From an optimization exercise on the open Yosys and OpenROAD flow, aimed at small area and a short achievable clock period; shortcuts taken in it are not production practice. At most, simulation tests tie the RTL to the original design; equivalence was not proved. Some runs may be left out. An edit can pass the tests and still lose a function that they never use. No functional check of the RTL was part of runs 2 to 8.

Figure 1. Cells colored by class (run 1).
Fill, decap, tap and diode cells in gray.
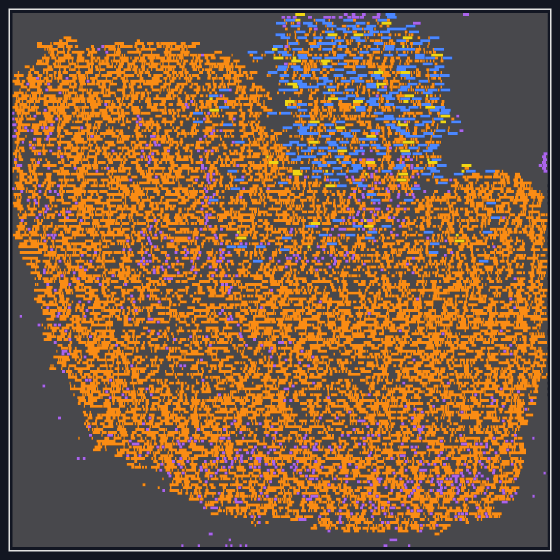
Figure 2. CTS result over the die (run 1).
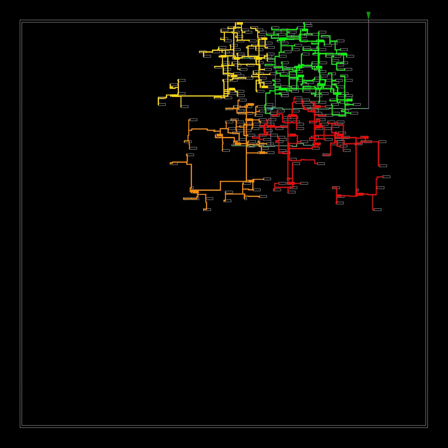
Figure 3. Critical path on the layout (run 1).
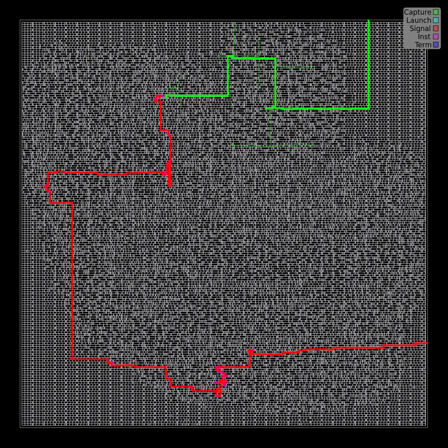
<file path="flow/run.sh">
#!/bin/bash
# synth_recipe.tcl (not shown) runs the flow's synth.tcl, then flattens the netlist and writes it again
# the make line also repeats each setting of config.mk as NAME=value (left out here)
make -C /OpenROAD-flow-scripts/flow DESIGN_CONFIG=/design/flow/config.mk WORK_HOME=/design/flow/orfs CLKGATE_MAP_FILE= SYNTH_SCRIPT=/design/flow/synth_recipe.tcl finish
</file>
<file path="flow/config.mk">
export PLATFORM = sky130hd
export DESIGN_NAME = FIRLPF
export DESIGN_NICKNAME = FIRLPF
export VERILOG_FILES = /design/flow/design.v
export SDC_FILE = /design/flow/constraint.sdc
export NUM_CORES = 4
export LEC_CHECK = 0
export CAP_MARGIN = 20
export CORE_MARGIN = 2
export CORE_UTILIZATION = 40
export SLEW_MARGIN = 20
</file>
<file path="flow/constraint.sdc">
create_clock -name core_clock -period 11.0 [get_ports {Clock}]
set_input_delay 2.2000 -clock core_clock [delete_from_list [all_inputs] [get_ports {Clock}]]
set_output_delay 2.2000 -clock core_clock [all_outputs]
set_load 0.01 [all_outputs]
</file>
<file path="flow/design.v">
module FIRLPF(
       input                     Clock,
       input                     Rst_n,
       input      signed  [31:0] InputData1,
       output reg signed  [31:0] OutputData    
);
parameter COEFF_00 = 13'sd5;
parameter COEFF_01 = 13'sd5;
parameter COEFF_02 = 13'sd5;
parameter COEFF_03 = 13'sd2;
parameter COEFF_04 = -13'sd2;
parameter COEFF_05 = -13'sd9;
parameter COEFF_06 = -13'sd15;
parameter COEFF_07 = -13'sd12;
parameter COEFF_08 =  13'sd10;
parameter COEFF_09 =  13'sd67;
parameter COEFF_10 =  13'sd178;
parameter COEFF_11 =  13'sd359;
parameter COEFF_12 =  13'sd621;
parameter COEFF_13 =  13'sd964;
parameter COEFF_14 =  13'sd1374;
parameter COEFF_15 =  13'sd1823;
parameter COEFF_16 =  13'sd2269;
parameter COEFF_17 =  13'sd2664;
parameter COEFF_18 =  13'sd2959;
parameter COEFF_19 =  13'sd3117;
parameter COEFF_20 =  13'sd3117;
parameter COEFF_21 =  13'sd2959;
parameter COEFF_22 =  13'sd2664;
parameter COEFF_23 =  13'sd2269;
parameter COEFF_24 =  13'sd1823;
parameter COEFF_25 =  13'sd1374;
parameter COEFF_26 =  13'sd964;
parameter COEFF_27 =  13'sd621;
parameter COEFF_28 =  13'sd359;
parameter COEFF_29 =  13'sd178;
parameter COEFF_30 =  13'sd67;
parameter COEFF_31 =  13'sd10;
parameter COEFF_32 = -13'sd12;
parameter COEFF_33 = -13'sd15;
parameter COEFF_34 = -13'sd9;
parameter COEFF_35 = -13'sd2;
parameter COEFF_36 = 13'sd2;
parameter COEFF_37 = 13'sd5;
parameter COEFF_38 = 13'sd5;
parameter COEFF_39 = 13'sd5;
wire signed[31:0] InputData;
assign InputData = InputData1;
reg [5:0]	Count;
always @(posedge Clock or negedge Rst_n)
begin
  if(Rst_n==1'b0)
    Count<=6'd0;
  else if(Count<6'd39)
    Count<=Count+6'd1;
  else
    Count<=6'd0;      
end	 
reg signed [39:0] FIRSum;
always @(posedge Clock or negedge Rst_n)
begin
  if(Rst_n==1'b0)
    FIRSum<=40'sd0;
  else 
    case(Count)
    	6'd0:FIRSum<=InputData*COEFF_00;
    	6'd1:FIRSum<=FIRSum+InputData*COEFF_01;
    	6'd2:FIRSum<=FIRSum+InputData*COEFF_02;
    	6'd3:FIRSum<=FIRSum+InputData*COEFF_03;
    	6'd4:FIRSum<=FIRSum+InputData*COEFF_04;
    	6'd5:FIRSum<=FIRSum+InputData*COEFF_05;
    	6'd6:FIRSum<=FIRSum+InputData*COEFF_06;
    	6'd7:FIRSum<=FIRSum+InputData*COEFF_07;
    	6'd8:FIRSum<=FIRSum+InputData*COEFF_08;   
    	6'd9:FIRSum<=FIRSum+InputData*COEFF_09; 
     6'd10:FIRSum<=FIRSum+InputData*COEFF_10; 
     6'd11:FIRSum<=FIRSum+InputData*COEFF_11;
     6'd12:FIRSum<=FIRSum+InputData*COEFF_12;
     6'd13:FIRSum<=FIRSum+InputData*COEFF_13;
     6'd14:FIRSum<=FIRSum+InputData*COEFF_14;
     6'd15:FIRSum<=FIRSum+InputData*COEFF_15;
     6'd16:FIRSum<=FIRSum+InputData*COEFF_16;
     6'd17:FIRSum<=FIRSum+InputData*COEFF_17;
     6'd18:FIRSum<=FIRSum+InputData*COEFF_18;   
     6'd19:FIRSum<=FIRSum+InputData*COEFF_19; 
     6'd20:FIRSum<=FIRSum+InputData*COEFF_20; 
     6'd21:FIRSum<=FIRSum+InputData*COEFF_21;
     6'd22:FIRSum<=FIRSum+InputData*COEFF_22;
     6'd23:FIRSum<=FIRSum+InputData*COEFF_23;
     6'd24:FIRSum<=FIRSum+InputData*COEFF_24;
     6'd25:FIRSum<=FIRSum+InputData*COEFF_25;
     6'd26:FIRSum<=FIRSum+InputData*COEFF_26;
     6'd27:FIRSum<=FIRSum+InputData*COEFF_27;
     6'd28:FIRSum<=FIRSum+InputData*COEFF_28;   
     6'd29:FIRSum<=FIRSum+InputData*COEFF_29; 
     6'd30:FIRSum<=FIRSum+InputData*COEFF_30; 
     6'd31:FIRSum<=FIRSum+InputData*COEFF_31;
     6'd32:FIRSum<=FIRSum+InputData*COEFF_32;
     6'd33:FIRSum<=FIRSum+InputData*COEFF_33;
     6'd34:FIRSum<=FIRSum+InputData*COEFF_34;
     6'd35:FIRSum<=FIRSum+InputData*COEFF_35;
     6'd36:FIRSum<=FIRSum+InputData*COEFF_36;
     6'd37:FIRSum<=FIRSum+InputData*COEFF_37;
     6'd38:FIRSum<=FIRSum+InputData*COEFF_38;   
     6'd39:FIRSum<=FIRSum+InputData*COEFF_39;
     default:FIRSum<=FIRSum;                	    	  	    	
    endcase	    
end	 
reg signed [24:0] FIRSum_Reg0;
reg signed [24:0] FIRSum_Reg1;
reg signed [24:0] FIRSum_Reg2;
reg signed [24:0] FIRSum_Reg3;
reg signed [24:0] FIRSum_Reg4;
reg signed [24:0] FIRSum_Reg5;
reg signed [24:0] FIRSum_Reg6;
reg signed [24:0] FIRSum_Reg7;
reg signed [27:0] FIRSum_RegSum;
always @(posedge Clock or negedge Rst_n)
begin
  if(Rst_n==1'b0)
    begin
    FIRSum_Reg0<=25'sd0;
    FIRSum_Reg1<=25'sd0;
    FIRSum_Reg2<=25'sd0;
    FIRSum_Reg3<=25'sd0;
    FIRSum_Reg4<=25'sd0;
    FIRSum_Reg5<=25'sd0;
    FIRSum_Reg6<=25'sd0;
    FIRSum_Reg7<=25'sd0;
    FIRSum_RegSum<=28'sd0;
    OutputData<=32'sd0;
    end
  else 
    case(Count)
    	6'd0:
		    begin
		    FIRSum_Reg0<=FIRSum[39:15];
		    FIRSum_Reg1<=FIRSum_Reg0;
		    FIRSum_Reg2<=FIRSum_Reg1;
		    FIRSum_Reg3<=FIRSum_Reg2;
		    FIRSum_Reg4<=FIRSum_Reg3;
		    FIRSum_Reg5<=FIRSum_Reg4;
		    FIRSum_Reg6<=FIRSum_Reg5;
		    FIRSum_Reg7<=FIRSum_Reg6;
		    OutputData<={{7{FIRSum_RegSum[27]}},FIRSum_RegSum[27:3]};
		    end
    	6'd1:FIRSum_RegSum<={{3{FIRSum_Reg0[24]}},FIRSum_Reg0};
    	6'd2:FIRSum_RegSum<=FIRSum_RegSum+{{3{FIRSum_Reg1[24]}},FIRSum_Reg1};
    	6'd3:FIRSum_RegSum<=FIRSum_RegSum+{{3{FIRSum_Reg2[24]}},FIRSum_Reg2};
    	6'd4:FIRSum_RegSum<=FIRSum_RegSum+{{3{FIRSum_Reg3[24]}},FIRSum_Reg3};
    	6'd5:FIRSum_RegSum<=FIRSum_RegSum+{{3{FIRSum_Reg4[24]}},FIRSum_Reg4};
    	6'd6:FIRSum_RegSum<=FIRSum_RegSum+{{3{FIRSum_Reg5[24]}},FIRSum_Reg5};
    	6'd7:FIRSum_RegSum<=FIRSum_RegSum+{{3{FIRSum_Reg6[24]}},FIRSum_Reg6};
    	6'd8:FIRSum_RegSum<=FIRSum_RegSum+{{3{FIRSum_Reg7[24]}},FIRSum_Reg7};
		default:FIRSum_RegSum<=FIRSum_RegSum;
    endcase
end
endmodule 
</file>
==> results.yml, run 1 <==
worst_setup_path:
  path_buf_inv: 8
  path_max_fanout: 6
  reg2reg_depth: 21
  end_kind: "flop"
  startpoint_type: "input port"
  worst_ep_required_time_ps: 11450
  slowest_delay_ps: 510
  path_delay_family: "compound AO/OA/AOI/OAI gates"
  cp-startpoint: "InputData1[13]"
  worstPathArrival_ps: 11210
  r2r-end: "FIRSum[25]"
  cp_slowest_cell: "fa_1"
  rrSetupSlack_ps: 3080
  path_class: "input port to flop"
  reg2reg_from: "Count[4]"
  crit_end: "FIRSum[37]"
  cp.depth: 37
sta:
  rsz0062_at_grt: "no"
  slew_viol_final: 0
  tightest_slew_ps: 1250
  max_freq_mhz: 93.0
  max_slew_margin_pct: 15.5
  setup_viol: 0
  hold_viol: 0
  setup_tns_ps: 0
  fin_skew_ps: 23.0
  fin_crit_sh_pct: 97.8
  whs_ps: 476
drt:
  first_pass_iters: 7
  met3WireLength_um: 52400
  dr.first_iter.drc_count: 10650
  drt_wl_total_um: 480000
  wl_met2_um: 197000
  ant_nets: 0
  topRoutingLayerUsed: "met5"
  wl_per_cell_um: 30.5
  drc: 0
  viasPerCell: 5.86
  wl_met1_um: 181000
  vias: 92117
placement:
  place_inst: 15649
  hpwl_um: 406000
  dpl_cell_area_um2: 111000
  gp_congestion: 1.09
  dp_slack_ps: -356
  port_buffers: 65
die:
  start_util_pct: 40.2
  die-height_um: 506
  coreArea_um2: 251000
  n_tap_cell: 3348
  io_pins: 66
  dieArea_um2: 256000
  die_w_um: 506
cts:
  cts.sinks: 299
  hold_buffers: 0
  path_clk_slew_ps: 60
  insertion_delay_ps: 580
  cts_resized: 0
  clockBufferDepth: 3
  cts_setup_buffers: 0
  cts_tree: "done"
cells_and_area:
  top_regs: "FIRSum (40), FIRSum_RegSum (28)"
  multi_input_gates: 8631
  final-clk-cell-share_pct: 1.10
  layout.nets: 15405
  regArea_um2: 7480
  syn_to_final_growth_pct: 11.5
  top_register: "FIRSum"
  multi_input_area_um2: 83300
  fillers: 25351
  final_common_cell: "inv_1"
  clock_buffers: 51
  nonClkBufAreaFrac_pct: 6.06
  multi_input_area_share_pct: 74.1
  drive_gt1_share_pct: 8.44
  antennaDiodeCount: 13
  inverters_excl_clock: 2487
  dominant_cells: "multi-input combinational cells"
  largest_reg_flops: 40
  signal_buffers: 887
  mostFrequentLayoutCells: "2,486 x inv_1, 1,536 x ha_1, 1,491 x fa_1"
logic_synthesis:
  synth-seq-cells: 299
  synthArstFlopShare_pct: 100
  avgSynthCellArea_um2: 8.64
  ys_top_cells_by_count: "2,487 x inv_1, 1,536 x ha_1, 1,491 x fa_1"
  synth_xor_area_share_pct: 5.85
  synth_compound_area_share_pct: 16.7
  yosys.area.top_type: "fa_1"
  synth-simple-area-share_pct: 10.5
  ys_warn_count: 1
  synth_seq_area_share_pct: 7.42
  synthMuxAreaShare_pct: 0.611
  netlist_area_um2: 101000
  synth_top_family_by_area: "adder cells"
  synth.area.top_cells: "fa_1 30%, ha_1 19%, inv_1 9.3%"
  synth_edf_count: 0
  ys_types: 93
  synth_top_area_share_pct: 29.6
  syn_nets: 14724
  syn_inst: 11663
  synth-main-ff-cell: "dfrtp_1"
  synthMostInstantiatedCell: "inv_1"
  synthAdderAreaFrac_pct: 48.7
global_routing:
  grt-busiest-layer: "met2"
  use_met3_pct: 9.10
  grt_max_degree: 139
  antenna_found_initial: 40
  grt_pass1_wl_um: 676000
  use_met1_pct: 46.6
  overflow: 0
  first_global_vias: 91242
  grtUsageTotal_pct: 37.1
  grtUsageMet2_pct: 54.0
hold_path:
  holdCritPathClass: "flop to flop"
  worst_hold_startpoint: "OutputData[21]"
  hold_end: "OutputData[21]"
  hold_depth: 2
status:
  outcome: "finished clean"
flow_run:
  drv_cap: 0
-- Figure 1 (at the start) --
Blue is flip-flops, cells 299, share of their area 6.9%. Purple is other buffers and delay cells, cells 887, share of their area 6.3%. Yellow is clock drivers and dummy loads, cells 68, share of their area 1.1%. Orange is all other logic, cells 11,118, share of their area 86%.
row cnt: 184
fin util: 44.8%
Final Cell Area: 112,000 um^2
fraction of area in registers: 6.66%

-- Figure 2 (at the start) --
Root Driver: clkbuf_16
seq_cells: 299
CTS Buf Count: 38
# H-tree levels: 2

-- Figure 3 (at the start) --
crit path time final: 10,760 ps
post-route insts no fill: 15,733
final setup margin: 242 ps

Figure 4. Placement density heat map (run 1).
The die is cut into 25 by 25 equal tiles; black is low, pale yellow is high, 0 to 100% covered.
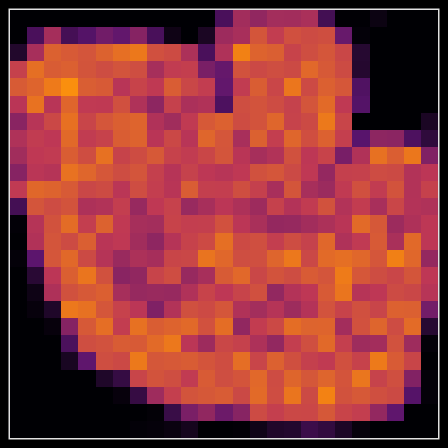

==> run 2, diff against run 1 <==
==> flow/design.v (replaced) <==
module FIRLPF(
       input                     Clock,
       input                     Rst_n,
       input      signed  [31:0] InputData1,
       output     signed  [31:0] OutputData
);
reg [5:0] Count;
always @(posedge Clock or negedge Rst_n)
  if (!Rst_n)            Count <= 6'd0;
  else if (Count < 6'd39) Count <= Count + 6'd1;
  else                   Count <= 6'd0;
wire first = (Count == 6'd0);
reg signed [12:0] coef;
always @* begin
  case (Count)
    6'd0,  6'd39: coef = 13'sd5;
    6'd1,  6'd38: coef = 13'sd5;
    6'd2,  6'd37: coef = 13'sd5;
    6'd3,  6'd36: coef = 13'sd2;
    6'd4,  6'd35: coef = -13'sd2;
    6'd5,  6'd34: coef = -13'sd9;
    6'd6,  6'd33: coef = -13'sd15;
    6'd7,  6'd32: coef = -13'sd12;
    6'd8,  6'd31: coef = 13'sd10;
    6'd9,  6'd30: coef = 13'sd67;
    6'd10, 6'd29: coef = 13'sd178;
    6'd11, 6'd28: coef = 13'sd359;
    6'd12, 6'd27: coef = 13'sd621;
    6'd13, 6'd26: coef = 13'sd964;
    6'd14, 6'd25: coef = 13'sd1374;
    6'd15, 6'd24: coef = 13'sd1823;
    6'd16, 6'd23: coef = 13'sd2269;
    6'd17, 6'd22: coef = 13'sd2664;
    6'd18, 6'd21: coef = 13'sd2959;
    default:      coef = 13'sd3117;
  endcase
end
reg  signed [39:0] S;
wire signed [39:0] prod = InputData1 * coef;
always @(posedge Clock)
  S <= (first ? 40'sd0 : S) + prod;
reg [3:0] nb;
always @(posedge Clock or negedge Rst_n)
  if (!Rst_n)                 nb <= 4'd0;
  else if (first && nb != 4'd9) nb <= nb + 4'd1;
reg [27:0] R0, R1, R2, R3, R4, R5, R6, R7, R8;
wire [27:0] newest = R3;
wire [27:0] oldest = (nb == 4'd9) ? R8 : 28'd0;
wire [27:0] ins    = (nb == 4'd0) ? 28'd0 : newest + {{3{S[39]}}, S[39:15]};
always @(posedge Clock) begin
  R0 <= first ? ins : R8;
  R1 <= R0; R2 <= R1; R3 <= R2; R4 <= R3;
  R5 <= R4; R6 <= R5; R7 <= R6; R8 <= R7;
end
wire [27:0] diff = newest - oldest;
reg [24:0] Out;
always @(posedge Clock or negedge Rst_n)
  if (!Rst_n)     Out <= 25'd0;
  else if (first) Out <= (nb == 4'd0) ? 25'd0 : diff[27:3];
assign OutputData = {{7{Out[24]}}, Out};
endmodule
Figure 5. Placement density heat map (run 2).
The die is cut into 25 by 25 equal tiles; black is low, pale yellow is high, 0 to 100% covered.
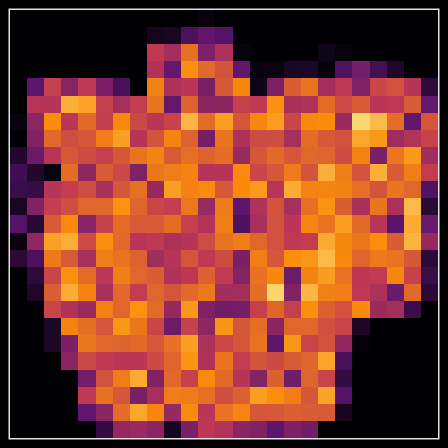
8.3% of the tiles are over 75% full. 22% of the tiles are nearly empty. The fullest tile reaches 92%. The mean over all tiles is 41%.
fin util: 44.8%
Placeable Area: 61,800 um^2
Starting Density: 40.6%

Figure 6. Cells colored by class (run 2).
Fill, decap, tap and diode cells in gray.
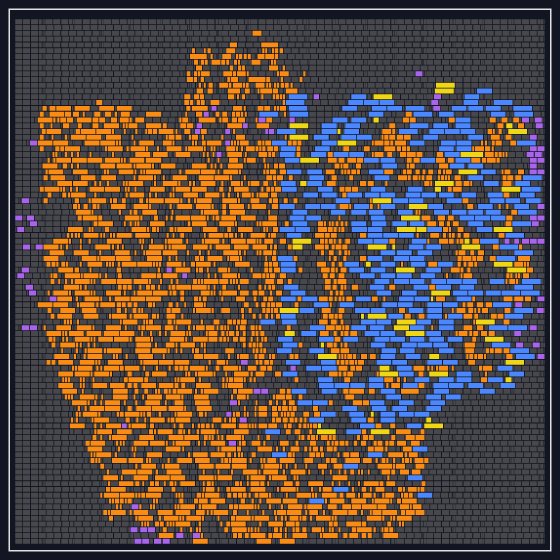
Purple is other buffers and delay cells, cells 83, share of their area 2.9%. Blue is flip-flops, cells 327, share of their area 25%. Orange is all other logic, cells 2,106, share of their area 68%. Yellow is clock drivers and dummy loads, cells 58, share of their area 4.2%.
fraction of area in registers: 24.3%
row cnt: 91
Final Cell Area: 27,700 um^2

==> run 2 against run 1 <==
- clock-buffer cell count shrank 9
- routed wire length shrank 88%
- critical endpoint is now S[37]
- still clean
- flip-flop and latch count grew 28
- cell area shrank 75%
- synthesized area shrank 75%
- highest routed layer unchanged
- worst hold slack lost 170 ps
- first-iteration DRC count shrank 93%
==> results.yml, run 2 <==
cells_and_area:
  multi_input_area_um2: 16300
  inverters_excl_clock: 457
  mostFrequentLayoutCells: "457 x inv_1, 377 x fa_1, 292 x dfxtp_1"
  syn_to_final_growth_pct: 10.4
  multi_input_gates: 1649
  final_common_cell: "inv_1"
  top_register: "S"
  drive_gt1_share_pct: 4.31
  nonClkBufAreaFrac_pct: 2.82
  layoutNonFillerInstCount: 3412
  multi_input_area_share_pct: 58.9
  largest_reg_flops: 40
  dominant_cells: "multi-input combinational cells"
  final-clk-cell-share_pct: 4.04
  antennaDiodeCount: 1
  layout.nets: 3135
  clock_buffers: 42
  signal_buffers: 83
  fillers: 5863
  regArea_um2: 6720
  seq_cell_count: 327
logic_synthesis:
  syn_inst: 2543
  synthAdderAreaFrac_pct: 38.8
  ys_warn_count: 1
  synth_top_area_share_pct: 30.1
  yosys.area.top_type: "fa_1"
  ys_types: 67
  synth-seq-cells: 327
  synth_top_family_by_area: "adder cells"
  synth.area.top_cells: "fa_1 30%, dfxtp_1 23%, ha_1 8.7%"
  synth_xor_area_share_pct: 3.67
  netlist_area_um2: 25100
  synth_compound_area_share_pct: 8.41
  synth-main-ff-cell: "dfxtp_1"
  syn_nets: 3129
  avgSynthCellArea_um2: 9.86
  synthMostInstantiatedCell: "inv_1"
  synthArstFlopShare_pct: 10.7
  synth-simple-area-share_pct: 13.2
  synth_edf_count: 0
  synthMuxAreaShare_pct: 0.469
worst_setup_path:
  cp_slowest_cell: "dfrtp_1"
  cp.depth: 25
  path_delay_family: "adder cells"
  end_kind: "flop"
  crit_end: "S[37]"
  path_max_fanout: 26
  startpoint_type: "flop"
  path_class: "flop to flop"
  path_buf_inv: 5
  r2r-end: "S[37]"
  worst_ep_required_time_ps: 11460
  cp-startpoint: "Count[3]"
  worstPathArrival_ps: 9230
  reg2reg_depth: 25
  rrSetupSlack_ps: 2220
  slowest_delay_ps: 860
  reg2reg_from: "Count[3]"
drt:
  wl_met2_um: 24900
  vias: 16500
  drt_wl_total_um: 56100
  drc: 0
  topRoutingLayerUsed: "met5"
  dr.first_iter.drc_count: 790
  first_pass_iters: 7
  wl_per_cell_um: 16.5
  ant_nets: 0
  viasPerCell: 4.84
  wl_met1_um: 27400
die:
  die_w_um: 254
  dieArea_um2: 64700
  io_pins: 66
  die-height_um: 254
  n_tap_cell: 837
sta:
  whs_ps: 309
  tightest_slew_ps: 977
  fin_crit_sh_pct: 79.8
  setup_tns_ps: 0
  slew_viol_final: 0
  fin_crit_ps: 8780
  setup_viol: 0
  hold_viol: 0
  max_slew_margin_pct: 34.9
  rsz0062_at_grt: "no"
  max_freq_mhz: 114
cts:
  insertion_delay_ps: 570
  cts.sinks: 327
  cts_setup_buffers: 0
  cts.root.buffer_cell: "clkbuf_16"
  cts_resized: 0
  cts_buffers: 31
  cts_max_level: 1
  cts_tree: "done"
  hold_buffers: 0
  clockBufferDepth: 3
  path_clk_slew_ps: 60
global_routing:
  grtUsageMet2_pct: 29.1
  grt_max_degree: 63
  overflow: 0
  grt_pass1_wl_um: 93800
  use_met1_pct: 26.5
  antenna_found_initial: 2
  use_met3_pct: 2.36
  grt-busiest-layer: "met2"
hold_path:
  hold_end: "R5[11]"
  worst_hold_startpoint: "R4[11]"
  holdCritPathClass: "flop to flop"
  hold_depth: 0
placement:
  dp_slack_ps: 2070
  gp_congestion: 0.842
  hpwl_um: 43900
  port_buffers: 65
  place_inst: 3353
  dpl_cell_area_um2: 26600
status:
  outcome: "finished clean"
flow_run:
  drv_cap: 0
Figure 7. I/O nets highlighted (run 2).
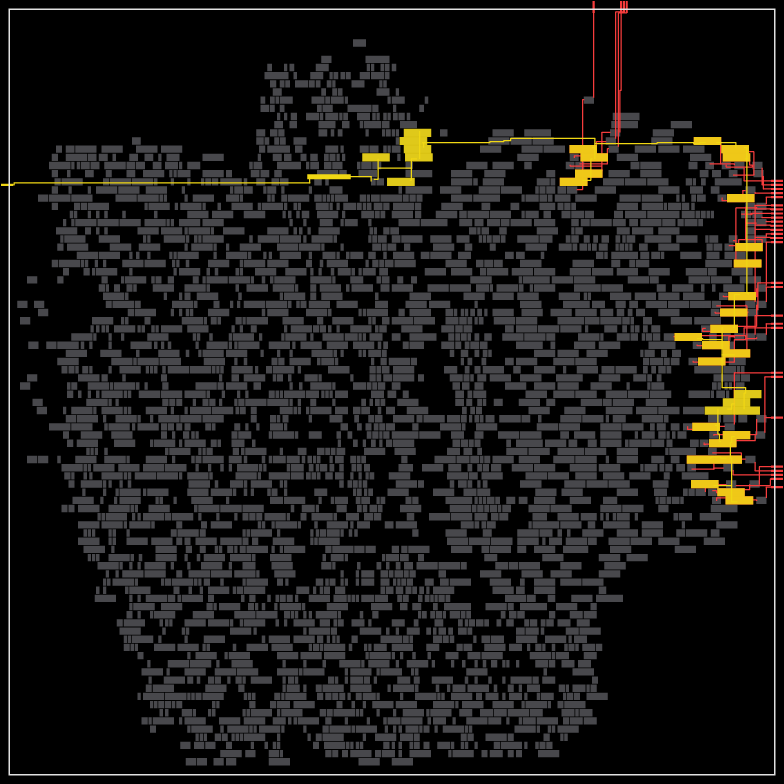
Red is OutputData, direction output, edge 28 east, 4 north, end cells 25, buffers 32, wire 943 um. Yellow is Rst_n, direction input, edge west, end cells 35, buffers 1, wire 454 um.

Figure 8. CTS result over the die (run 2).
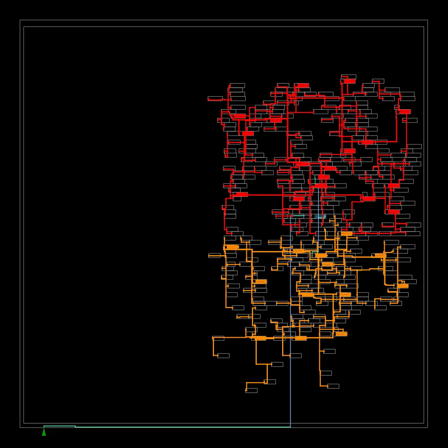

==> run 3: a larger rewrite; changed files in full <==
==> flow/design.v <==
module FIRLPF(
       input                     Clock,
       input                     Rst_n,
       input      signed  [31:0] InputData1,
       output     signed  [31:0] OutputData
);
reg [5:0] Count;
always @(posedge Clock or negedge Rst_n)
  if (!Rst_n)             Count <= 6'd0;
  else if (Count < 6'd39) Count <= Count + 6'd1;
  else                    Count <= 6'd0;
reg [19:0] rom;
always @* begin
  case (Count)
    6'd0: rom = 20'b00000000001001000000;
    6'd1: rom = 20'b00000000001001000000;
    6'd2: rom = 20'b00000000001001000000;
    6'd3: rom = 20'b00010000000000000000;
    6'd4: rom = 20'b10010000000000000000;
    6'd5: rom = 20'b00001001000000000101;
    6'd6: rom = 20'b00000001000000000110;
    6'd7: rom = 20'b10100000101000000000;
    6'd8: rom = 20'b00010000000000000001;
    6'd9: rom = 20'b00001001001000010000;
    6'd10: rom = 20'b00010000010000001010;
    6'd11: rom = 20'b10100010010101000110;
    6'd12: rom = 20'b10010100010101000110;
    6'd13: rom = 20'b00000000001010110000;
    6'd14: rom = 20'b10010010010010101000;
    6'd15: rom = 20'b01001010000101001000;
    6'd16: rom = 20'b01000010101001101000;
    6'd17: rom = 20'b01000100010000101001;
    6'd18: rom = 20'b01001001110010000010;
    6'd19: rom = 20'b01000001101010001010;
    6'd20: rom = 20'b01000001101010001010;
    6'd21: rom = 20'b01001001110010000010;
    6'd22: rom = 20'b01000100010000101001;
    6'd23: rom = 20'b01000010101001101000;
    6'd24: rom = 20'b01001010000101001000;
    6'd25: rom = 20'b10010010010010101000;
    6'd26: rom = 20'b00000000001010110000;
    6'd27: rom = 20'b10010100010101000110;
    6'd28: rom = 20'b10100010010101000110;
    6'd29: rom = 20'b00010000010000001010;
    6'd30: rom = 20'b00001001001000010000;
    6'd31: rom = 20'b00010000000000000001;
    6'd32: rom = 20'b10100000101000000000;
    6'd33: rom = 20'b00000001000000000110;
    6'd34: rom = 20'b00001001000000000101;
    6'd35: rom = 20'b10010000000000000000;
    6'd36: rom = 20'b00010000000000000000;
    6'd37: rom = 20'b00000000001001000000;
    6'd38: rom = 20'b00000000001001000000;
    6'd39: rom = 20'b00000000001001000000;
    default: rom = 20'b0;
  endcase
end
reg [31:0] xr;
reg [19:0] ctl;
always @(posedge Clock) begin
  xr  <= InputData1;
  ctl <= rom;
end
wire [31:0] xo = {~xr[31], xr[30:0]};
wire [1:0] sel0 = ctl[1:0];
wire neg0 = ctl[2];
wire [31:0] v0 = xo ^ {32{neg0}};
wire [39:0] row0 = ({40{sel0[0]}} & {5'd0, v0, 3'd0})
                   | ({40{sel0[1]}} & {4'd0, v0, 4'd0});
wire [1:0] sel1 = ctl[4:3];
wire neg1 = ctl[5];
wire [31:0] v1 = xo ^ {32{neg1}};
wire [39:0] row1 = ({40{sel1[0]}} & {3'd0, v1, 5'd0})
                   | ({40{sel1[1]}} & {2'd0, v1, 6'd0});
wire [1:0] sel2 = ctl[7:6];
wire neg2 = ctl[8];
wire [31:0] v2 = xo ^ {32{neg2}};
wire [39:0] row2 = ({40{sel2[0]}} & {8'd0, v2})
                   | ({40{sel2[1]}} & {v2[29:0], 10'd0});
wire [1:0] sel3 = ctl[10:9];
wire neg3 = ctl[11];
wire [31:0] v3 = xo ^ {32{neg3}};
wire [39:0] row3 = ({40{sel3[0]}} & {6'd0, v3, 2'd0})
                   | ({40{sel3[1]}} & {1'd0, v3, 7'd0});
wire [2:0] sel4 = ctl[14:12];
wire neg4 = ctl[15];
wire [31:0] v4 = xo ^ {32{neg4}};
wire [39:0] row4 = ({40{sel4[0]}} & {8'd0, v4})
                   | ({40{sel4[1]}} & {v4, 8'd0})
                   | ({40{sel4[2]}} & {v4[30:0], 9'd0});
wire [2:0] sel5 = ctl[18:16];
wire neg5 = ctl[19];
wire [31:0] v5 = xo ^ {32{neg5}};
wire [39:0] row5 = ({40{sel5[0]}} & {7'd0, v5, 1'd0})
                   | ({40{sel5[1]}} & {5'd0, v5, 3'd0})
                   | ({40{sel5[2]}} & {v5[28:0], 11'd0});
wire restart = (Count == 6'd1);
localparam [39:0] K = 40'h0000000500;
reg [39:0] S;
always @(posedge Clock)
  S <= (restart ? K : S) + row0 + row1 + row2 + row3 + row4 + row5;
wire [24:0] Stop = S[39:15];
reg [3:0] nins;
always @(posedge Clock or negedge Rst_n)
  if (!Rst_n)                      nins <= 4'd0;
  else if (restart && nins != 4'd9) nins <= nins + 4'd1;
reg [27:0] R0, R1, R2, R3, R4, R5, R6, R7, R8;
wire [27:0] ins = (nins == 4'd0) ? 28'd0 : R3 + {{3{Stop[24]}}, Stop};
always @(posedge Clock) begin
  R0 <= restart ? ins : R8;
  R1 <= R0; R2 <= R1; R3 <= R2; R4 <= R3;
  R5 <= R4; R6 <= R5; R7 <= R6; R8 <= R7;
end
wire [27:0] newest = (nins == 4'd0) ? 28'd0 : R2;
wire [27:0] oldest = (nins == 4'd9) ? R7 : 28'd0;
wire [27:0] diff   = newest - oldest;
reg  [24:0] Out;
always @(posedge Clock or negedge Rst_n)
  if (!Rst_n)              Out <= 25'd0;
  else if (Count == 6'd0)  Out <= diff[27:3];
assign OutputData = {{7{Out[24]}}, Out};
endmodule
Figure 9. CTS result over the die (run 3).
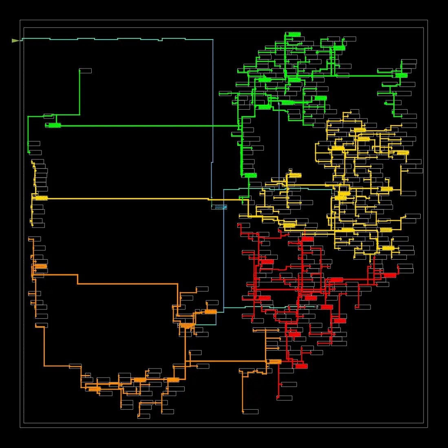
Clock Sinks: 379
CTS Buf Count: 41
seq_cells: 379

Figure 10. Cells colored by class (run 3).
Fill, decap, tap and diode cells in gray.
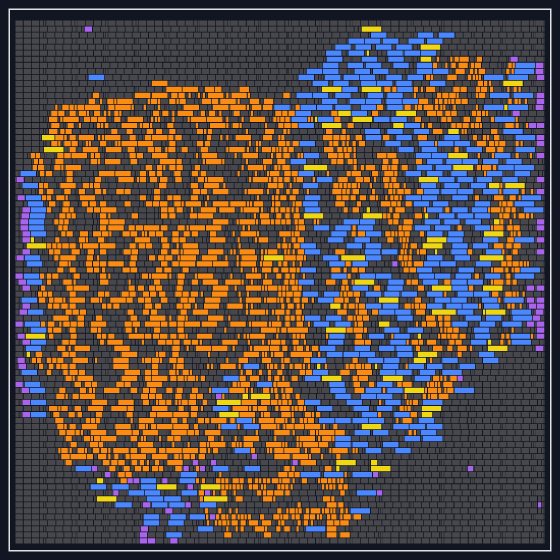
Blue is flip-flops, cells 379, share of their area 32%. Orange is all other logic, cells 1,774, share of their area 59%. Yellow is clock drivers and dummy loads, cells 75, share of their area 5.9%. Purple is other buffers and delay cells, cells 87, share of their area 3.3%.

==> run 3 against run 2 <==
- non-clock buffer count grew 4
- synthesized cell count shrank 8.2%
- critical path type unchanged
- highest routed layer is now met4
- still clean on timing, DRC and antenna
- critical endpoint is now S[38]
==> results.yml, run 3 <==
sta:
  setup_tns_ps: 0
  fin_crit_ps: 6920
  fin_crit_sh_pct: 62.9
  tightest_slew_ps: 1090
  setup_slack_ps: 4080
  slew_viol_final: 0
  fin_skew_ps: 45.3
  hold_viol: 0
  whs_ps: 290
  setup_viol: 0
worst_setup_path:
  path_class: "flop to flop"
  cp-startpoint: "Count[4]"
  crit_end: "S[38]"
  path_delay_family: "adder cells"
  worstPathArrival_ps: 7430
  slowest_delay_ps: 970
  end_kind: "flop"
  r2r-end: "S[38]"
  reg2reg_depth: 22
  cp.depth: 22
  cp_slowest_cell: "dfrtp_1"
  rrSetupSlack_ps: 4080
  path_max_fanout: 77
cells_and_area:
  clock_buffers: 53
  inverters_excl_clock: 220
  top_register: "S"
  syn_to_final_growth_pct: 10.9
  final-clk-cell-share_pct: 5.67
  mostFrequentLayoutCells: "337 x dfxtp_1, 219 x inv_1, 181 x fa_1"
  multi_input_gates: 1554
  largest_reg_flops: 40
  layout.nets: 2608
  final_common_cell: "dfxtp_1"
  fin_util_pct: 45.1
  seq_share_pct: 30.4
  fillers: 5329
  multi_input_area_share_pct: 53.8
  drive_gt1_share_pct: 6.35
  final_area_um2: 25500
  dominant_cells: "multi-input combinational cells"
  nonClkBufAreaFrac_pct: 3.18
  antennaDiodeCount: 0
  multi_input_area_um2: 13700
global_routing:
  grt_max_degree: 78
  grt-busiest-layer: "met2"
  grtUsageMet2_pct: 29.8
  antenna_found_initial: 0
  overflow: 0
  first_global_vias: 16649
  use_met1_pct: 28.5
die:
  start_util_pct: 40.7
  dieArea_um2: 59500
  coreArea_um2: 56600
  rows: 87
drt:
  met3WireLength_um: 4790
  ant_nets: 0
  wl_met1_um: 27800
  dr.first_iter.drc_count: 1393
  first_pass_iters: 12
  viasPerCell: 5.44
hold_path:
  holdCritPathClass: "flop to flop"
  hold_end: "R7[27]"
placement:
  dp_slack_ps: 4120
  gp_congestion: 0.968
  port_buffers: 65
  hpwl_um: 43400
  dpl_cell_area_um2: 24100
  place_inst: 2996
logic_synthesis:
  syn_nets: 2660
  avgSynthCellArea_um2: 9.86
  synth_seq_area_share_pct: 33.7
  synth.area.top_cells: "dfxtp_1 30%, fa_1 16%, xor2_1 6.5%"
  synth_compound_area_share_pct: 19.2
  synth-seq-cells: 379
  synthArstFlopShare_pct: 9.23
  synthAdderAreaFrac_pct: 21.7
  synth_top_family_by_area: "adder cells"
  synth_top_area_share_pct: 29.9
  synth-main-ff-cell: "dfxtp_1"
  netlist_area_um2: 23000
  ys_types: 82
  ys_warn_count: 1
  ys_top_cells_by_count: "344 x dfxtp_1, 219 x inv_1, 181 x fa_1"
  synthMuxAreaShare_pct: 0.402
  synthMostInstantiatedCell: "dfxtp_1"
status:
  outcome: "finished clean"
cts:
  cts_resized: 0
  clockBufferDepth: 3
  cts_setup_buffers: 0
  hold_buffers: 0
  cts.root.buffer_cell: "clkbuf_16"
flow_run:
  drv_cap: 0
Figure 11. Routed metal per tile (run 3).
The die is cut into 24 by 24 equal tiles; black is low, pale yellow is high, scaled to the fullest tile. Values are wire area over tile area, all layers added.
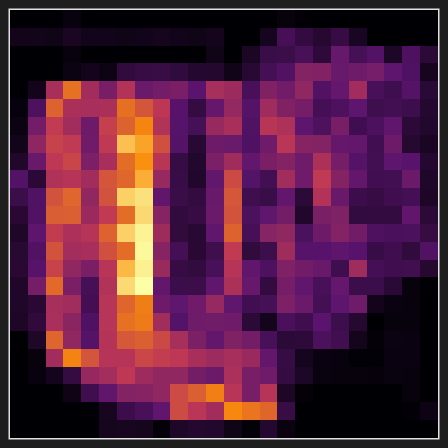
The fullest tile reaches 0.65. 17% of the tiles are nearly empty. The mean over all tiles is 0.16. The emptiest ninth of the die: south-east. The densest ninth of the die: west. 12% of the tiles are over half the peak.
routed wire length: 59,000 um
Overall Global Routing Usage: 19.9%
routed vias: 16,712

Figure 12. I/O nets highlighted (run 3).
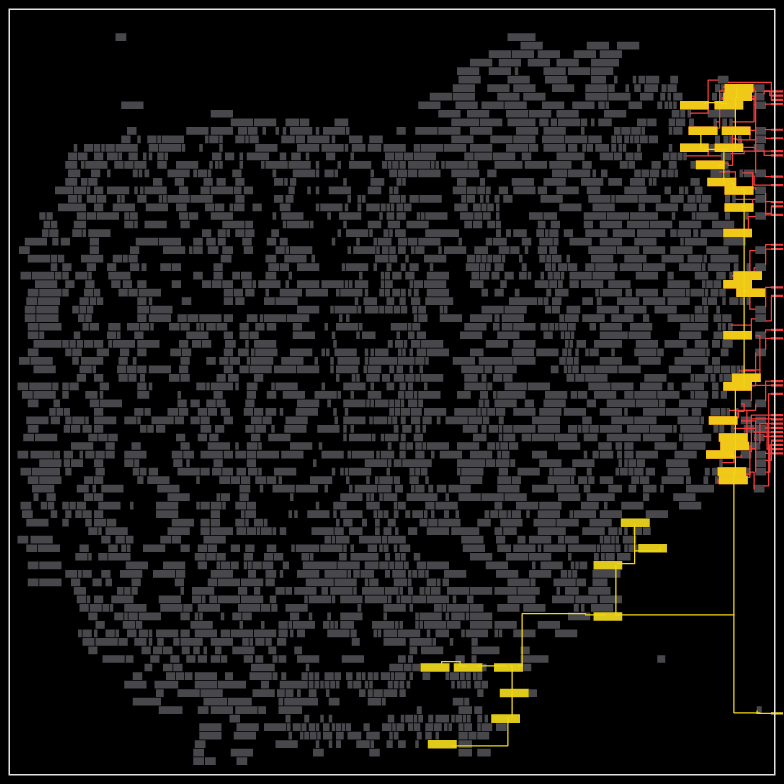

==> run 4: a larger rewrite; changed files in full <==
==> flow/design.v <==
module FIRLPF(
       input                     Clock,
       input                     Rst_n,
       input      signed  [31:0] InputData1,
       output     signed  [31:0] OutputData
);
reg [5:0] Count;
always @(posedge Clock or negedge Rst_n)
  if (!Rst_n)             Count <= 6'd0;
  else if (Count < 6'd39) Count <= Count + 6'd1;
  else                    Count <= 6'd0;
reg [22:0] rom;
always @* begin
  case (Count)
    6'd0: rom = 23'b00000001000000100000000;
    6'd1: rom = 23'b00000001000000100000000;
    6'd2: rom = 23'b00000001000000100000000;
    6'd3: rom = 23'b00000000100000000000000;
    6'd4: rom = 23'b00000000000000000000001;
    6'd5: rom = 23'b00000010000000010000000;
    6'd6: rom = 23'b00100000000000100000000;
    6'd7: rom = 23'b00100001000000000000000;
    6'd8: rom = 23'b00000000100000000000010;
    6'd9: rom = 23'b01000001000010000000000;
    6'd10: rom = 23'b00100000100001000000100;
    6'd11: rom = 23'b01001000000011000000010;
    6'd12: rom = 23'b00100000001000010100001;
    6'd13: rom = 23'b00000001010000000000100;
    6'd14: rom = 23'b01001000010001000000001;
    6'd15: rom = 23'b00001000000100010001000;
    6'd16: rom = 23'b00000100000011001000001;
    6'd17: rom = 23'b00100010001000000101000;
    6'd18: rom = 23'b10000000010000010011000;
    6'd19: rom = 23'b00110000010000011000001;
    6'd20: rom = 23'b00110000010000011000001;
    6'd21: rom = 23'b10000000010000010011000;
    6'd22: rom = 23'b00100010001000000101000;
    6'd23: rom = 23'b00000100000011001000001;
    6'd24: rom = 23'b00001000000100010001000;
    6'd25: rom = 23'b01001000010001000000001;
    6'd26: rom = 23'b00000001010000000000100;
    6'd27: rom = 23'b00100000001000010100001;
    6'd28: rom = 23'b01001000000011000000010;
    6'd29: rom = 23'b00100000100001000000100;
    6'd30: rom = 23'b01000001000010000000000;
    6'd31: rom = 23'b00000000100000000000010;
    6'd32: rom = 23'b00100001000000000000000;
    6'd33: rom = 23'b00100000000000100000000;
    6'd34: rom = 23'b00000010000000010000000;
    6'd35: rom = 23'b00000000000000000000001;
    6'd36: rom = 23'b00000000100000000000000;
    6'd37: rom = 23'b00000001000000100000000;
    6'd38: rom = 23'b00000001000000100000000;
    6'd39: rom = 23'b00000001000000100000000;
    default: rom = 23'b0;
  endcase
end
reg [31:0] xr;
reg [22:0] ctl;
always @(posedge Clock) begin
  xr  <= InputData1;
  ctl <= rom;
end
wire [31:0] xo = {~xr[31], xr[30:0]};
wire [3:0] sel0 = ctl[3:0];
wire [2:0] sel1 = ctl[6:4];
wire [2:0] sel2 = ctl[9:7];
wire [3:0] sel3 = ctl[13:10];
wire [5:0] sel4 = ctl[19:14];
wire [2:0] sel5 = ctl[22:20];
wire [31:0] n0_0 = ~xo;
wire [31:0] n0_2 = ~xo;
wire [39:0] row0 = ({40{sel0[0]}} & {7'd0, n0_0, 1'd0})
                   | ({40{sel0[1]}} & {5'd0, xo, 3'd0})
                   | ({40{sel0[2]}} & {2'd0, n0_2, 6'd0})
                   | ({40{sel0[3]}} & {xo[28:0], 11'd0});
wire [39:0] row1 = ({40{sel1[0]}} & {4'd0, xo, 4'd0})
                   | ({40{sel1[1]}} & {1'd0, xo, 7'd0})
                   | ({40{sel1[2]}} & {xo[28:0], 11'd0});
wire [31:0] n2_0 = ~xo;
wire [39:0] row2 = ({40{sel2[0]}} & {8'd0, n2_0})
                   | ({40{sel2[1]}} & {8'd0, xo})
                   | ({40{sel2[2]}} & {xo, 8'd0});
wire [31:0] n3_0 = ~xo;
wire [31:0] n3_1 = ~xo;
wire [39:0] row3 = ({40{sel3[0]}} & {8'd0, n3_0})
                   | ({40{sel3[1]}} & {n3_1, 8'd0})
                   | ({40{sel3[2]}} & {xo[30:0], 9'd0})
                   | ({40{sel3[3]}} & {xo[29:0], 10'd0});
wire [31:0] n4_2 = ~xo;
wire [31:0] n4_3 = ~xo;
wire [39:0] row4 = ({40{sel4[0]}} & {7'd0, xo, 1'd0})
                   | ({40{sel4[1]}} & {6'd0, xo, 2'd0})
                   | ({40{sel4[2]}} & {5'd0, n4_2, 3'd0})
                   | ({40{sel4[3]}} & {3'd0, n4_3, 5'd0})
                   | ({40{sel4[4]}} & {3'd0, xo, 5'd0})
                   | ({40{sel4[5]}} & {2'd0, xo, 6'd0});
wire [31:0] n5_0 = ~xo;
wire [31:0] n5_2 = ~xo;
wire [39:0] row5 = ({40{sel5[0]}} & {4'd0, n5_0, 4'd0})
                   | ({40{sel5[1]}} & {2'd0, xo, 6'd0})
                   | ({40{sel5[2]}} & {1'd0, n5_2, 7'd0});
reg restart;
always @(posedge Clock or negedge Rst_n)
  if (!Rst_n) restart <= 1'b0;
  else        restart <= (Count == 6'd0);
localparam [39:0] K = 40'hbc00000544;
reg [39:0] Ss, Sc;
wire [39:0] ss = restart ? K : Ss;
wire [39:0] sc = restart ? 40'd0 : Sc;
wire f0s = ss[0] ^ row2[0] ^ row3[0];
wire f0c = (ss[0] & row2[0]) | (ss[0] & row3[0]) | (row2[0] & row3[0]);
wire f1s = ss[1] ^ sc[1] ^ row0[1];
wire f1c = (ss[1] & sc[1]) | (ss[1] & row0[1]) | (sc[1] & row0[1]);
wire f2s = row2[1] ^ row3[1] ^ row4[1];
wire f2c = (row2[1] & row3[1]) | (row2[1] & row4[1]) | (row3[1] & row4[1]);
wire f3s = f0c ^ f1s ^ f2s;
wire f3c = (f0c & f1s) | (f0c & f2s) | (f1s & f2s);
wire f4s = ss[2] ^ sc[2] ^ row0[2];
wire f4c = (ss[2] & sc[2]) | (ss[2] & row0[2]) | (sc[2] & row0[2]);
wire f5s = row2[2] ^ row3[2] ^ row4[2];
wire f5c = (row2[2] & row3[2]) | (row2[2] & row4[2]) | (row3[2] & row4[2]);
wire f6s = f1c ^ f2c ^ f4s;
wire f6c = (f1c & f2c) | (f1c & f4s) | (f2c & f4s);
wire f7s = f5s ^ f3c ^ f6s;
wire f7c = (f5s & f3c) | (f5s & f6s) | (f3c & f6s);
wire f8s = ss[3] ^ sc[3] ^ row0[3];
wire f8c = (ss[3] & sc[3]) | (ss[3] & row0[3]) | (sc[3] & row0[3]);
wire f9s = row2[3] ^ row3[3] ^ row4[3];
wire f9c = (row2[3] & row3[3]) | (row2[3] & row4[3]) | (row3[3] & row4[3]);
wire f10s = f4c ^ f5c ^ f8s;
wire f10c = (f4c & f5c) | (f4c & f8s) | (f5c & f8s);
wire f11s = f9s ^ f6c ^ f10s;
wire f11c = (f9s & f6c) | (f9s & f10s) | (f6c & f10s);
wire f12s = ss[4] ^ sc[4] ^ row0[4];
wire f12c = (ss[4] & sc[4]) | (ss[4] & row0[4]) | (sc[4] & row0[4]);
wire f13s = row1[4] ^ row2[4] ^ row3[4];
wire f13c = (row1[4] & row2[4]) | (row1[4] & row3[4]) | (row2[4] & row3[4]);
wire f14s = row4[4] ^ row5[4] ^ f8c;
wire f14c = (row4[4] & row5[4]) | (row4[4] & f8c) | (row5[4] & f8c);
wire f15s = f9c ^ f12s ^ f13s;
wire f15c = (f9c & f12s) | (f9c & f13s) | (f12s & f13s);
wire f16s = f10c ^ f14s ^ f15s;
wire f16c = (f10c & f14s) | (f10c & f15s) | (f14s & f15s);
wire f17s = ss[5] ^ sc[5] ^ row0[5];
wire f17c = (ss[5] & sc[5]) | (ss[5] & row0[5]) | (sc[5] & row0[5]);
wire f18s = row1[5] ^ row2[5] ^ row3[5];
wire f18c = (row1[5] & row2[5]) | (row1[5] & row3[5]) | (row2[5] & row3[5]);
wire f19s = row4[5] ^ row5[5] ^ f12c;
wire f19c = (row4[5] & row5[5]) | (row4[5] & f12c) | (row5[5] & f12c);
wire f20s = f13c ^ f17s ^ f18s;
wire f20c = (f13c & f17s) | (f13c & f18s) | (f17s & f18s);
wire f21s = f14c ^ f15c ^ f19s;
wire f21c = (f14c & f15c) | (f14c & f19s) | (f15c & f19s);
wire f22s = f20s ^ f16c ^ f21s;
wire f22c = (f20s & f16c) | (f20s & f21s) | (f16c & f21s);
wire f23s = ss[6] ^ sc[6] ^ row0[6];
wire f23c = (ss[6] & sc[6]) | (ss[6] & row0[6]) | (sc[6] & row0[6]);
wire f24s = row1[6] ^ row2[6] ^ row3[6];
wire f24c = (row1[6] & row2[6]) | (row1[6] & row3[6]) | (row2[6] & row3[6]);
wire f25s = row4[6] ^ row5[6] ^ f17c;
wire f25c = (row4[6] & row5[6]) | (row4[6] & f17c) | (row5[6] & f17c);
wire f26s = f18c ^ f23s ^ f24s;
wire f26c = (f18c & f23s) | (f18c & f24s) | (f23s & f24s);
wire f27s = f19c ^ f20c ^ f25s;
wire f27c = (f19c & f20c) | (f19c & f25s) | (f20c & f25s);
wire f28s = f26s ^ f21c ^ f27s;
wire f28c = (f26s & f21c) | (f26s & f27s) | (f21c & f27s);
wire f29s = ss[7] ^ sc[7] ^ row0[7];
wire f29c = (ss[7] & sc[7]) | (ss[7] & row0[7]) | (sc[7] & row0[7]);
wire f30s = row1[7] ^ row2[7] ^ row3[7];
wire f30c = (row1[7] & row2[7]) | (row1[7] & row3[7]) | (row2[7] & row3[7]);
wire f31s = row4[7] ^ row5[7] ^ f23c;
wire f31c = (row4[7] & row5[7]) | (row4[7] & f23c) | (row5[7] & f23c);
wire f32s = f24c ^ f29s ^ f30s;
wire f32c = (f24c & f29s) | (f24c & f30s) | (f29s & f30s);
wire f33s = f25c ^ f26c ^ f31s;
wire f33c = (f25c & f26c) | (f25c & f31s) | (f26c & f31s);
wire f34s = f32s ^ f27c ^ f33s;
wire f34c = (f32s & f27c) | (f32s & f33s) | (f27c & f33s);
wire f35s = ss[8] ^ sc[8] ^ row0[8];
wire f35c = (ss[8] & sc[8]) | (ss[8] & row0[8]) | (sc[8] & row0[8]);
wire f36s = row1[8] ^ row2[8] ^ row3[8];
wire f36c = (row1[8] & row2[8]) | (row1[8] & row3[8]) | (row2[8] & row3[8]);
wire f37s = row4[8] ^ row5[8] ^ f29c;
wire f37c = (row4[8] & row5[8]) | (row4[8] & f29c) | (row5[8] & f29c);
wire f38s = f30c ^ f35s ^ f36s;
wire f38c = (f30c & f35s) | (f30c & f36s) | (f35s & f36s);
wire f39s = f31c ^ f32c ^ f37s;
wire f39c = (f31c & f32c) | (f31c & f37s) | (f32c & f37s);
wire f40s = f38s ^ f33c ^ f39s;
wire f40c = (f38s & f33c) | (f38s & f39s) | (f33c & f39s);
wire f41s = ss[9] ^ sc[9] ^ row0[9];
wire f41c = (ss[9] & sc[9]) | (ss[9] & row0[9]) | (sc[9] & row0[9]);
wire f42s = row1[9] ^ row2[9] ^ row3[9];
wire f42c = (row1[9] & row2[9]) | (row1[9] & row3[9]) | (row2[9] & row3[9]);
wire f43s = row4[9] ^ row5[9] ^ f35c;
wire f43c = (row4[9] & row5[9]) | (row4[9] & f35c) | (row5[9] & f35c);
wire f44s = f36c ^ f41s ^ f42s;
wire f44c = (f36c & f41s) | (f36c & f42s) | (f41s & f42s);
wire f45s = f37c ^ f38c ^ f43s;
wire f45c = (f37c & f38c) | (f37c & f43s) | (f38c & f43s);
wire f46s = f44s ^ f39c ^ f45s;
wire f46c = (f44s & f39c) | (f44s & f45s) | (f39c & f45s);
wire f47s = ss[10] ^ sc[10] ^ row0[10];
wire f47c = (ss[10] & sc[10]) | (ss[10] & row0[10]) | (sc[10] & row0[10]);
wire f48s = row1[10] ^ row2[10] ^ row3[10];
wire f48c = (row1[10] & row2[10]) | (row1[10] & row3[10]) | (row2[10] & row3[10]);
wire f49s = row4[10] ^ row5[10] ^ f41c;
wire f49c = (row4[10] & row5[10]) | (row4[10] & f41c) | (row5[10] & f41c);
wire f50s = f42c ^ f47s ^ f48s;
wire f50c = (f42c & f47s) | (f42c & f48s) | (f47s & f48s);
wire f51s = f43c ^ f44c ^ f49s;
wire f51c = (f43c & f44c) | (f43c & f49s) | (f44c & f49s);
wire f52s = f50s ^ f45c ^ f51s;
wire f52c = (f50s & f45c) | (f50s & f51s) | (f45c & f51s);
wire f53s = ss[11] ^ sc[11] ^ row0[11];
wire f53c = (ss[11] & sc[11]) | (ss[11] & row0[11]) | (sc[11] & row0[11]);
wire f54s = row1[11] ^ row2[11] ^ row3[11];
wire f54c = (row1[11] & row2[11]) | (row1[11] & row3[11]) | (row2[11] & row3[11]);
wire f55s = row4[11] ^ row5[11] ^ f47c;
wire f55c = (row4[11] & row5[11]) | (row4[11] & f47c) | (row5[11] & f47c);
wire f56s = f48c ^ f53s ^ f54s;
wire f56c = (f48c & f53s) | (f48c & f54s) | (f53s & f54s);
wire f57s = f49c ^ f50c ^ f55s;
wire f57c = (f49c & f50c) | (f49c & f55s) | (f50c & f55s);
wire f58s = f56s ^ f51c ^ f57s;
wire f58c = (f56s & f51c) | (f56s & f57s) | (f51c & f57s);
wire f59s = ss[12] ^ sc[12] ^ row0[12];
wire f59c = (ss[12] & sc[12]) | (ss[12] & row0[12]) | (sc[12] & row0[12]);
wire f60s = row1[12] ^ row2[12] ^ row3[12];
wire f60c = (row1[12] & row2[12]) | (row1[12] & row3[12]) | (row2[12] & row3[12]);
wire f61s = row4[12] ^ row5[12] ^ f53c;
wire f61c = (row4[12] & row5[12]) | (row4[12] & f53c) | (row5[12] & f53c);
wire f62s = f54c ^ f59s ^ f60s;
wire f62c = (f54c & f59s) | (f54c & f60s) | (f59s & f60s);
wire f63s = f55c ^ f56c ^ f61s;
wire f63c = (f55c & f56c) | (f55c & f61s) | (f56c & f61s);
wire f64s = f62s ^ f57c ^ f63s;
wire f64c = (f62s & f57c) | (f62s & f63s) | (f57c & f63s);
wire f65s = ss[13] ^ sc[13] ^ row0[13];
wire f65c = (ss[13] & sc[13]) | (ss[13] & row0[13]) | (sc[13] & row0[13]);
wire f66s = row1[13] ^ row2[13] ^ row3[13];
wire f66c = (row1[13] & row2[13]) | (row1[13] & row3[13]) | (row2[13] & row3[13]);
wire f67s = row4[13] ^ row5[13] ^ f59c;
wire f67c = (row4[13] & row5[13]) | (row4[13] & f59c) | (row5[13] & f59c);
wire f68s = f60c ^ f65s ^ f66s;
wire f68c = (f60c & f65s) | (f60c & f66s) | (f65s & f66s);
wire f69s = f61c ^ f62c ^ f67s;
wire f69c = (f61c & f62c) | (f61c & f67s) | (f62c & f67s);
wire f70s = f68s ^ f63c ^ f69s;
wire f70c = (f68s & f63c) | (f68s & f69s) | (f63c & f69s);
wire f71s = ss[14] ^ sc[14] ^ row0[14];
wire f71c = (ss[14] & sc[14]) | (ss[14] & row0[14]) | (sc[14] & row0[14]);
wire f72s = row1[14] ^ row2[14] ^ row3[14];
wire f72c = (row1[14] & row2[14]) | (row1[14] & row3[14]) | (row2[14] & row3[14]);
wire f73s = row4[14] ^ row5[14] ^ f65c;
wire f73c = (row4[14] & row5[14]) | (row4[14] & f65c) | (row5[14] & f65c);
wire f74s = f66c ^ f71s ^ f72s;
wire f74c = (f66c & f71s) | (f66c & f72s) | (f71s & f72s);
wire f75s = f67c ^ f68c ^ f73s;
wire f75c = (f67c & f68c) | (f67c & f73s) | (f68c & f73s);
wire f76s = f74s ^ f69c ^ f75s;
wire f76c = (f74s & f69c) | (f74s & f75s) | (f69c & f75s);
wire f77s = ss[15] ^ sc[15] ^ row0[15];
wire f77c = (ss[15] & sc[15]) | (ss[15] & row0[15]) | (sc[15] & row0[15]);
wire f78s = row1[15] ^ row2[15] ^ row3[15];
wire f78c = (row1[15] & row2[15]) | (row1[15] & row3[15]) | (row2[15] & row3[15]);
wire f79s = row4[15] ^ row5[15] ^ f71c;
wire f79c = (row4[15] & row5[15]) | (row4[15] & f71c) | (row5[15] & f71c);
wire f80s = f72c ^ f77s ^ f78s;
wire f80c = (f72c & f77s) | (f72c & f78s) | (f77s & f78s);
wire f81s = f73c ^ f74c ^ f79s;
wire f81c = (f73c & f74c) | (f73c & f79s) | (f74c & f79s);
wire f82s = f80s ^ f75c ^ f81s;
wire f82c = (f80s & f75c) | (f80s & f81s) | (f75c & f81s);
wire f83s = ss[16] ^ sc[16] ^ row0[16];
wire f83c = (ss[16] & sc[16]) | (ss[16] & row0[16]) | (sc[16] & row0[16]);
wire f84s = row1[16] ^ row2[16] ^ row3[16];
wire f84c = (row1[16] & row2[16]) | (row1[16] & row3[16]) | (row2[16] & row3[16]);
wire f85s = row4[16] ^ row5[16] ^ f77c;
wire f85c = (row4[16] & row5[16]) | (row4[16] & f77c) | (row5[16] & f77c);
wire f86s = f78c ^ f83s ^ f84s;
wire f86c = (f78c & f83s) | (f78c & f84s) | (f83s & f84s);
wire f87s = f79c ^ f80c ^ f85s;
wire f87c = (f79c & f80c) | (f79c & f85s) | (f80c & f85s);
wire f88s = f86s ^ f81c ^ f87s;
wire f88c = (f86s & f81c) | (f86s & f87s) | (f81c & f87s);
wire f89s = ss[17] ^ sc[17] ^ row0[17];
wire f89c = (ss[17] & sc[17]) | (ss[17] & row0[17]) | (sc[17] & row0[17]);
wire f90s = row1[17] ^ row2[17] ^ row3[17];
wire f90c = (row1[17] & row2[17]) | (row1[17] & row3[17]) | (row2[17] & row3[17]);
wire f91s = row4[17] ^ row5[17] ^ f83c;
wire f91c = (row4[17] & row5[17]) | (row4[17] & f83c) | (row5[17] & f83c);
wire f92s = f84c ^ f89s ^ f90s;
wire f92c = (f84c & f89s) | (f84c & f90s) | (f89s & f90s);
wire f93s = f85c ^ f86c ^ f91s;
wire f93c = (f85c & f86c) | (f85c & f91s) | (f86c & f91s);
wire f94s = f92s ^ f87c ^ f93s;
wire f94c = (f92s & f87c) | (f92s & f93s) | (f87c & f93s);
wire f95s = ss[18] ^ sc[18] ^ row0[18];
wire f95c = (ss[18] & sc[18]) | (ss[18] & row0[18]) | (sc[18] & row0[18]);
wire f96s = row1[18] ^ row2[18] ^ row3[18];
wire f96c = (row1[18] & row2[18]) | (row1[18] & row3[18]) | (row2[18] & row3[18]);
wire f97s = row4[18] ^ row5[18] ^ f89c;
wire f97c = (row4[18] & row5[18]) | (row4[18] & f89c) | (row5[18] & f89c);
wire f98s = f90c ^ f95s ^ f96s;
wire f98c = (f90c & f95s) | (f90c & f96s) | (f95s & f96s);
wire f99s = f91c ^ f92c ^ f97s;
wire f99c = (f91c & f92c) | (f91c & f97s) | (f92c & f97s);
wire f100s = f98s ^ f93c ^ f99s;
wire f100c = (f98s & f93c) | (f98s & f99s) | (f93c & f99s);
wire f101s = ss[19] ^ sc[19] ^ row0[19];
wire f101c = (ss[19] & sc[19]) | (ss[19] & row0[19]) | (sc[19] & row0[19]);
wire f102s = row1[19] ^ row2[19] ^ row3[19];
wire f102c = (row1[19] & row2[19]) | (row1[19] & row3[19]) | (row2[19] & row3[19]);
wire f103s = row4[19] ^ row5[19] ^ f95c;
wire f103c = (row4[19] & row5[19]) | (row4[19] & f95c) | (row5[19] & f95c);
wire f104s = f96c ^ f101s ^ f102s;
wire f104c = (f96c & f101s) | (f96c & f102s) | (f101s & f102s);
wire f105s = f97c ^ f98c ^ f103s;
wire f105c = (f97c & f98c) | (f97c & f103s) | (f98c & f103s);
wire f106s = f104s ^ f99c ^ f105s;
wire f106c = (f104s & f99c) | (f104s & f105s) | (f99c & f105s);
wire f107s = ss[20] ^ sc[20] ^ row0[20];
wire f107c = (ss[20] & sc[20]) | (ss[20] & row0[20]) | (sc[20] & row0[20]);
wire f108s = row1[20] ^ row2[20] ^ row3[20];
wire f108c = (row1[20] & row2[20]) | (row1[20] & row3[20]) | (row2[20] & row3[20]);
wire f109s = row4[20] ^ row5[20] ^ f101c;
wire f109c = (row4[20] & row5[20]) | (row4[20] & f101c) | (row5[20] & f101c);
wire f110s = f102c ^ f107s ^ f108s;
wire f110c = (f102c & f107s) | (f102c & f108s) | (f107s & f108s);
wire f111s = f103c ^ f104c ^ f109s;
wire f111c = (f103c & f104c) | (f103c & f109s) | (f104c & f109s);
wire f112s = f110s ^ f105c ^ f111s;
wire f112c = (f110s & f105c) | (f110s & f111s) | (f105c & f111s);
wire f113s = ss[21] ^ sc[21] ^ row0[21];
wire f113c = (ss[21] & sc[21]) | (ss[21] & row0[21]) | (sc[21] & row0[21]);
wire f114s = row1[21] ^ row2[21] ^ row3[21];
wire f114c = (row1[21] & row2[21]) | (row1[21] & row3[21]) | (row2[21] & row3[21]);
wire f115s = row4[21] ^ row5[21] ^ f107c;
wire f115c = (row4[21] & row5[21]) | (row4[21] & f107c) | (row5[21] & f107c);
wire f116s = f108c ^ f113s ^ f114s;
wire f116c = (f108c & f113s) | (f108c & f114s) | (f113s & f114s);
wire f117s = f109c ^ f110c ^ f115s;
wire f117c = (f109c & f110c) | (f109c & f115s) | (f110c & f115s);
wire f118s = f116s ^ f111c ^ f117s;
wire f118c = (f116s & f111c) | (f116s & f117s) | (f111c & f117s);
wire f119s = ss[22] ^ sc[22] ^ row0[22];
wire f119c = (ss[22] & sc[22]) | (ss[22] & row0[22]) | (sc[22] & row0[22]);
wire f120s = row1[22] ^ row2[22] ^ row3[22];
wire f120c = (row1[22] & row2[22]) | (row1[22] & row3[22]) | (row2[22] & row3[22]);
wire f121s = row4[22] ^ row5[22] ^ f113c;
wire f121c = (row4[22] & row5[22]) | (row4[22] & f113c) | (row5[22] & f113c);
wire f122s = f114c ^ f119s ^ f120s;
wire f122c = (f114c & f119s) | (f114c & f120s) | (f119s & f120s);
wire f123s = f115c ^ f116c ^ f121s;
wire f123c = (f115c & f116c) | (f115c & f121s) | (f116c & f121s);
wire f124s = f122s ^ f117c ^ f123s;
wire f124c = (f122s & f117c) | (f122s & f123s) | (f117c & f123s);
wire f125s = ss[23] ^ sc[23] ^ row0[23];
wire f125c = (ss[23] & sc[23]) | (ss[23] & row0[23]) | (sc[23] & row0[23]);
wire f126s = row1[23] ^ row2[23] ^ row3[23];
wire f126c = (row1[23] & row2[23]) | (row1[23] & row3[23]) | (row2[23] & row3[23]);
wire f127s = row4[23] ^ row5[23] ^ f119c;
wire f127c = (row4[23] & row5[23]) | (row4[23] & f119c) | (row5[23] & f119c);
wire f128s = f120c ^ f125s ^ f126s;
wire f128c = (f120c & f125s) | (f120c & f126s) | (f125s & f126s);
wire f129s = f121c ^ f122c ^ f127s;
wire f129c = (f121c & f122c) | (f121c & f127s) | (f122c & f127s);
wire f130s = f128s ^ f123c ^ f129s;
wire f130c = (f128s & f123c) | (f128s & f129s) | (f123c & f129s);
wire f131s = ss[24] ^ sc[24] ^ row0[24];
wire f131c = (ss[24] & sc[24]) | (ss[24] & row0[24]) | (sc[24] & row0[24]);
wire f132s = row1[24] ^ row2[24] ^ row3[24];
wire f132c = (row1[24] & row2[24]) | (row1[24] & row3[24]) | (row2[24] & row3[24]);
wire f133s = row4[24] ^ row5[24] ^ f125c;
wire f133c = (row4[24] & row5[24]) | (row4[24] & f125c) | (row5[24] & f125c);
wire f134s = f126c ^ f131s ^ f132s;
wire f134c = (f126c & f131s) | (f126c & f132s) | (f131s & f132s);
wire f135s = f127c ^ f128c ^ f133s;
wire f135c = (f127c & f128c) | (f127c & f133s) | (f128c & f133s);
wire f136s = f134s ^ f129c ^ f135s;
wire f136c = (f134s & f129c) | (f134s & f135s) | (f129c & f135s);
wire f137s = ss[25] ^ sc[25] ^ row0[25];
wire f137c = (ss[25] & sc[25]) | (ss[25] & row0[25]) | (sc[25] & row0[25]);
wire f138s = row1[25] ^ row2[25] ^ row3[25];
wire f138c = (row1[25] & row2[25]) | (row1[25] & row3[25]) | (row2[25] & row3[25]);
wire f139s = row4[25] ^ row5[25] ^ f131c;
wire f139c = (row4[25] & row5[25]) | (row4[25] & f131c) | (row5[25] & f131c);
wire f140s = f132c ^ f137s ^ f138s;
wire f140c = (f132c & f137s) | (f132c & f138s) | (f137s & f138s);
wire f141s = f133c ^ f134c ^ f139s;
wire f141c = (f133c & f134c) | (f133c & f139s) | (f134c & f139s);
wire f142s = f140s ^ f135c ^ f141s;
wire f142c = (f140s & f135c) | (f140s & f141s) | (f135c & f141s);
wire f143s = ss[26] ^ sc[26] ^ row0[26];
wire f143c = (ss[26] & sc[26]) | (ss[26] & row0[26]) | (sc[26] & row0[26]);
wire f144s = row1[26] ^ row2[26] ^ row3[26];
wire f144c = (row1[26] & row2[26]) | (row1[26] & row3[26]) | (row2[26] & row3[26]);
wire f145s = row4[26] ^ row5[26] ^ f137c;
wire f145c = (row4[26] & row5[26]) | (row4[26] & f137c) | (row5[26] & f137c);
wire f146s = f138c ^ f143s ^ f144s;
wire f146c = (f138c & f143s) | (f138c & f144s) | (f143s & f144s);
wire f147s = f139c ^ f140c ^ f145s;
wire f147c = (f139c & f140c) | (f139c & f145s) | (f140c & f145s);
wire f148s = f146s ^ f141c ^ f147s;
wire f148c = (f146s & f141c) | (f146s & f147s) | (f141c & f147s);
wire f149s = ss[27] ^ sc[27] ^ row0[27];
wire f149c = (ss[27] & sc[27]) | (ss[27] & row0[27]) | (sc[27] & row0[27]);
wire f150s = row1[27] ^ row2[27] ^ row3[27];
wire f150c = (row1[27] & row2[27]) | (row1[27] & row3[27]) | (row2[27] & row3[27]);
wire f151s = row4[27] ^ row5[27] ^ f143c;
wire f151c = (row4[27] & row5[27]) | (row4[27] & f143c) | (row5[27] & f143c);
wire f152s = f144c ^ f149s ^ f150s;
wire f152c = (f144c & f149s) | (f144c & f150s) | (f149s & f150s);
wire f153s = f145c ^ f146c ^ f151s;
wire f153c = (f145c & f146c) | (f145c & f151s) | (f146c & f151s);
wire f154s = f152s ^ f147c ^ f153s;
wire f154c = (f152s & f147c) | (f152s & f153s) | (f147c & f153s);
wire f155s = ss[28] ^ sc[28] ^ row0[28];
wire f155c = (ss[28] & sc[28]) | (ss[28] & row0[28]) | (sc[28] & row0[28]);
wire f156s = row1[28] ^ row2[28] ^ row3[28];
wire f156c = (row1[28] & row2[28]) | (row1[28] & row3[28]) | (row2[28] & row3[28]);
wire f157s = row4[28] ^ row5[28] ^ f149c;
wire f157c = (row4[28] & row5[28]) | (row4[28] & f149c) | (row5[28] & f149c);
wire f158s = f150c ^ f155s ^ f156s;
wire f158c = (f150c & f155s) | (f150c & f156s) | (f155s & f156s);
wire f159s = f151c ^ f152c ^ f157s;
wire f159c = (f151c & f152c) | (f151c & f157s) | (f152c & f157s);
wire f160s = f158s ^ f153c ^ f159s;
wire f160c = (f158s & f153c) | (f158s & f159s) | (f153c & f159s);
wire f161s = ss[29] ^ sc[29] ^ row0[29];
wire f161c = (ss[29] & sc[29]) | (ss[29] & row0[29]) | (sc[29] & row0[29]);
wire f162s = row1[29] ^ row2[29] ^ row3[29];
wire f162c = (row1[29] & row2[29]) | (row1[29] & row3[29]) | (row2[29] & row3[29]);
wire f163s = row4[29] ^ row5[29] ^ f155c;
wire f163c = (row4[29] & row5[29]) | (row4[29] & f155c) | (row5[29] & f155c);
wire f164s = f156c ^ f161s ^ f162s;
wire f164c = (f156c & f161s) | (f156c & f162s) | (f161s & f162s);
wire f165s = f157c ^ f158c ^ f163s;
wire f165c = (f157c & f158c) | (f157c & f163s) | (f158c & f163s);
wire f166s = f164s ^ f159c ^ f165s;
wire f166c = (f164s & f159c) | (f164s & f165s) | (f159c & f165s);
wire f167s = ss[30] ^ sc[30] ^ row0[30];
wire f167c = (ss[30] & sc[30]) | (ss[30] & row0[30]) | (sc[30] & row0[30]);
wire f168s = row1[30] ^ row2[30] ^ row3[30];
wire f168c = (row1[30] & row2[30]) | (row1[30] & row3[30]) | (row2[30] & row3[30]);
wire f169s = row4[30] ^ row5[30] ^ f161c;
wire f169c = (row4[30] & row5[30]) | (row4[30] & f161c) | (row5[30] & f161c);
wire f170s = f162c ^ f167s ^ f168s;
wire f170c = (f162c & f167s) | (f162c & f168s) | (f167s & f168s);
wire f171s = f163c ^ f164c ^ f169s;
wire f171c = (f163c & f164c) | (f163c & f169s) | (f164c & f169s);
wire f172s = f170s ^ f165c ^ f171s;
wire f172c = (f170s & f165c) | (f170s & f171s) | (f165c & f171s);
wire f173s = ss[31] ^ sc[31] ^ row0[31];
wire f173c = (ss[31] & sc[31]) | (ss[31] & row0[31]) | (sc[31] & row0[31]);
wire f174s = row1[31] ^ row2[31] ^ row3[31];
wire f174c = (row1[31] & row2[31]) | (row1[31] & row3[31]) | (row2[31] & row3[31]);
wire f175s = row4[31] ^ row5[31] ^ f167c;
wire f175c = (row4[31] & row5[31]) | (row4[31] & f167c) | (row5[31] & f167c);
wire f176s = f168c ^ f173s ^ f174s;
wire f176c = (f168c & f173s) | (f168c & f174s) | (f173s & f174s);
wire f177s = f169c ^ f170c ^ f175s;
wire f177c = (f169c & f170c) | (f169c & f175s) | (f170c & f175s);
wire f178s = f176s ^ f171c ^ f177s;
wire f178c = (f176s & f171c) | (f176s & f177s) | (f171c & f177s);
wire f179s = ss[32] ^ sc[32] ^ row0[32];
wire f179c = (ss[32] & sc[32]) | (ss[32] & row0[32]) | (sc[32] & row0[32]);
wire f180s = row1[32] ^ row2[32] ^ row3[32];
wire f180c = (row1[32] & row2[32]) | (row1[32] & row3[32]) | (row2[32] & row3[32]);
wire f181s = row4[32] ^ row5[32] ^ f173c;
wire f181c = (row4[32] & row5[32]) | (row4[32] & f173c) | (row5[32] & f173c);
wire f182s = f174c ^ f179s ^ f180s;
wire f182c = (f174c & f179s) | (f174c & f180s) | (f179s & f180s);
wire f183s = f175c ^ f176c ^ f181s;
wire f183c = (f175c & f176c) | (f175c & f181s) | (f176c & f181s);
wire f184s = f182s ^ f177c ^ f183s;
wire f184c = (f182s & f177c) | (f182s & f183s) | (f177c & f183s);
wire f185s = ss[33] ^ sc[33] ^ row0[33];
wire f185c = (ss[33] & sc[33]) | (ss[33] & row0[33]) | (sc[33] & row0[33]);
wire f186s = row1[33] ^ row2[33] ^ row3[33];
wire f186c = (row1[33] & row2[33]) | (row1[33] & row3[33]) | (row2[33] & row3[33]);
wire f187s = row4[33] ^ row5[33] ^ f179c;
wire f187c = (row4[33] & row5[33]) | (row4[33] & f179c) | (row5[33] & f179c);
wire f188s = f180c ^ f185s ^ f186s;
wire f188c = (f180c & f185s) | (f180c & f186s) | (f185s & f186s);
wire f189s = f181c ^ f182c ^ f187s;
wire f189c = (f181c & f182c) | (f181c & f187s) | (f182c & f187s);
wire f190s = f188s ^ f183c ^ f189s;
wire f190c = (f188s & f183c) | (f188s & f189s) | (f183c & f189s);
wire f191s = ss[34] ^ sc[34] ^ row0[34];
wire f191c = (ss[34] & sc[34]) | (ss[34] & row0[34]) | (sc[34] & row0[34]);
wire f192s = row1[34] ^ row2[34] ^ row3[34];
wire f192c = (row1[34] & row2[34]) | (row1[34] & row3[34]) | (row2[34] & row3[34]);
wire f193s = row4[34] ^ row5[34] ^ f185c;
wire f193c = (row4[34] & row5[34]) | (row4[34] & f185c) | (row5[34] & f185c);
wire f194s = f186c ^ f191s ^ f192s;
wire f194c = (f186c & f191s) | (f186c & f192s) | (f191s & f192s);
wire f195s = f187c ^ f188c ^ f193s;
wire f195c = (f187c & f188c) | (f187c & f193s) | (f188c & f193s);
wire f196s = f194s ^ f189c ^ f195s;
wire f196c = (f194s & f189c) | (f194s & f195s) | (f189c & f195s);
wire f197s = ss[35] ^ sc[35] ^ row0[35];
wire f197c = (ss[35] & sc[35]) | (ss[35] & row0[35]) | (sc[35] & row0[35]);
wire f198s = row1[35] ^ row2[35] ^ row3[35];
wire f198c = (row1[35] & row2[35]) | (row1[35] & row3[35]) | (row2[35] & row3[35]);
wire f199s = row4[35] ^ row5[35] ^ f191c;
wire f199c = (row4[35] & row5[35]) | (row4[35] & f191c) | (row5[35] & f191c);
wire f200s = f192c ^ f197s ^ f198s;
wire f200c = (f192c & f197s) | (f192c & f198s) | (f197s & f198s);
wire f201s = f193c ^ f194c ^ f199s;
wire f201c = (f193c & f194c) | (f193c & f199s) | (f194c & f199s);
wire f202s = f200s ^ f195c ^ f201s;
wire f202c = (f200s & f195c) | (f200s & f201s) | (f195c & f201s);
wire f203s = ss[36] ^ sc[36] ^ row0[36];
wire f203c = (ss[36] & sc[36]) | (ss[36] & row0[36]) | (sc[36] & row0[36]);
wire f204s = row1[36] ^ row2[36] ^ row3[36];
wire f204c = (row1[36] & row2[36]) | (row1[36] & row3[36]) | (row2[36] & row3[36]);
wire f205s = row4[36] ^ row5[36] ^ f197c;
wire f205c = (row4[36] & row5[36]) | (row4[36] & f197c) | (row5[36] & f197c);
wire f206s = f198c ^ f203s ^ f204s;
wire f206c = (f198c & f203s) | (f198c & f204s) | (f203s & f204s);
wire f207s = f199c ^ f200c ^ f205s;
wire f207c = (f199c & f200c) | (f199c & f205s) | (f200c & f205s);
wire f208s = f206s ^ f201c ^ f207s;
wire f208c = (f206s & f201c) | (f206s & f207s) | (f201c & f207s);
wire f209s = ss[37] ^ sc[37] ^ row0[37];
wire f209c = (ss[37] & sc[37]) | (ss[37] & row0[37]) | (sc[37] & row0[37]);
wire f210s = row1[37] ^ row2[37] ^ row3[37];
wire f210c = (row1[37] & row2[37]) | (row1[37] & row3[37]) | (row2[37] & row3[37]);
wire f211s = row4[37] ^ row5[37] ^ f203c;
wire f211c = (row4[37] & row5[37]) | (row4[37] & f203c) | (row5[37] & f203c);
wire f212s = f204c ^ f209s ^ f210s;
wire f212c = (f204c & f209s) | (f204c & f210s) | (f209s & f210s);
wire f213s = f205c ^ f206c ^ f211s;
wire f213c = (f205c & f206c) | (f205c & f211s) | (f206c & f211s);
wire f214s = f212s ^ f207c ^ f213s;
wire f214c = (f212s & f207c) | (f212s & f213s) | (f207c & f213s);
wire f215s = ss[38] ^ sc[38] ^ row0[38];
wire f215c = (ss[38] & sc[38]) | (ss[38] & row0[38]) | (sc[38] & row0[38]);
wire f216s = row1[38] ^ row2[38] ^ row3[38];
wire f216c = (row1[38] & row2[38]) | (row1[38] & row3[38]) | (row2[38] & row3[38]);
wire f217s = row5[38] ^ f209c ^ f210c;
wire f217c = (row5[38] & f209c) | (row5[38] & f210c) | (f209c & f210c);
wire f218s = f215s ^ f216s ^ f211c;
wire f218c = (f215s & f216s) | (f215s & f211c) | (f216s & f211c);
wire f219s = f212c ^ f217s ^ f213c;
wire f219c = (f212c & f217s) | (f212c & f213c) | (f217s & f213c);
wire f220s = f218s ^ f214c ^ f219s;
wire f220c = (f218s & f214c) | (f218s & f219s) | (f214c & f219s);
wire f221s = ss[39] ^ sc[39] ^ row0[39];
wire f221c = (ss[39] & sc[39]) | (ss[39] & row0[39]) | (sc[39] & row0[39]);
wire f222s = row1[39] ^ row2[39] ^ row3[39];
wire f222c = (row1[39] & row2[39]) | (row1[39] & row3[39]) | (row2[39] & row3[39]);
wire f223s = f215c ^ f216c ^ f221s;
wire f223c = (f215c & f216c) | (f215c & f221s) | (f216c & f221s);
wire f224s = f222s ^ f217c ^ f223s;
wire f224c = (f222s & f217c) | (f222s & f223s) | (f217c & f223s);
wire f225s = f218c ^ f224s ^ f219c;
wire f225c = (f218c & f224s) | (f218c & f219c) | (f224s & f219c);
always @(posedge Clock) begin
  Ss <= {f220c, f220s, f208c, f202c, f196c, f190c, f184c, f178c, f172c, f166c, f160c, f154c, f148c, f142c, f136c, f130c, f124c, f118c, f112c, f106c, f100c, f94c, f88c, f82c, f76c, f70c, f64c, f58c, f52c, f46c, f40c, f34c, f28c, f22c, f22s, f11c, f7c, f7s, f3s, f0s};
  Sc <= {f225s, 1'b0, f214s, f208s, f202s, f196s, f190s, f184s, f178s, f172s, f166s, f160s, f154s, f148s, f142s, f136s, f130s, f124s, f118s, f112s, f106s, f100s, f94s, f88s, f82s, f76s, f70s, f64s, f58s, f52s, f46s, f40s, f34s, f28s, 1'b0, f16s, f11s, 1'b0, 1'b0, 1'b0};
end
wire [39:0] Ssum = Ss + Sc;
wire [24:0] Sfin = Ssum[39:15];
reg [3:0] nins;
always @(posedge Clock or negedge Rst_n)
  if (!Rst_n)                        nins <= 4'd0;
  else if (restart && nins != 4'd10) nins <= nins + 4'd1;
reg [24:0] R0, R1, R2, R3, R4, R5, R6, R7, R8;
always @(posedge Clock) begin
  R0 <= restart ? Sfin : R8;
  R1 <= R0; R2 <= R1; R3 <= R2; R4 <= R3;
  R5 <= R4; R6 <= R5; R7 <= R6; R8 <= R7;
end
reg upd;
always @(posedge Clock or negedge Rst_n)
  if (!Rst_n) upd <= 1'b0;
  else        upd <= (Count == 6'd39);
wire [24:0] add = (nins >= 4'd2)  ? R2 : 25'd0;
wire [24:0] sub = (nins == 4'd10) ? R7 : 25'd0;
reg  [27:0] U;
always @(posedge Clock or negedge Rst_n)
  if (!Rst_n)   U <= 28'd0;
  else if (upd) U <= U + {{3{add[24]}}, add} - {{3{sub[24]}}, sub};
assign OutputData = {{7{U[27]}}, U[27:3]};
endmodule
==> flow/config.mk <==
export PLATFORM = sky130hd
export DESIGN_NAME = FIRLPF
export DESIGN_NICKNAME = FIRLPF
export VERILOG_FILES = /design/flow/design.v
export SDC_FILE = /design/flow/constraint.sdc
export NUM_CORES = 4
export LEC_CHECK = 0
export ABC_CLOCK_PERIOD_IN_PS = 3000
export CAP_MARGIN = 20
export CORE_MARGIN = 2
export CORE_UTILIZATION = 40
export SLEW_MARGIN = 20
Figure 13. I/O nets highlighted (run 4).
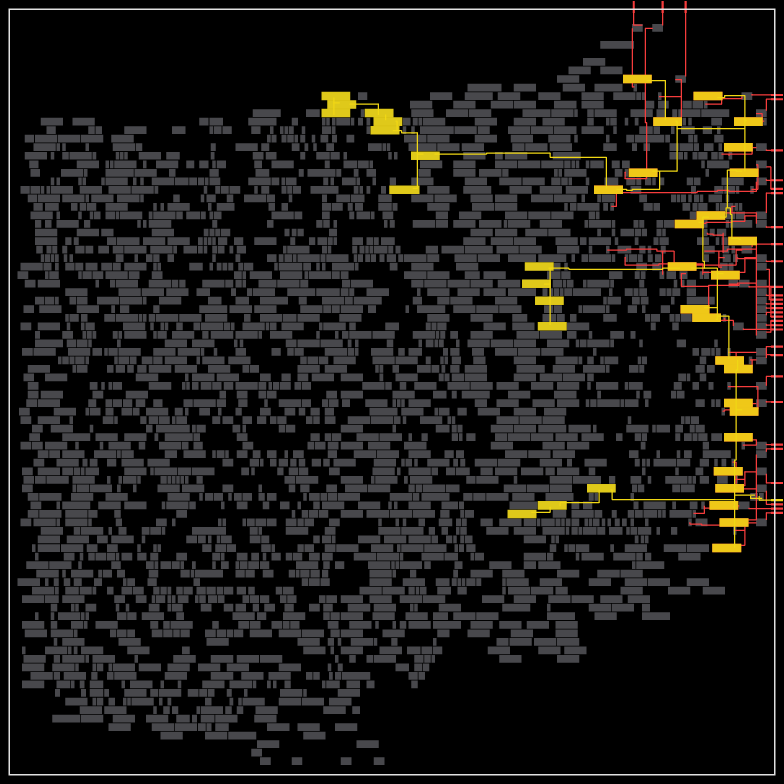
Yellow is Rst_n, direction input, edge east, end cells 40, buffers 2, wire 555 um. Red is OutputData, direction output, edge 29 east, 3 north, end cells 25, buffers 32, wire 821 um.

Figure 14. CTS result over the die (run 4).
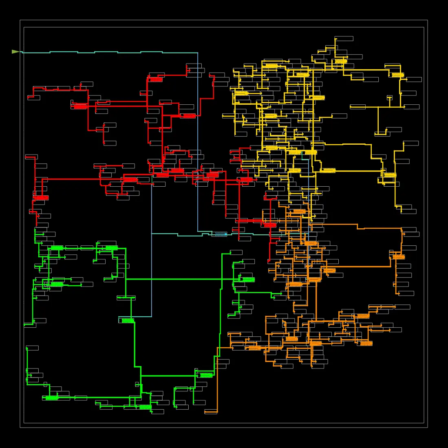
seq_cells: 393
Clock Sinks: 393
CTS Buf Count: 43

Figure 15. Routed metal per tile (run 4).
The die is cut into 24 by 24 equal tiles; black is low, pale yellow is high, scaled to the fullest tile. Values are wire area over tile area, all layers added.
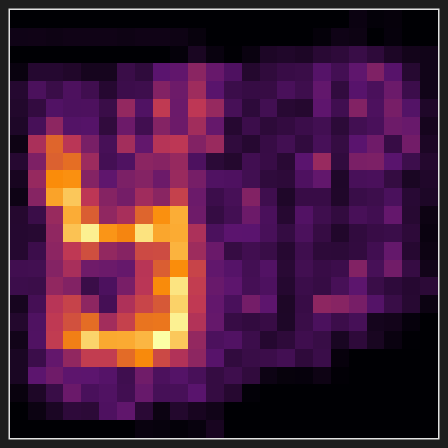
The emptiest ninth of the die: south-east. The densest ninth of the die: west. The fullest tile reaches 0.77. 19% of the tiles are nearly empty. 10% of the tiles are over half the peak.

==> run 4 against run 3 <==
- maximum frequency grew 43%
- flip-flop and latch count up 14
- highest routed layer unchanged
- global-route usage about the same
- clock skew decreased by 16 ps
- routed wire length shrank 0.56%
- first-iteration DRC count up 51%
- sequential share of layout area rose by 1.5 points
- still clean on timing, DRC and antenna
==> results.yml, run 4 <==
sta:
  whs_ps: 316
  setup_tns_ps: 0
  fin_crit_sh_pct: 44.1
  hold_viol: 0
  max_slew_margin_pct: 22.6
  max_freq_mhz: 206
  fin_skew_ps: 29.4
  setup_slack_ps: 6150
  tightest_slew_ps: 1160
hold_path:
  hold_end: "R2[11]"
  hold_depth: 0
  holdCritPathClass: "flop to flop"
  worst_hold_startpoint: "R1[11]"
worst_setup_path:
  worstPathArrival_ps: 5280
  worst_ep_required_time_ps: 11430
  crit_end: "U[22]"
  end_kind: "flop"
  cp.depth: 15
  path_delay_family: "simple AND/OR/NAND/NOR gates"
  path_class: "flop to flop"
  path_buf_inv: 2
  path_max_fanout: 25
  rrSetupSlack_ps: 6150
  cp-startpoint: "nins[0]"
  slowest_delay_ps: 820
  r2r-end: "U[22]"
logic_synthesis:
  synthAdderAreaFrac_pct: 25.7
  synth-simple-area-share_pct: 9.08
  synth_top_area_share_pct: 30.8
  synth-seq-cells: 393
  synth_seq_area_share_pct: 35.1
  synthMostInstantiatedCell: "dfxtp_1"
  synth-main-ff-cell: "dfxtp_1"
  ys_types: 77
  syn_nets: 2599
  syn_inst: 2240
  ys_top_cells_by_count: "353 x dfxtp_1, 277 x inv_1, 244 x fa_1"
  synth_xor_area_share_pct: 2.10
  synth.area.top_cells: "dfxtp_1 31%, fa_1 21%, inv_1 4.5%"
  synth_edf_count: 0
  ys_warn_count: 1
  synth_compound_area_share_pct: 16.1
global_routing:
  overflow: 0
  antenna_found_initial: 1
  grt_pass1_wl_um: 94800
  grt-busiest-layer: "met2"
  grtUsageTotal_pct: 19.9
  use_met3_pct: 4.08
  grt_max_degree: 65
cts:
  hold_buffers: 0
  path_clk_slew_ps: 60
  cts_tree: "done"
  insertion_delay_ps: 590
  cts_setup_buffers: 0
  clockBufferDepth: 3
  cts_resized: 0
  cts.root.buffer_cell: "clkbuf_16"
  cts_max_level: 2
placement:
  dp_slack_ps: 6140
  place_inst: 2879
  hpwl_um: 40800
  dpl_cell_area_um2: 23800
  gp_congestion: 0.868
cells_and_area:
  multi_input_gates: 1364
  signal_buffers: 86
  final_common_cell: "dfxtp_1"
  mostFrequentLayoutCells: "351 x dfxtp_1, 277 x inv_1, 244 x fa_1"
  drive_gt1_share_pct: 6.41
  final-clk-cell-share_pct: 5.75
  antennaDiodeCount: 0
  fillers: 5403
  syn_to_final_growth_pct: 10.1
  layoutNonFillerInstCount: 2955
  fin_util_pct: 44.7
  top_register: "Ss"
  top_regs: "Ss (40), Sc (35), xr (32)"
  final_area_um2: 25300
  regArea_um2: 8070
  layout.nets: 2527
  multi_input_area_share_pct: 51.3
  multi_input_area_um2: 13000
  clock_buffers: 57
  inverters_excl_clock: 280
  seq_share_pct: 31.9
die:
  rows: 87
  n_tap_cell: 756
  start_util_pct: 40.6
  dieArea_um2: 59400
  io_pins: 66
  die-height_um: 244
  coreArea_um2: 56600
  die_w_um: 244
drt:
  viasPerCell: 5.57
  met3WireLength_um: 5160
  wl_per_cell_um: 19.8
  first_pass_iters: 10
  drt_wl_total_um: 58600
  wl_met2_um: 25200
  wl_met1_um: 26400
  drc: 0
flow_run:
  drv_cap: 0
status:
  outcome: "finished clean"
Figure 16. Critical path on the layout (run 4).
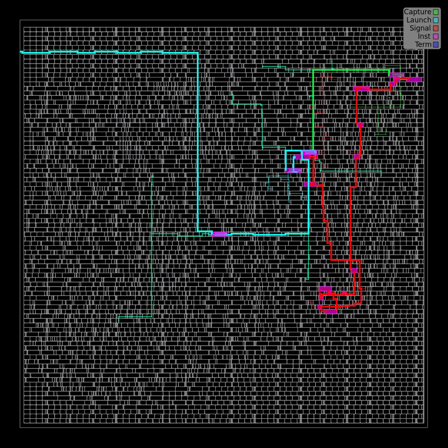

--- run 5: outline of the changes from run 4 ---
flow/design.v: 590 -> 603 lines; modules unchanged: 0
  FIRLPF: edited, 590 -> 595 lines
  FIRLPF_fa: new, 4 lines
  FIRLPF_ha: new, 4 lines
==> module FIRLPF_ha as of run 5 <==
module FIRLPF_ha(input a, input b, output s, output co);
assign s  = a ^ b;
assign co = a & b;
endmodule
==> module FIRLPF_fa as of run 5 <==
module FIRLPF_fa(input a, input b, input c, output s, output co);
assign s  = a ^ b ^ c;
assign co = (a & b) | (a & c) | (b & c);
endmodule
--- a/flow/config.mk
+++ b/flow/config.mk
@@ -6,7 +6,10 @@
 export NUM_CORES = 4
 export LEC_CHECK = 0
-export ABC_CLOCK_PERIOD_IN_PS = 3000
 export CAP_MARGIN = 20
+export CELL_PAD_IN_SITES_DETAIL_PLACEMENT = 1
 export CORE_MARGIN = 2
-export CORE_UTILIZATION = 40
+export CORE_UTILIZATION = 30
+export PLACE_DENSITY = 0.5
 export SLEW_MARGIN = 20
+export SYNTH_HIERARCHICAL = 1
+export SYNTH_MINIMUM_KEEP_SIZE = 0
Figure 17. Critical path on the layout (run 5).
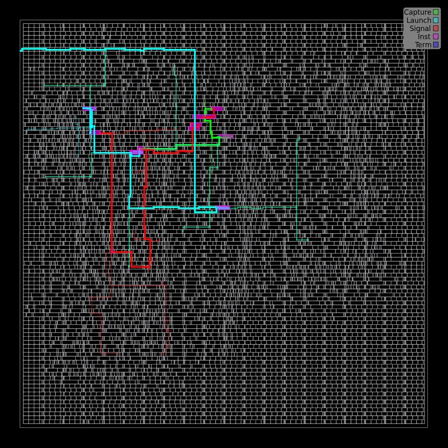
fin util: 33.9%
final setup margin: 6630 ps
setup TNS: 0 ps

Figure 18. CTS result over the die (run 5).
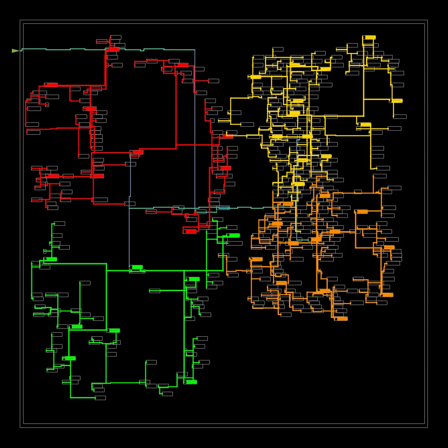
Clock Sinks: 398
seq_cells: 398

Figure 19. I/O nets highlighted (run 5).
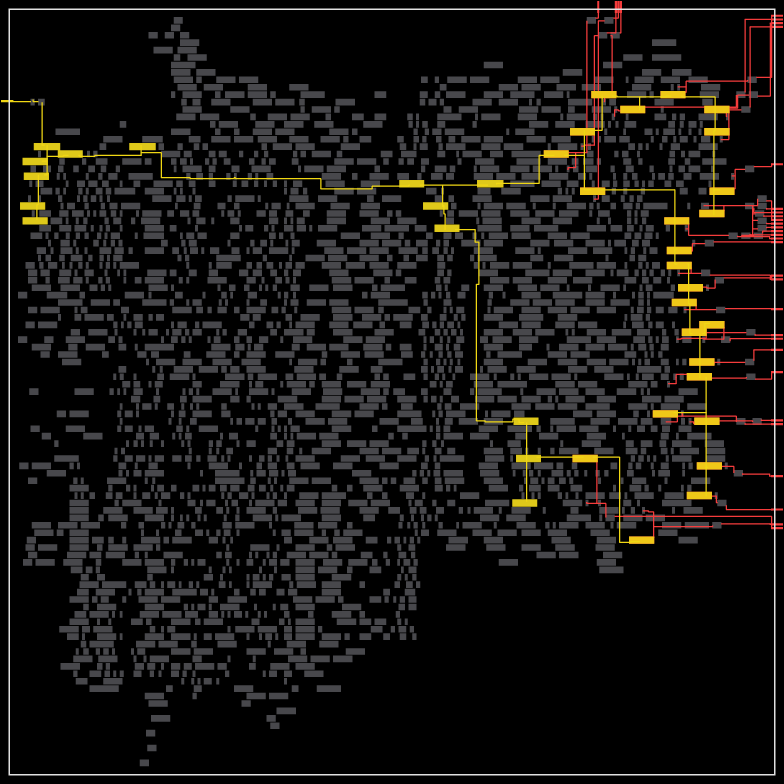
Red is OutputData, direction output, edge 28 east, 4 north, end cells 25, buffers 32, wire 1,130 um. Yellow is Rst_n, direction input, edge west, end cells 39, buffers 2, wire 772 um.
total I/O pin count: 66
Port Buf Inserts: 65

==> run 5 against run 4 <==
- sequential share of layout area decreased by 0.081 points
- synthesized cell count increased by 1.5%
- routed wire length increased by 11%
- first-iteration DRC count decreased by 35%
- clock-buffer cell count increased by 1
- via count increased by 0.61%
- setup slack improved by 480 ps
- non-clock buffer count increased by 2
- worst hold slack improved by 2.8 ps
- synthesized area decreased by 0.63%
- cell area increased by 1.5%
==> results.yml, run 5 <==
worst_setup_path:
  path_class: "flop to flop"
  worst_ep_required_time_ps: 11460
  reg2reg_from: "ctl[1]"
  crit_end: "Sc[33]"
  worstPathArrival_ps: 4820
  cp.depth: 6
  slowest_delay_ps: 910
  path_delay_family: "adder cells"
logic_synthesis:
  synth-seq-cells: 398
  synthArstFlopShare_pct: 9.80
  avgSynthCellArea_um2: 10.0
  synth_edf_count: 0
  synth.area.top_cells: "dfxtp_1 31%, fa_1 22%, ha_1 4.8%"
  ys_top_cells_by_count: "359 x dfxtp_1, 288 x nand2_1, 249 x fa_1"
  synthMostInstantiatedCell: "dfxtp_1"
  syn_inst: 2274
  ys_warn_count: 7
  synth_xor_area_share_pct: 1.84
  synthMuxAreaShare_pct: 2.08
  netlist_area_um2: 22800
  yosys.area.top_type: "dfxtp_1"
  synth_top_family_by_area: "adder cells"
  synth-simple-area-share_pct: 10.6
  ys_types: 70
  syn_nets: 2644
  synthAdderAreaFrac_pct: 26.6
cells_and_area:
  syn_to_final_growth_pct: 12.5
  mostFrequentLayoutCells: "355 x dfxtp_1, 288 x nand2_1, 249 x fa_1"
  final_area_um2: 25700
  dominant_cells: "multi-input combinational cells"
  final_common_cell: "dfxtp_1"
  top_regs: "Sc (40), Ss (40), xr (32)"
  inverters_excl_clock: 168
  nonClkBufAreaFrac_pct: 3.19
  multi_input_area_share_pct: 51.3
  layout.nets: 2579
  fillers: 8381
  clock_buffers: 58
  regArea_um2: 8170
global_routing:
  grt_max_degree: 54
  antenna_found_initial: 0
  overflow: 0
  grt_pass1_wl_um: 104000
  use_met3_pct: 3.24
  grtUsageMet2_pct: 26.7
  grtUsageTotal_pct: 16.8
sta:
  rsz0062_at_grt: "no"
  tightest_slew_ps: 1100
  fin_crit_sh_pct: 39.7
  setup_viol: 0
  fin_crit_ps: 4370
  hold_viol: 0
  fin_skew_ps: 18.8
  slew_viol_final: 0
cts:
  hold_buffers: 0
  cts.root.buffer_cell: "clkbuf_16"
  cts_resized: 0
  cts_buffers: 45
  path_clk_slew_ps: 60
  cts_tree: "done"
die:
  die-height_um: 280
  start_util_pct: 30.2
  dieArea_um2: 78300
  rows: 101
  coreArea_um2: 75700
  die_w_um: 280
placement:
  hpwl_um: 46200
  gp_congestion: 0.894
  place_inst: 3140
drt:
  drc: 0
  wl_met2_um: 29500
  met3WireLength_um: 4250
  wl_met1_um: 29700
  dr.first_iter.drc_count: 1362
  viasPerCell: 5.14
  vias: 16567
  drt_wl_total_um: 65200
  wl_per_cell_um: 20.2
  topRoutingLayerUsed: "met4"
flow_run:
  drv_cap: 0
status:
  outcome: "finished clean"
hold_path:
  hold_depth: 0
Figure 20. Routed metal per tile (run 5).
The die is cut into 28 by 28 equal tiles; black is low, pale yellow is high, scaled to the fullest tile. Values are wire area over tile area, all layers added.
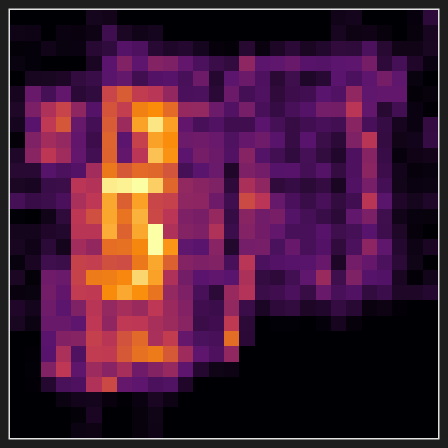

==> run 6, diff against run 5 <==
==> flow/flow/run.sh (new file) <==
#!/bin/bash
# The standard layout (standard.sh), with two changes to how it is made:
# - the port buffers that global placement inserts use buf_4 instead of the
#   flow's default pick, a slow delay buffer;
# - repair_design also keeps each net's fanout at most 10 (pre_resize.tcl), so
#   high-fanout nets are buffered.
# Everything else, including synthesis, is the standard flow's. Each tool's
# full output goes to standard.log in the work folder (and the ORFS logs).
set -euo pipefail
here=$(cd "$(dirname "$0")" && pwd)
export BUFFER_PORTS_ARGS="-buffer_cell sky130_fd_sc_hd__buf_4"
export PRE_RESIZE_TCL="$here/pre_resize.tcl"
bash standard.sh > standard.log 2>&1
==> flow/flow/pre_resize.tcl (new file) <==
# Sourced by ORFS before repair_design (placement resizing step).
set_max_fanout 10 [current_design]
==> flow/standard.sh (new file) <==
#!/bin/bash
# synth_recipe.tcl (not shown) runs the flow's synth.tcl, then flattens the netlist and writes it again
# the make line also repeats each setting of config.mk as NAME=value (left out here)
make -C /OpenROAD-flow-scripts/flow DESIGN_CONFIG=/design/flow/config.mk WORK_HOME=/design/flow/orfs CLKGATE_MAP_FILE= SYNTH_SCRIPT=/design/flow/synth_recipe.tcl "${@:-finish}"
removed: flow/run.sh
Figure 21. Routed metal per tile (run 6).
The die is cut into 28 by 28 equal tiles; black is low, pale yellow is high, scaled to the fullest tile. Values are wire area over tile area, all layers added.
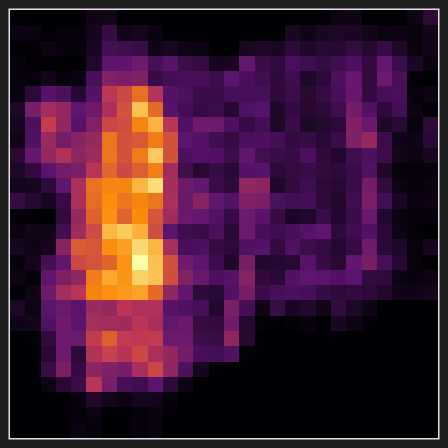
The emptiest ninth of the die: south-east. The fullest tile reaches 0.86. The densest ninth of the die: west. 9.7% of the tiles are over half the peak. 27% of the tiles are nearly empty.

Figure 22. CTS result over the die (run 6).
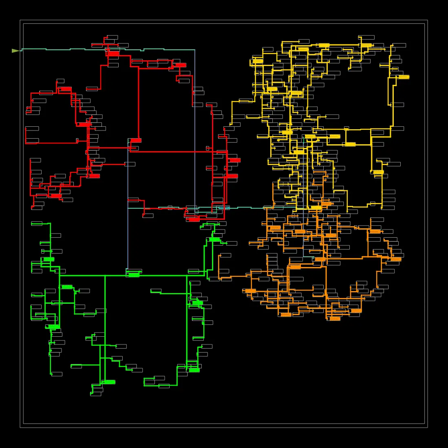
CTS Buf Count: 45

Figure 23. Placement density heat map (run 6).
The die is cut into 28 by 28 equal tiles; black is low, pale yellow is high, 0 to 100% covered.
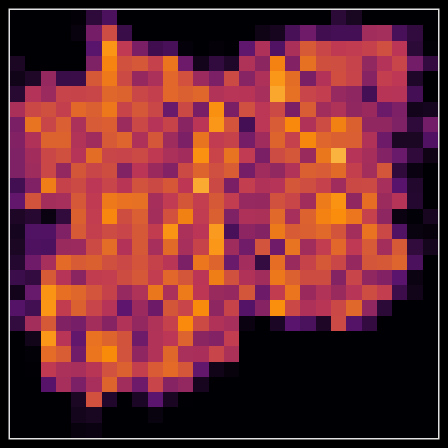
The densest ninth of the die: center. 26% of the tiles are nearly empty. The mean over all tiles is 33%.

==> run 6 against run 5 <==
- still clean
- sequential share of layout area shrank 2.0 points
- setup slack lost 1400 ps
- flip-flop and latch count is the same
- register-to-register slack lost 1400 ps
- synthesized cell count is the same
- via count grew 8.5%
- maximum frequency shrank 24%
- non-clock buffer count grew 189
- global-route usage grew 2.2 points
==> results.yml, run 6 <==
global_routing:
  grt_max_degree: 16
  antenna_found_initial: 1
  grt-busiest-layer: "met2"
  use_met1_pct: 24.9
  grt_pass1_wl_um: 116000
  use_met3_pct: 3.86
  grtUsageTotal_pct: 19.0
  first_global_vias: 19489
  overflow: 0
  grtUsageMet2_pct: 29.8
logic_synthesis:
  synth-simple-area-share_pct: 10.6
  yosys.area.top_type: "dfxtp_1"
  syn_nets: 2644
  synth_top_family_by_area: "adder cells"
  synthMuxAreaShare_pct: 2.08
  synth_edf_count: 0
  synth-seq-cells: 398
  synth_seq_area_share_pct: 35.8
  synthArstFlopShare_pct: 9.80
  ys_types: 70
  synth-main-ff-cell: "dfxtp_1"
  netlist_area_um2: 22800
  avgSynthCellArea_um2: 10.0
  synth.area.top_cells: "dfxtp_1 31%, fa_1 22%, ha_1 4.8%"
  synthMostInstantiatedCell: "dfxtp_1"
  synth_xor_area_share_pct: 1.84
  synth_top_area_share_pct: 31.5
  syn_inst: 2274
  synth_compound_area_share_pct: 16.5
  synthAdderAreaFrac_pct: 26.6
  ys_top_cells_by_count: "359 x dfxtp_1, 288 x nand2_1, 249 x fa_1"
  ys_warn_count: 7
placement:
  gp_congestion: 0.893
  port_buffers: 65
  dp_slack_ps: 5400
  hpwl_um: 58400
  place_inst: 3329
  dpl_cell_area_um2: 25700
cells_and_area:
  fin_util_pct: 36.2
  antennaDiodeCount: 0
  multi_input_area_um2: 13200
  top_regs: "Sc (40), Ss (40), xr (32)"
  final-clk-cell-share_pct: 5.98
  nonClkBufAreaFrac_pct: 9.30
  final_common_cell: "dfxtp_1"
  syn_to_final_growth_pct: 19.9
  seq_cell_count: 398
  seq_share_pct: 29.8
  mostFrequentLayoutCells: "357 x dfxtp_1, 288 x nand2_1, 249 x fa_1"
  layoutNonFillerInstCount: 3412
  clock_buffers: 58
  multi_input_area_share_pct: 48.1
  multi_input_gates: 1508
  final_area_um2: 27400
  fillers: 8419
  layout.nets: 2768
  inverters_excl_clock: 168
  dominant_cells: "multi-input combinational cells"
  signal_buffers: 277
  drive_gt1_share_pct: 8.22
  regArea_um2: 8170
cts:
  path_clk_slew_ps: 60
  insertion_delay_ps: 610
  cts_resized: 0
  cts.sinks: 398
  cts_max_level: 2
  cts.root.buffer_cell: "clkbuf_16"
  hold_buffers: 0
  clockBufferDepth: 3
  cts_setup_buffers: 0
  cts_tree: "done"
sta:
  tightest_slew_ps: 891
  fin_crit_ps: 5740
  fin_skew_ps: 31.4
  rsz0062_at_grt: "no"
  setup_viol: 0
  slew_viol_final: 0
  setup_slack_ps: 5260
  max_slew_margin_pct: 40.2
  max_freq_mhz: 174
  setup_tns_ps: 0
  fin_crit_sh_pct: 52.2
  hold_viol: 0
  whs_ps: 313
worst_setup_path:
  path_max_fanout: 10
  end_kind: "flop"
  worstPathArrival_ps: 6210
  startpoint_type: "flop"
  rrSetupSlack_ps: 5260
  worst_ep_required_time_ps: 11470
  path_class: "flop to flop"
  path_buf_inv: 5
  path_delay_family: "buffers and inverters"
  reg2reg_from: "ctl[10]"
  reg2reg_depth: 10
  cp.depth: 10
  crit_end: "Sc[11]"
  r2r-end: "Sc[11]"
  path_cells: "buf_4 -> clkdlybuf4s50_1 -> clkdlybuf4s50_1 -> inv_1 -> clkdlybuf4s50_1 -> o211ai_1 -> fa_1 -> fa_1 -> fa_1 -> fa_1"
  critPathMostFrequentCell: "fa_1"
  cp-startpoint: "ctl[10]"
  slowest_delay_ps: 930
  cp_slowest_cell: "clkdlybuf4s50_1"
drt:
  vias: 17978
  ant_nets: 0
  wl_met1_um: 31700
  drt_wl_total_um: 74200
  dr.first_iter.drc_count: 1646
  drc: 0
  wl_met2_um: 32600
  met3WireLength_um: 5950
  first_pass_iters: 7
  viasPerCell: 5.27
  topRoutingLayerUsed: "met5"
  wl_per_cell_um: 21.7
die:
  die_w_um: 280
  io_pins: 66
  die-height_um: 280
  rows: 101
  coreArea_um2: 75700
  dieArea_um2: 78300
  n_tap_cell: 978
  start_util_pct: 30.2
hold_path:
  holdCritPathClass: "flop to flop"
  worst_hold_startpoint: "R0[11]"
  hold_end: "R1[11]"
  hold_depth: 0
flow_run:
  drv_cap: 0
status:
  outcome: "finished clean"
Figure 24. Cells colored by class (run 6).
Fill, decap, tap and diode cells in gray.
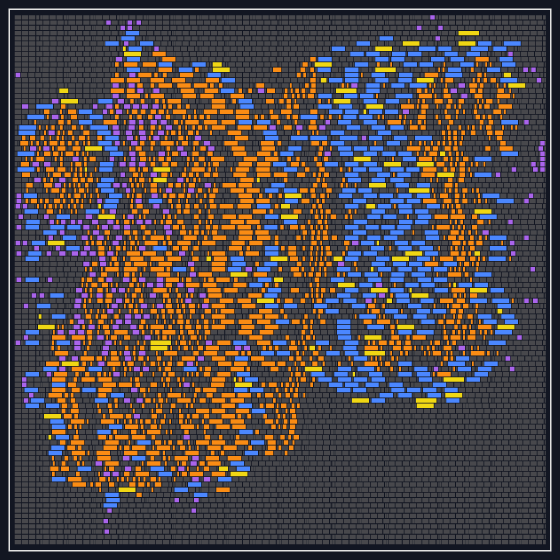

==> run 7, diff against run 6 <==
==> flow/flow/run.sh (replaced) <==
#!/bin/bash
# The standard layout (standard.sh), with two changes to how it is made:
# - the port buffers that global placement inserts use buf_2 instead of the
#   flow's default pick, a slow delay buffer;
# - repair_design also keeps each net's fanout at most 16, with real buffers rather than delay cells (pre_resize.tcl), so
#   high-fanout nets are buffered.
# Everything else, including synthesis, is the standard flow's. Each tool's
# full output goes to standard.log in the work folder (and the ORFS logs).
set -euo pipefail
here=$(cd "$(dirname "$0")" && pwd)
export BUFFER_PORTS_ARGS="-buffer_cell sky130_fd_sc_hd__buf_2"
export PRE_RESIZE_TCL="$here/pre_resize.tcl"
bash standard.sh > standard.log 2>&1
==> flow/flow/pre_resize.tcl (replaced) <==
# Sourced by ORFS before repair_design (placement resizing step): buffer
# high-fanout nets, and do it with ordinary buffers, not delay cells.
set_dont_use [get_lib_cells {sky130_fd_sc_hd__clkdlybuf4s* sky130_fd_sc_hd__dlygate* sky130_fd_sc_hd__dlymetal* sky130_fd_sc_hd__buf_1 sky130_fd_sc_hd__clkbuf_1}]
set_max_fanout 16 [current_design]
Figure 25. Cells colored by class (run 7).
Fill, decap, tap and diode cells in gray.
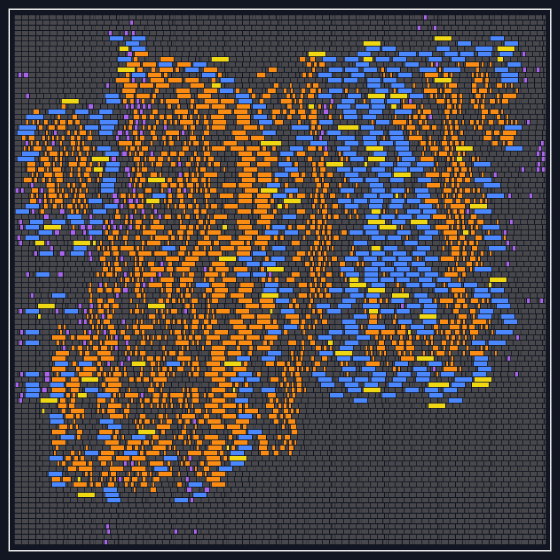
Purple is other buffers and delay cells, cells 185, share of their area 4.0%. Orange is all other logic, cells 1,676, share of their area 56%. Yellow is clock drivers and dummy loads, cells 81, share of their area 6.4%. Blue is flip-flops, cells 398, share of their area 33%.

Figure 26. Routed metal per tile (run 7).
The die is cut into 28 by 28 equal tiles; black is low, pale yellow is high, scaled to the fullest tile. Values are wire area over tile area, all layers added.
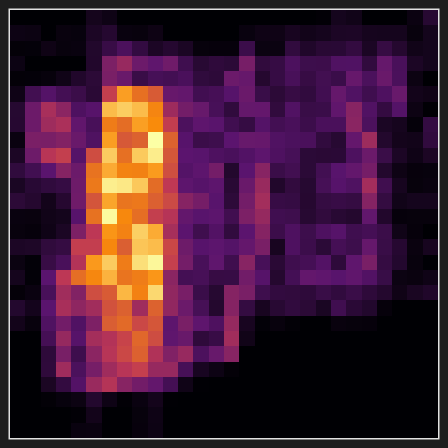
The emptiest ninth of the die: south-east. The fullest tile reaches 0.74. The mean over all tiles is 0.15. The densest ninth of the die: west.
DR WL/cell: 21.1 um
routed vias: 17,252
Overall Global Routing Usage: 18.1%
routed wire length: 70,100 um

==> run 7 against run 6 <==
- still clean on timing, DRC and antenna
- via count is 4.0% lower
- non-clock buffer count is 92 lower
- utilization is 2.2 points lower
- die area stayed put
- worst hold slack better by 8.9 ps
- clock-buffer cell count is 3 higher
- critical path depth is 2 lower
- setup slack better by 1700 ps
- maximum frequency is 43% higher
- critical path type unchanged
- critical endpoint is now Sc[20]
==> results.yml, run 7 <==
status:
  outcome: "finished clean"
die:
  dieArea_um2: 78300
  rows: 101
  die-height_um: 280
  start_util_pct: 30.2
  die_w_um: 280
  n_tap_cell: 978
drt:
  topRoutingLayerUsed: "met4"
  wl_met1_um: 30800
  dr.first_iter.drc_count: 1582
  viasPerCell: 5.20
  wl_met2_um: 30700
worst_setup_path:
  r2r-end: "Sc[20]"
  worst_ep_required_time_ps: 11460
  cp-startpoint: "ctl[1]"
  path_max_fanout: 16
  cp_slowest_cell: "dfxtp_1"
  critPathMostFrequentCell: "fa_1"
  cp.depth: 8
  slowest_delay_ps: 860
  path_delay_family: "adder cells"
  path_buf_inv: 2
  reg2reg_from: "ctl[1]"
  crit_end: "Sc[20]"
cells_and_area:
  antennaDiodeCount: 0
  dominant_cells: "multi-input combinational cells"
  final_common_cell: "dfxtp_1"
  regArea_um2: 8170
  top_regs: "Sc (40), Ss (40), xr (32)"
  inverters_excl_clock: 168
  multi_input_area_um2: 13200
  clock_buffers: 61
  layoutNonFillerInstCount: 3318
  fillers: 8506
  seq_cell_count: 398
  seq_share_pct: 31.7
  final-clk-cell-share_pct: 6.06
  final_area_um2: 25700
  syn_to_final_growth_pct: 12.7
logic_synthesis:
  yosys.area.top_type: "dfxtp_1"
  synthMostInstantiatedCell: "dfxtp_1"
  synth_edf_count: 0
  syn_inst: 2274
  ys_types: 70
  ys_top_cells_by_count: "359 x dfxtp_1, 288 x nand2_1, 249 x fa_1"
  synth_xor_area_share_pct: 1.84
  synth-seq-cells: 398
  syn_nets: 2644
  ys_warn_count: 7
  avgSynthCellArea_um2: 10.0
  synth_top_family_by_area: "adder cells"
  synth_top_area_share_pct: 31.5
global_routing:
  grtUsageMet2_pct: 28.2
  grt-busiest-layer: "met2"
  antenna_found_initial: 1
  use_met3_pct: 3.87
  use_met1_pct: 24.1
  overflow: 0
  first_global_vias: 18861
  grt_max_degree: 17
placement:
  port_buffers: 65
  hpwl_um: 53600
  place_inst: 3237
  gp_congestion: 0.905
  dpl_cell_area_um2: 24200
  dp_slack_ps: 7050
cts:
  cts_tree: "done"
  cts_max_level: 2
  cts_setup_buffers: 0
  cts.sinks: 398
  cts_resized: 0
sta:
  fin_skew_ps: 33.7
  max_slew_margin_pct: 39.7
  max_freq_mhz: 249
  whs_ps: 322
  tightest_slew_ps: 895
  slew_viol_final: 0
  setup_tns_ps: 0
  fin_crit_ps: 4020
  fin_crit_sh_pct: 36.6
  hold_viol: 0
hold_path:
  hold_depth: 0
  worst_hold_startpoint: "R0[7]"
Figure 27. Placement density heat map (run 7).
The die is cut into 28 by 28 equal tiles; black is low, pale yellow is high, 0 to 100% covered.
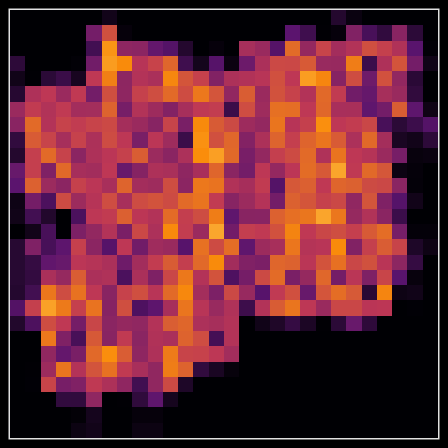
1.5% of the tiles are over 75% full. The emptiest ninth of the die: south-east. The fullest tile reaches 81%. 28% of the tiles are nearly empty. The mean over all tiles is 31%. The densest ninth of the die: center.

Figure 28. I/O nets highlighted (run 7).
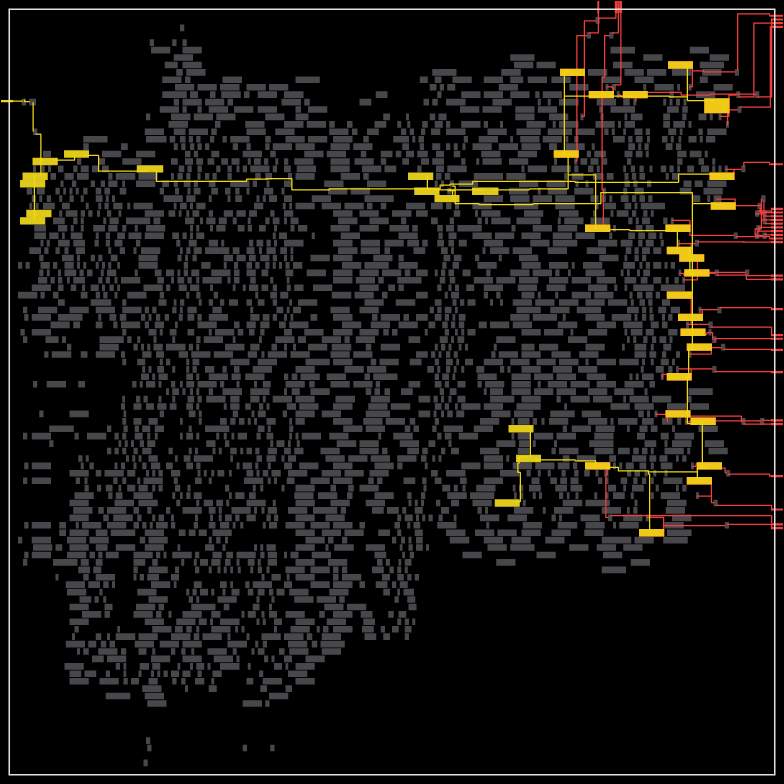

--- run 8: outline of the changes from run 7 ---
flow/design.v: 603 -> 601 lines; modules unchanged: 0
  FIRLPF: edited, 595 -> 601 lines
  removed: FIRLPF_fa, FIRLPF_ha
==> flow/run.sh (new file) <==
#!/bin/bash
# synth_recipe.tcl (not shown) runs the flow's synth.tcl, then flattens the netlist and writes it again
# the make line also repeats each setting of config.mk as NAME=value (left out here)
make -C /OpenROAD-flow-scripts/flow DESIGN_CONFIG=/design/flow/config.mk WORK_HOME=/design/flow/orfs CLKGATE_MAP_FILE= SYNTH_SCRIPT=/design/flow/synth_recipe.tcl finish
--- a/flow/config.mk
+++ b/flow/config.mk
@@ -6,4 +6,5 @@
 export NUM_CORES = 4
 export LEC_CHECK = 0
+export ABC_CLOCK_PERIOD_IN_PS = 3000
 export CAP_MARGIN = 20
 export CELL_PAD_IN_SITES_DETAIL_PLACEMENT = 1
@@ -12,4 +13,2 @@
 export PLACE_DENSITY = 0.5
 export SLEW_MARGIN = 20
-export SYNTH_HIERARCHICAL = 1
-export SYNTH_MINIMUM_KEEP_SIZE = 0
removed: flow/flow/run.sh
removed: flow/flow/pre_resize.tcl
removed: flow/standard.sh
Figure 29. I/O nets highlighted (run 8).
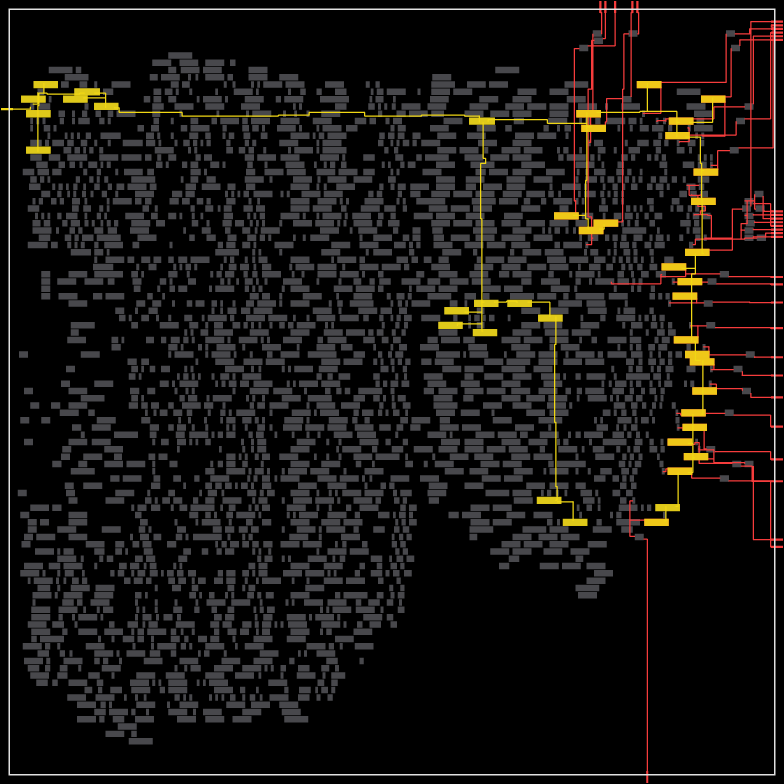
Yellow is Rst_n, direction input, edge west, end cells 42, buffers 2, wire 756 um. Red is OutputData, direction output, edge 26 east, 5 north, 1 south, end cells 25, buffers 32, wire 1,620 um.

Figure 30. Cells colored by class (run 8).
Fill, decap, tap and diode cells in gray.
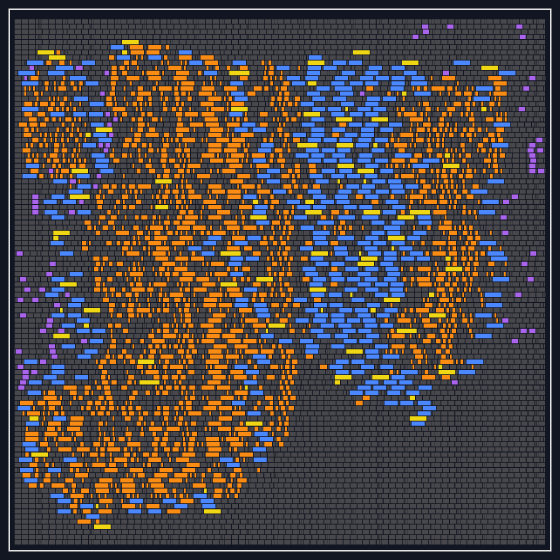
Purple is other buffers and delay cells, cells 82, share of their area 3.1%. Orange is all other logic, cells 1,808, share of their area 58%. Blue is flip-flops, cells 400, share of their area 33%. Yellow is clock drivers and dummy loads, cells 85, share of their area 6.5%.

==> run 8 against run 7 <==
- still clean on timing, DRC and antenna
- sequential share of layout area shrank 0.69 points
- global-route usage shrank 1.9 points
- register-to-register slack lost 190 ps
- worst hold slack lost 1.7 ps
- highest routed layer unchanged
==> results.yml, run 8 <==
drt:
  vias: 17046
  met3WireLength_um: 4490
  topRoutingLayerUsed: "met4"
  wl_met1_um: 30000
  first_pass_iters: 14
  wl_met2_um: 28500
cts:
  cts_setup_buffers: 0
  cts_buffers: 46
  cts.root.buffer_cell: "clkbuf_16"
  insertion_delay_ps: 600
  cts_max_level: 2
  cts_resized: 0
  cts.sinks: 400
  path_clk_slew_ps: 60
sta:
  fin_crit_sh_pct: 38.3
  tightest_slew_ps: 988
  slew_viol_final: 0
  fin_crit_ps: 4210
  setup_tns_ps: 0
  rsz0062_at_grt: "no"
  whs_ps: 320
  hold_viol: 0
  fin_skew_ps: 27.9
cells_and_area:
  nonClkBufAreaFrac_pct: 2.93
  regArea_um2: 8230
  multi_input_area_um2: 13200
  multi_input_gates: 1452
  final-clk-cell-share_pct: 6.14
  layoutNonFillerInstCount: 3415
  inverters_excl_clock: 356
  clock_buffers: 54
  top_regs: "Sc (40), Ss (40), xr (32)"
  mostFrequentLayoutCells: "351 x dfxtp_1, 351 x inv_1, 244 x fa_1"
  multi_input_area_share_pct: 49.9
  seq_cell_count: 400
  final_area_um2: 26500
  dominant_cells: "multi-input combinational cells"
  antennaDiodeCount: 0
  layout.nets: 2703
logic_synthesis:
  synth-main-ff-cell: "dfxtp_1"
  synthAdderAreaFrac_pct: 25.2
  ys_types: 70
  synth_seq_area_share_pct: 34.7
  synth_xor_area_share_pct: 2.15
  synth_edf_count: 0
  yosys.area.top_type: "dfxtp_1"
  synthMostInstantiatedCell: "dfxtp_1"
  avgSynthCellArea_um2: 9.84
  netlist_area_um2: 23700
  synth_compound_area_share_pct: 14.6
  ys_warn_count: 1
  synthMuxAreaShare_pct: 3.22
  synth-seq-cells: 400
worst_setup_path:
  r2r-end: "U[27]"
  path_cells: "nand2_1 -> fa_1 -> inv_1 -> ha_1 -> a2111oi_2 -> o21ai_1 -> or3b_1 -> o21ai_2 -> o41a_1 -> a21oi_2 -> o21bai_1 -> or4b_1 -> nand4_1"
  path_delay_family: "compound AO/OA/AOI/OAI gates"
  worstPathArrival_ps: 4730
  end_kind: "flop"
  path_max_fanout: 25
  path_buf_inv: 1
  path_class: "flop to flop"
  cp-startpoint: "addv"
  reg2reg_depth: 13
  reg2reg_from: "addv"
  crit_end: "U[27]"
  rrSetupSlack_ps: 6790
global_routing:
  use_met3_pct: 3.01
  grt_max_degree: 113
  grtUsageTotal_pct: 16.1
  overflow: 0
  grt-busiest-layer: "met2"
  antenna_found_initial: 1
  first_global_vias: 18700
  grt_pass1_wl_um: 106000
  use_met1_pct: 22.6
placement:
  dp_slack_ps: 6710
  dpl_cell_area_um2: 24900
  port_buffers: 65
die:
  io_pins: 66
  die_w_um: 285
  die-height_um: 285
  dieArea_um2: 81100
hold_path:
  hold_depth: 0
flow_run:
  drv_cap: 0
status:
  outcome: "finished clean"
Figure 31. Routed metal per tile (run 8).
The die is cut into 28 by 28 equal tiles; black is low, pale yellow is high, scaled to the fullest tile. Values are wire area over tile area, all layers added.
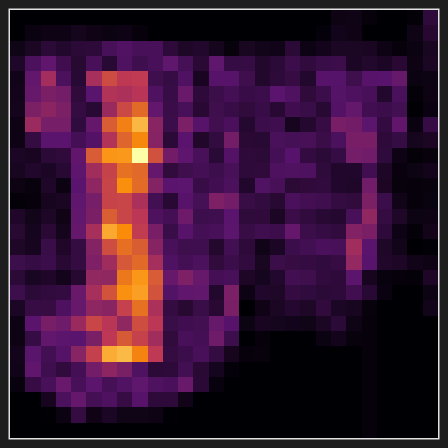
6.6% of the tiles are over half the peak. The fullest tile reaches 0.80. The emptiest ninth of the die: south-east.

Figure 32. Placement density heat map (run 8).
The die is cut into 28 by 28 equal tiles; black is low, pale yellow is high, 0 to 100% covered.
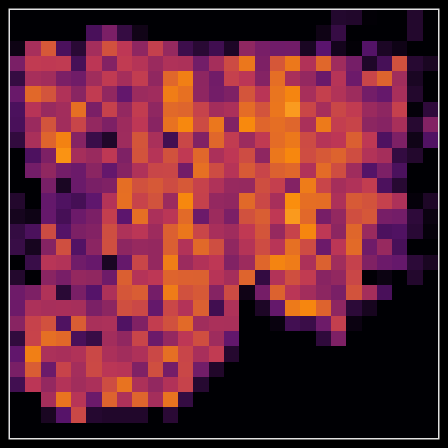

==> run 9, diff against run 8 <==
--- a/flow/design.v
+++ b/flow/design.v
@@ -102,3 +102,3 @@
                    | ({40{sel5[2]}} & {1'd0, n5_2, 7'd0});
-reg restart;
+reg restart, restart_n, restart_s;
 always @(posedge Clock or negedge Rst_n)
@@ -106,6 +106,11 @@
   else        restart <= (Count == 6'd0);
+always @(posedge Clock)
+  restart_n <= (Count == 6'd0);
+always @(posedge Clock or negedge Rst_n)
+  if (!Rst_n) restart_s <= 1'b1;
+  else        restart_s <= (Count == 6'd0);
 localparam [39:0] K = 40'hbc00000544;
 reg [39:0] Ss, Sc;
-wire [39:0] ss = restart ? K : Ss;
-wire [39:0] sc = restart ? 40'd0 : Sc;
+wire [39:0] ss = restart_s ? K : Ss;
+wire [39:0] sc = restart_n ? 40'd0 : Sc;
 wire f0s = ss[4] ^ sc[4] ^ row0[4];
@@ -570,9 +575,9 @@
 wire [24:0] Sfin = Ssum[39:15];
-reg [3:0] nins;
+reg [1:0] nins;
 always @(posedge Clock or negedge Rst_n)
-  if (!Rst_n)                        nins <= 4'd0;
-  else if (restart && nins != 4'd10) nins <= nins + 4'd1;
+  if (!Rst_n)                       nins <= 2'd0;
+  else if (restart && nins != 2'd2) nins <= nins + 2'd1;
 reg [24:0] R0, R1, R2, R3, R4, R5, R6, R7, R8;
 always @(posedge Clock) begin
-  R0 <= restart ? Sfin : R8;
+  R0 <= restart ? (nins == 2'd0 ? 25'd0 : Sfin) : (nins == 2'd2 ? R8 : 25'd0);
   R1 <= R0; R2 <= R1; R3 <= R2; R4 <= R3;
@@ -584,13 +589,2 @@
   else        upd <= (Count == 6'd39);
-reg addv, subv;
-always @(posedge Clock or negedge Rst_n)
-  if (!Rst_n) begin
-    addv <= 1'b0;
-    subv <= 1'b0;
-  end else begin
-    addv <= (nins >= 4'd2);
-    subv <= (nins == 4'd10);
-  end
-wire [24:0] add = addv ? R2 : 25'd0;
-wire [24:0] sub = subv ? R7 : 25'd0;
 reg  [27:0] U;
@@ -598,3 +592,3 @@
   if (!Rst_n)   U <= 28'd0;
-  else if (upd) U <= U + {{3{add[24]}}, add} - {{3{sub[24]}}, sub};
+  else if (upd) U <= U + {{3{R2[24]}}, R2} - {{3{R7[24]}}, R7};
 assign OutputData = {{7{U[27]}}, U[27:3]};
Figure 33. Placement density heat map (run 9).
The die is cut into 28 by 28 equal tiles; black is low, pale yellow is high, 0 to 100% covered.
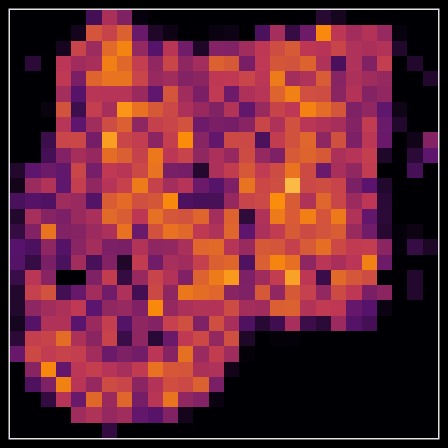
0.80% of the tiles are over 75% full. The densest ninth of the die: center. The mean over all tiles is 31%. The emptiest ninth of the die: south-east. The fullest tile reaches 85%. 28% of the tiles are nearly empty.
Placeable Area: 77,600 um^2
fin util: 34.0%
Starting Density: 30.3%

Figure 34. Critical path on the layout (run 9).
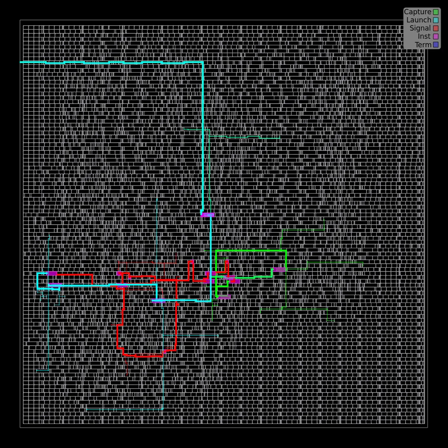
crit path time final: 4000 ps
final setup margin: 7000 ps
post-route insts no fill: 3,426

Figure 35. Cells colored by class (run 9).
Fill, decap, tap and diode cells in gray.
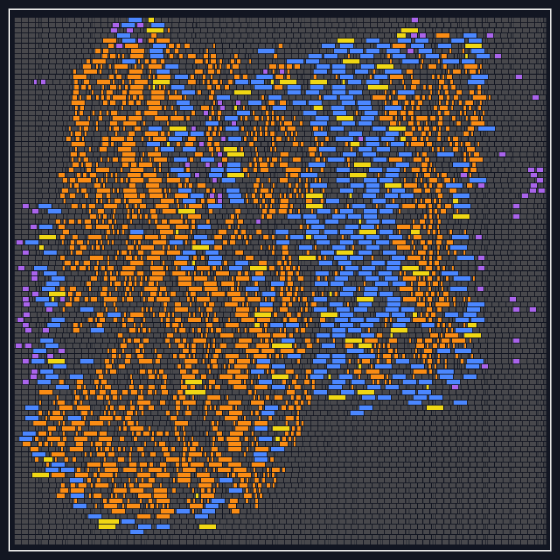
Yellow is clock drivers and dummy loads, cells 84, share of their area 6.2%. Orange is all other logic, cells 1,814, share of their area 58%. Purple is other buffers and delay cells, cells 89, share of their area 3.3%. Blue is flip-flops, cells 398, share of their area 33%.
Final Cell Area: 26,300 um^2
fraction of area in registers: 31.0%
row cnt: 102

==> run 9 against run 8 <==
- non-clock buffer count grew 7
- critical endpoint is now Sc[18]
- flip-flop and latch count shrank 2
- via count grew 1.6%
- synthesized area shrank 0.57%
- cell area shrank 0.63%
- clock-buffer cell count grew 7
- die area shrank 0.56%
- still clean
==> results.yml, run 9 <==
logic_synthesis:
  netlist_area_um2: 23500
  synth_top_family_by_area: "adder cells"
  avgSynthCellArea_um2: 9.75
  synth_xor_area_share_pct: 1.97
  ys_types: 77
  synthArstFlopShare_pct: 9.80
  synth-main-ff-cell: "dfxtp_1"
  ys_top_cells_by_count: "380 x inv_1, 359 x dfxtp_1, 244 x fa_1"
  synthAdderAreaFrac_pct: 25.4
  synth_edf_count: 0
  synth_compound_area_share_pct: 15.3
  synth_seq_area_share_pct: 34.7
global_routing:
  grt_pass1_wl_um: 111000
  first_global_vias: 19224
  grt_max_degree: 60
  grtUsageTotal_pct: 17.1
  use_met1_pct: 23.7
  grtUsageMet2_pct: 26.7
worst_setup_path:
  cp_slowest_cell: "dfxtp_1"
  critPathMostFrequentCell: "fa_1"
  worstPathArrival_ps: 4470
  path_class: "flop to flop"
  end_kind: "flop"
  r2r-end: "Sc[18]"
  reg2reg_from: "xr[9]"
  path_max_fanout: 18
  slowest_delay_ps: 930
  path_buf_inv: 3
  rrSetupSlack_ps: 7000
  startpoint_type: "flop"
  cp-startpoint: "xr[9]"
  reg2reg_depth: 9
drt:
  ant_nets: 0
  vias: 17318
  topRoutingLayerUsed: "met4"
  wl_met1_um: 32000
  wl_met2_um: 30200
  drt_wl_total_um: 69100
hold_path:
  holdCritPathClass: "flop to flop"
  hold_depth: 0
  hold_end: "R5[8]"
  worst_hold_startpoint: "R4[8]"
placement:
  dp_slack_ps: 7060
  place_inst: 3341
  hpwl_um: 50200
die:
  n_tap_cell: 1040
  io_pins: 66
  die-height_um: 284
  die_w_um: 284
cells_and_area:
  syn_to_final_growth_pct: 12.0
  mostFrequentLayoutCells: "380 x inv_1, 356 x dfxtp_1, 244 x fa_1"
  final-clk-cell-share_pct: 5.92
  multi_input_gates: 1430
  drive_gt1_share_pct: 5.53
  seq_cell_count: 398
sta:
  tightest_slew_ps: 1050
  max_slew_margin_pct: 29.9
  max_freq_mhz: 250
cts:
  path_clk_slew_ps: 60
  cts_buffers: 46
status:
  outcome: "finished clean"
flow_run:
  drv_cap: 0

## separate check: timing with driven ports
In the flow no input, the clock included, has a driving cell. The finished layouts below were timed again as built, in two steps.
Step 1, drivers: a clkbuf_16 drives Clock and a buf_2 each remaining input, both assumed.
Step 2 adds t to the input delays and takes it off the output delays; t is the mean of the earliest and latest rising clock arrival at the registers after step 1. Input paths then give back, and output paths get back, about the clock's delay inside the block.
a / b / c = ideal / step 1 / step 2; a / b = the first two.
run | t (ns) | setup WS [ns] | pins driven straight from the clock port
run 1 | 0.627 | 0.242 / 0.240 / -0.387 | 1
run 2 | 0.617 | 2.224 / 2.224 / 2.020 | 1
run 3 | 0.624 | 4.080 / 4.080 / 4.080 | 1
run 4 | 0.627 | 6.150 / 6.150 / 6.150 | 1
run 5 | 0.637 | 6.634 / 6.634 / 6.634 | 1
run 6 | 0.652 | 5.260 / 5.260 / 5.260 | 1
run 7 | 0.639 | 6.977 / 6.977 / 6.977 | 1
run 8 | 0.648 | 6.789 / 6.789 / 6.789 | 1
run 9 | 0.653 | 6.998 / 6.998 / 6.998 | 1
With both steps, setup timing fails in run 1, where it was met with ideal ports. The setup slack of run 1, which loses most, moves by -0.002 ns with the drivers and by -0.629 ns with both steps.
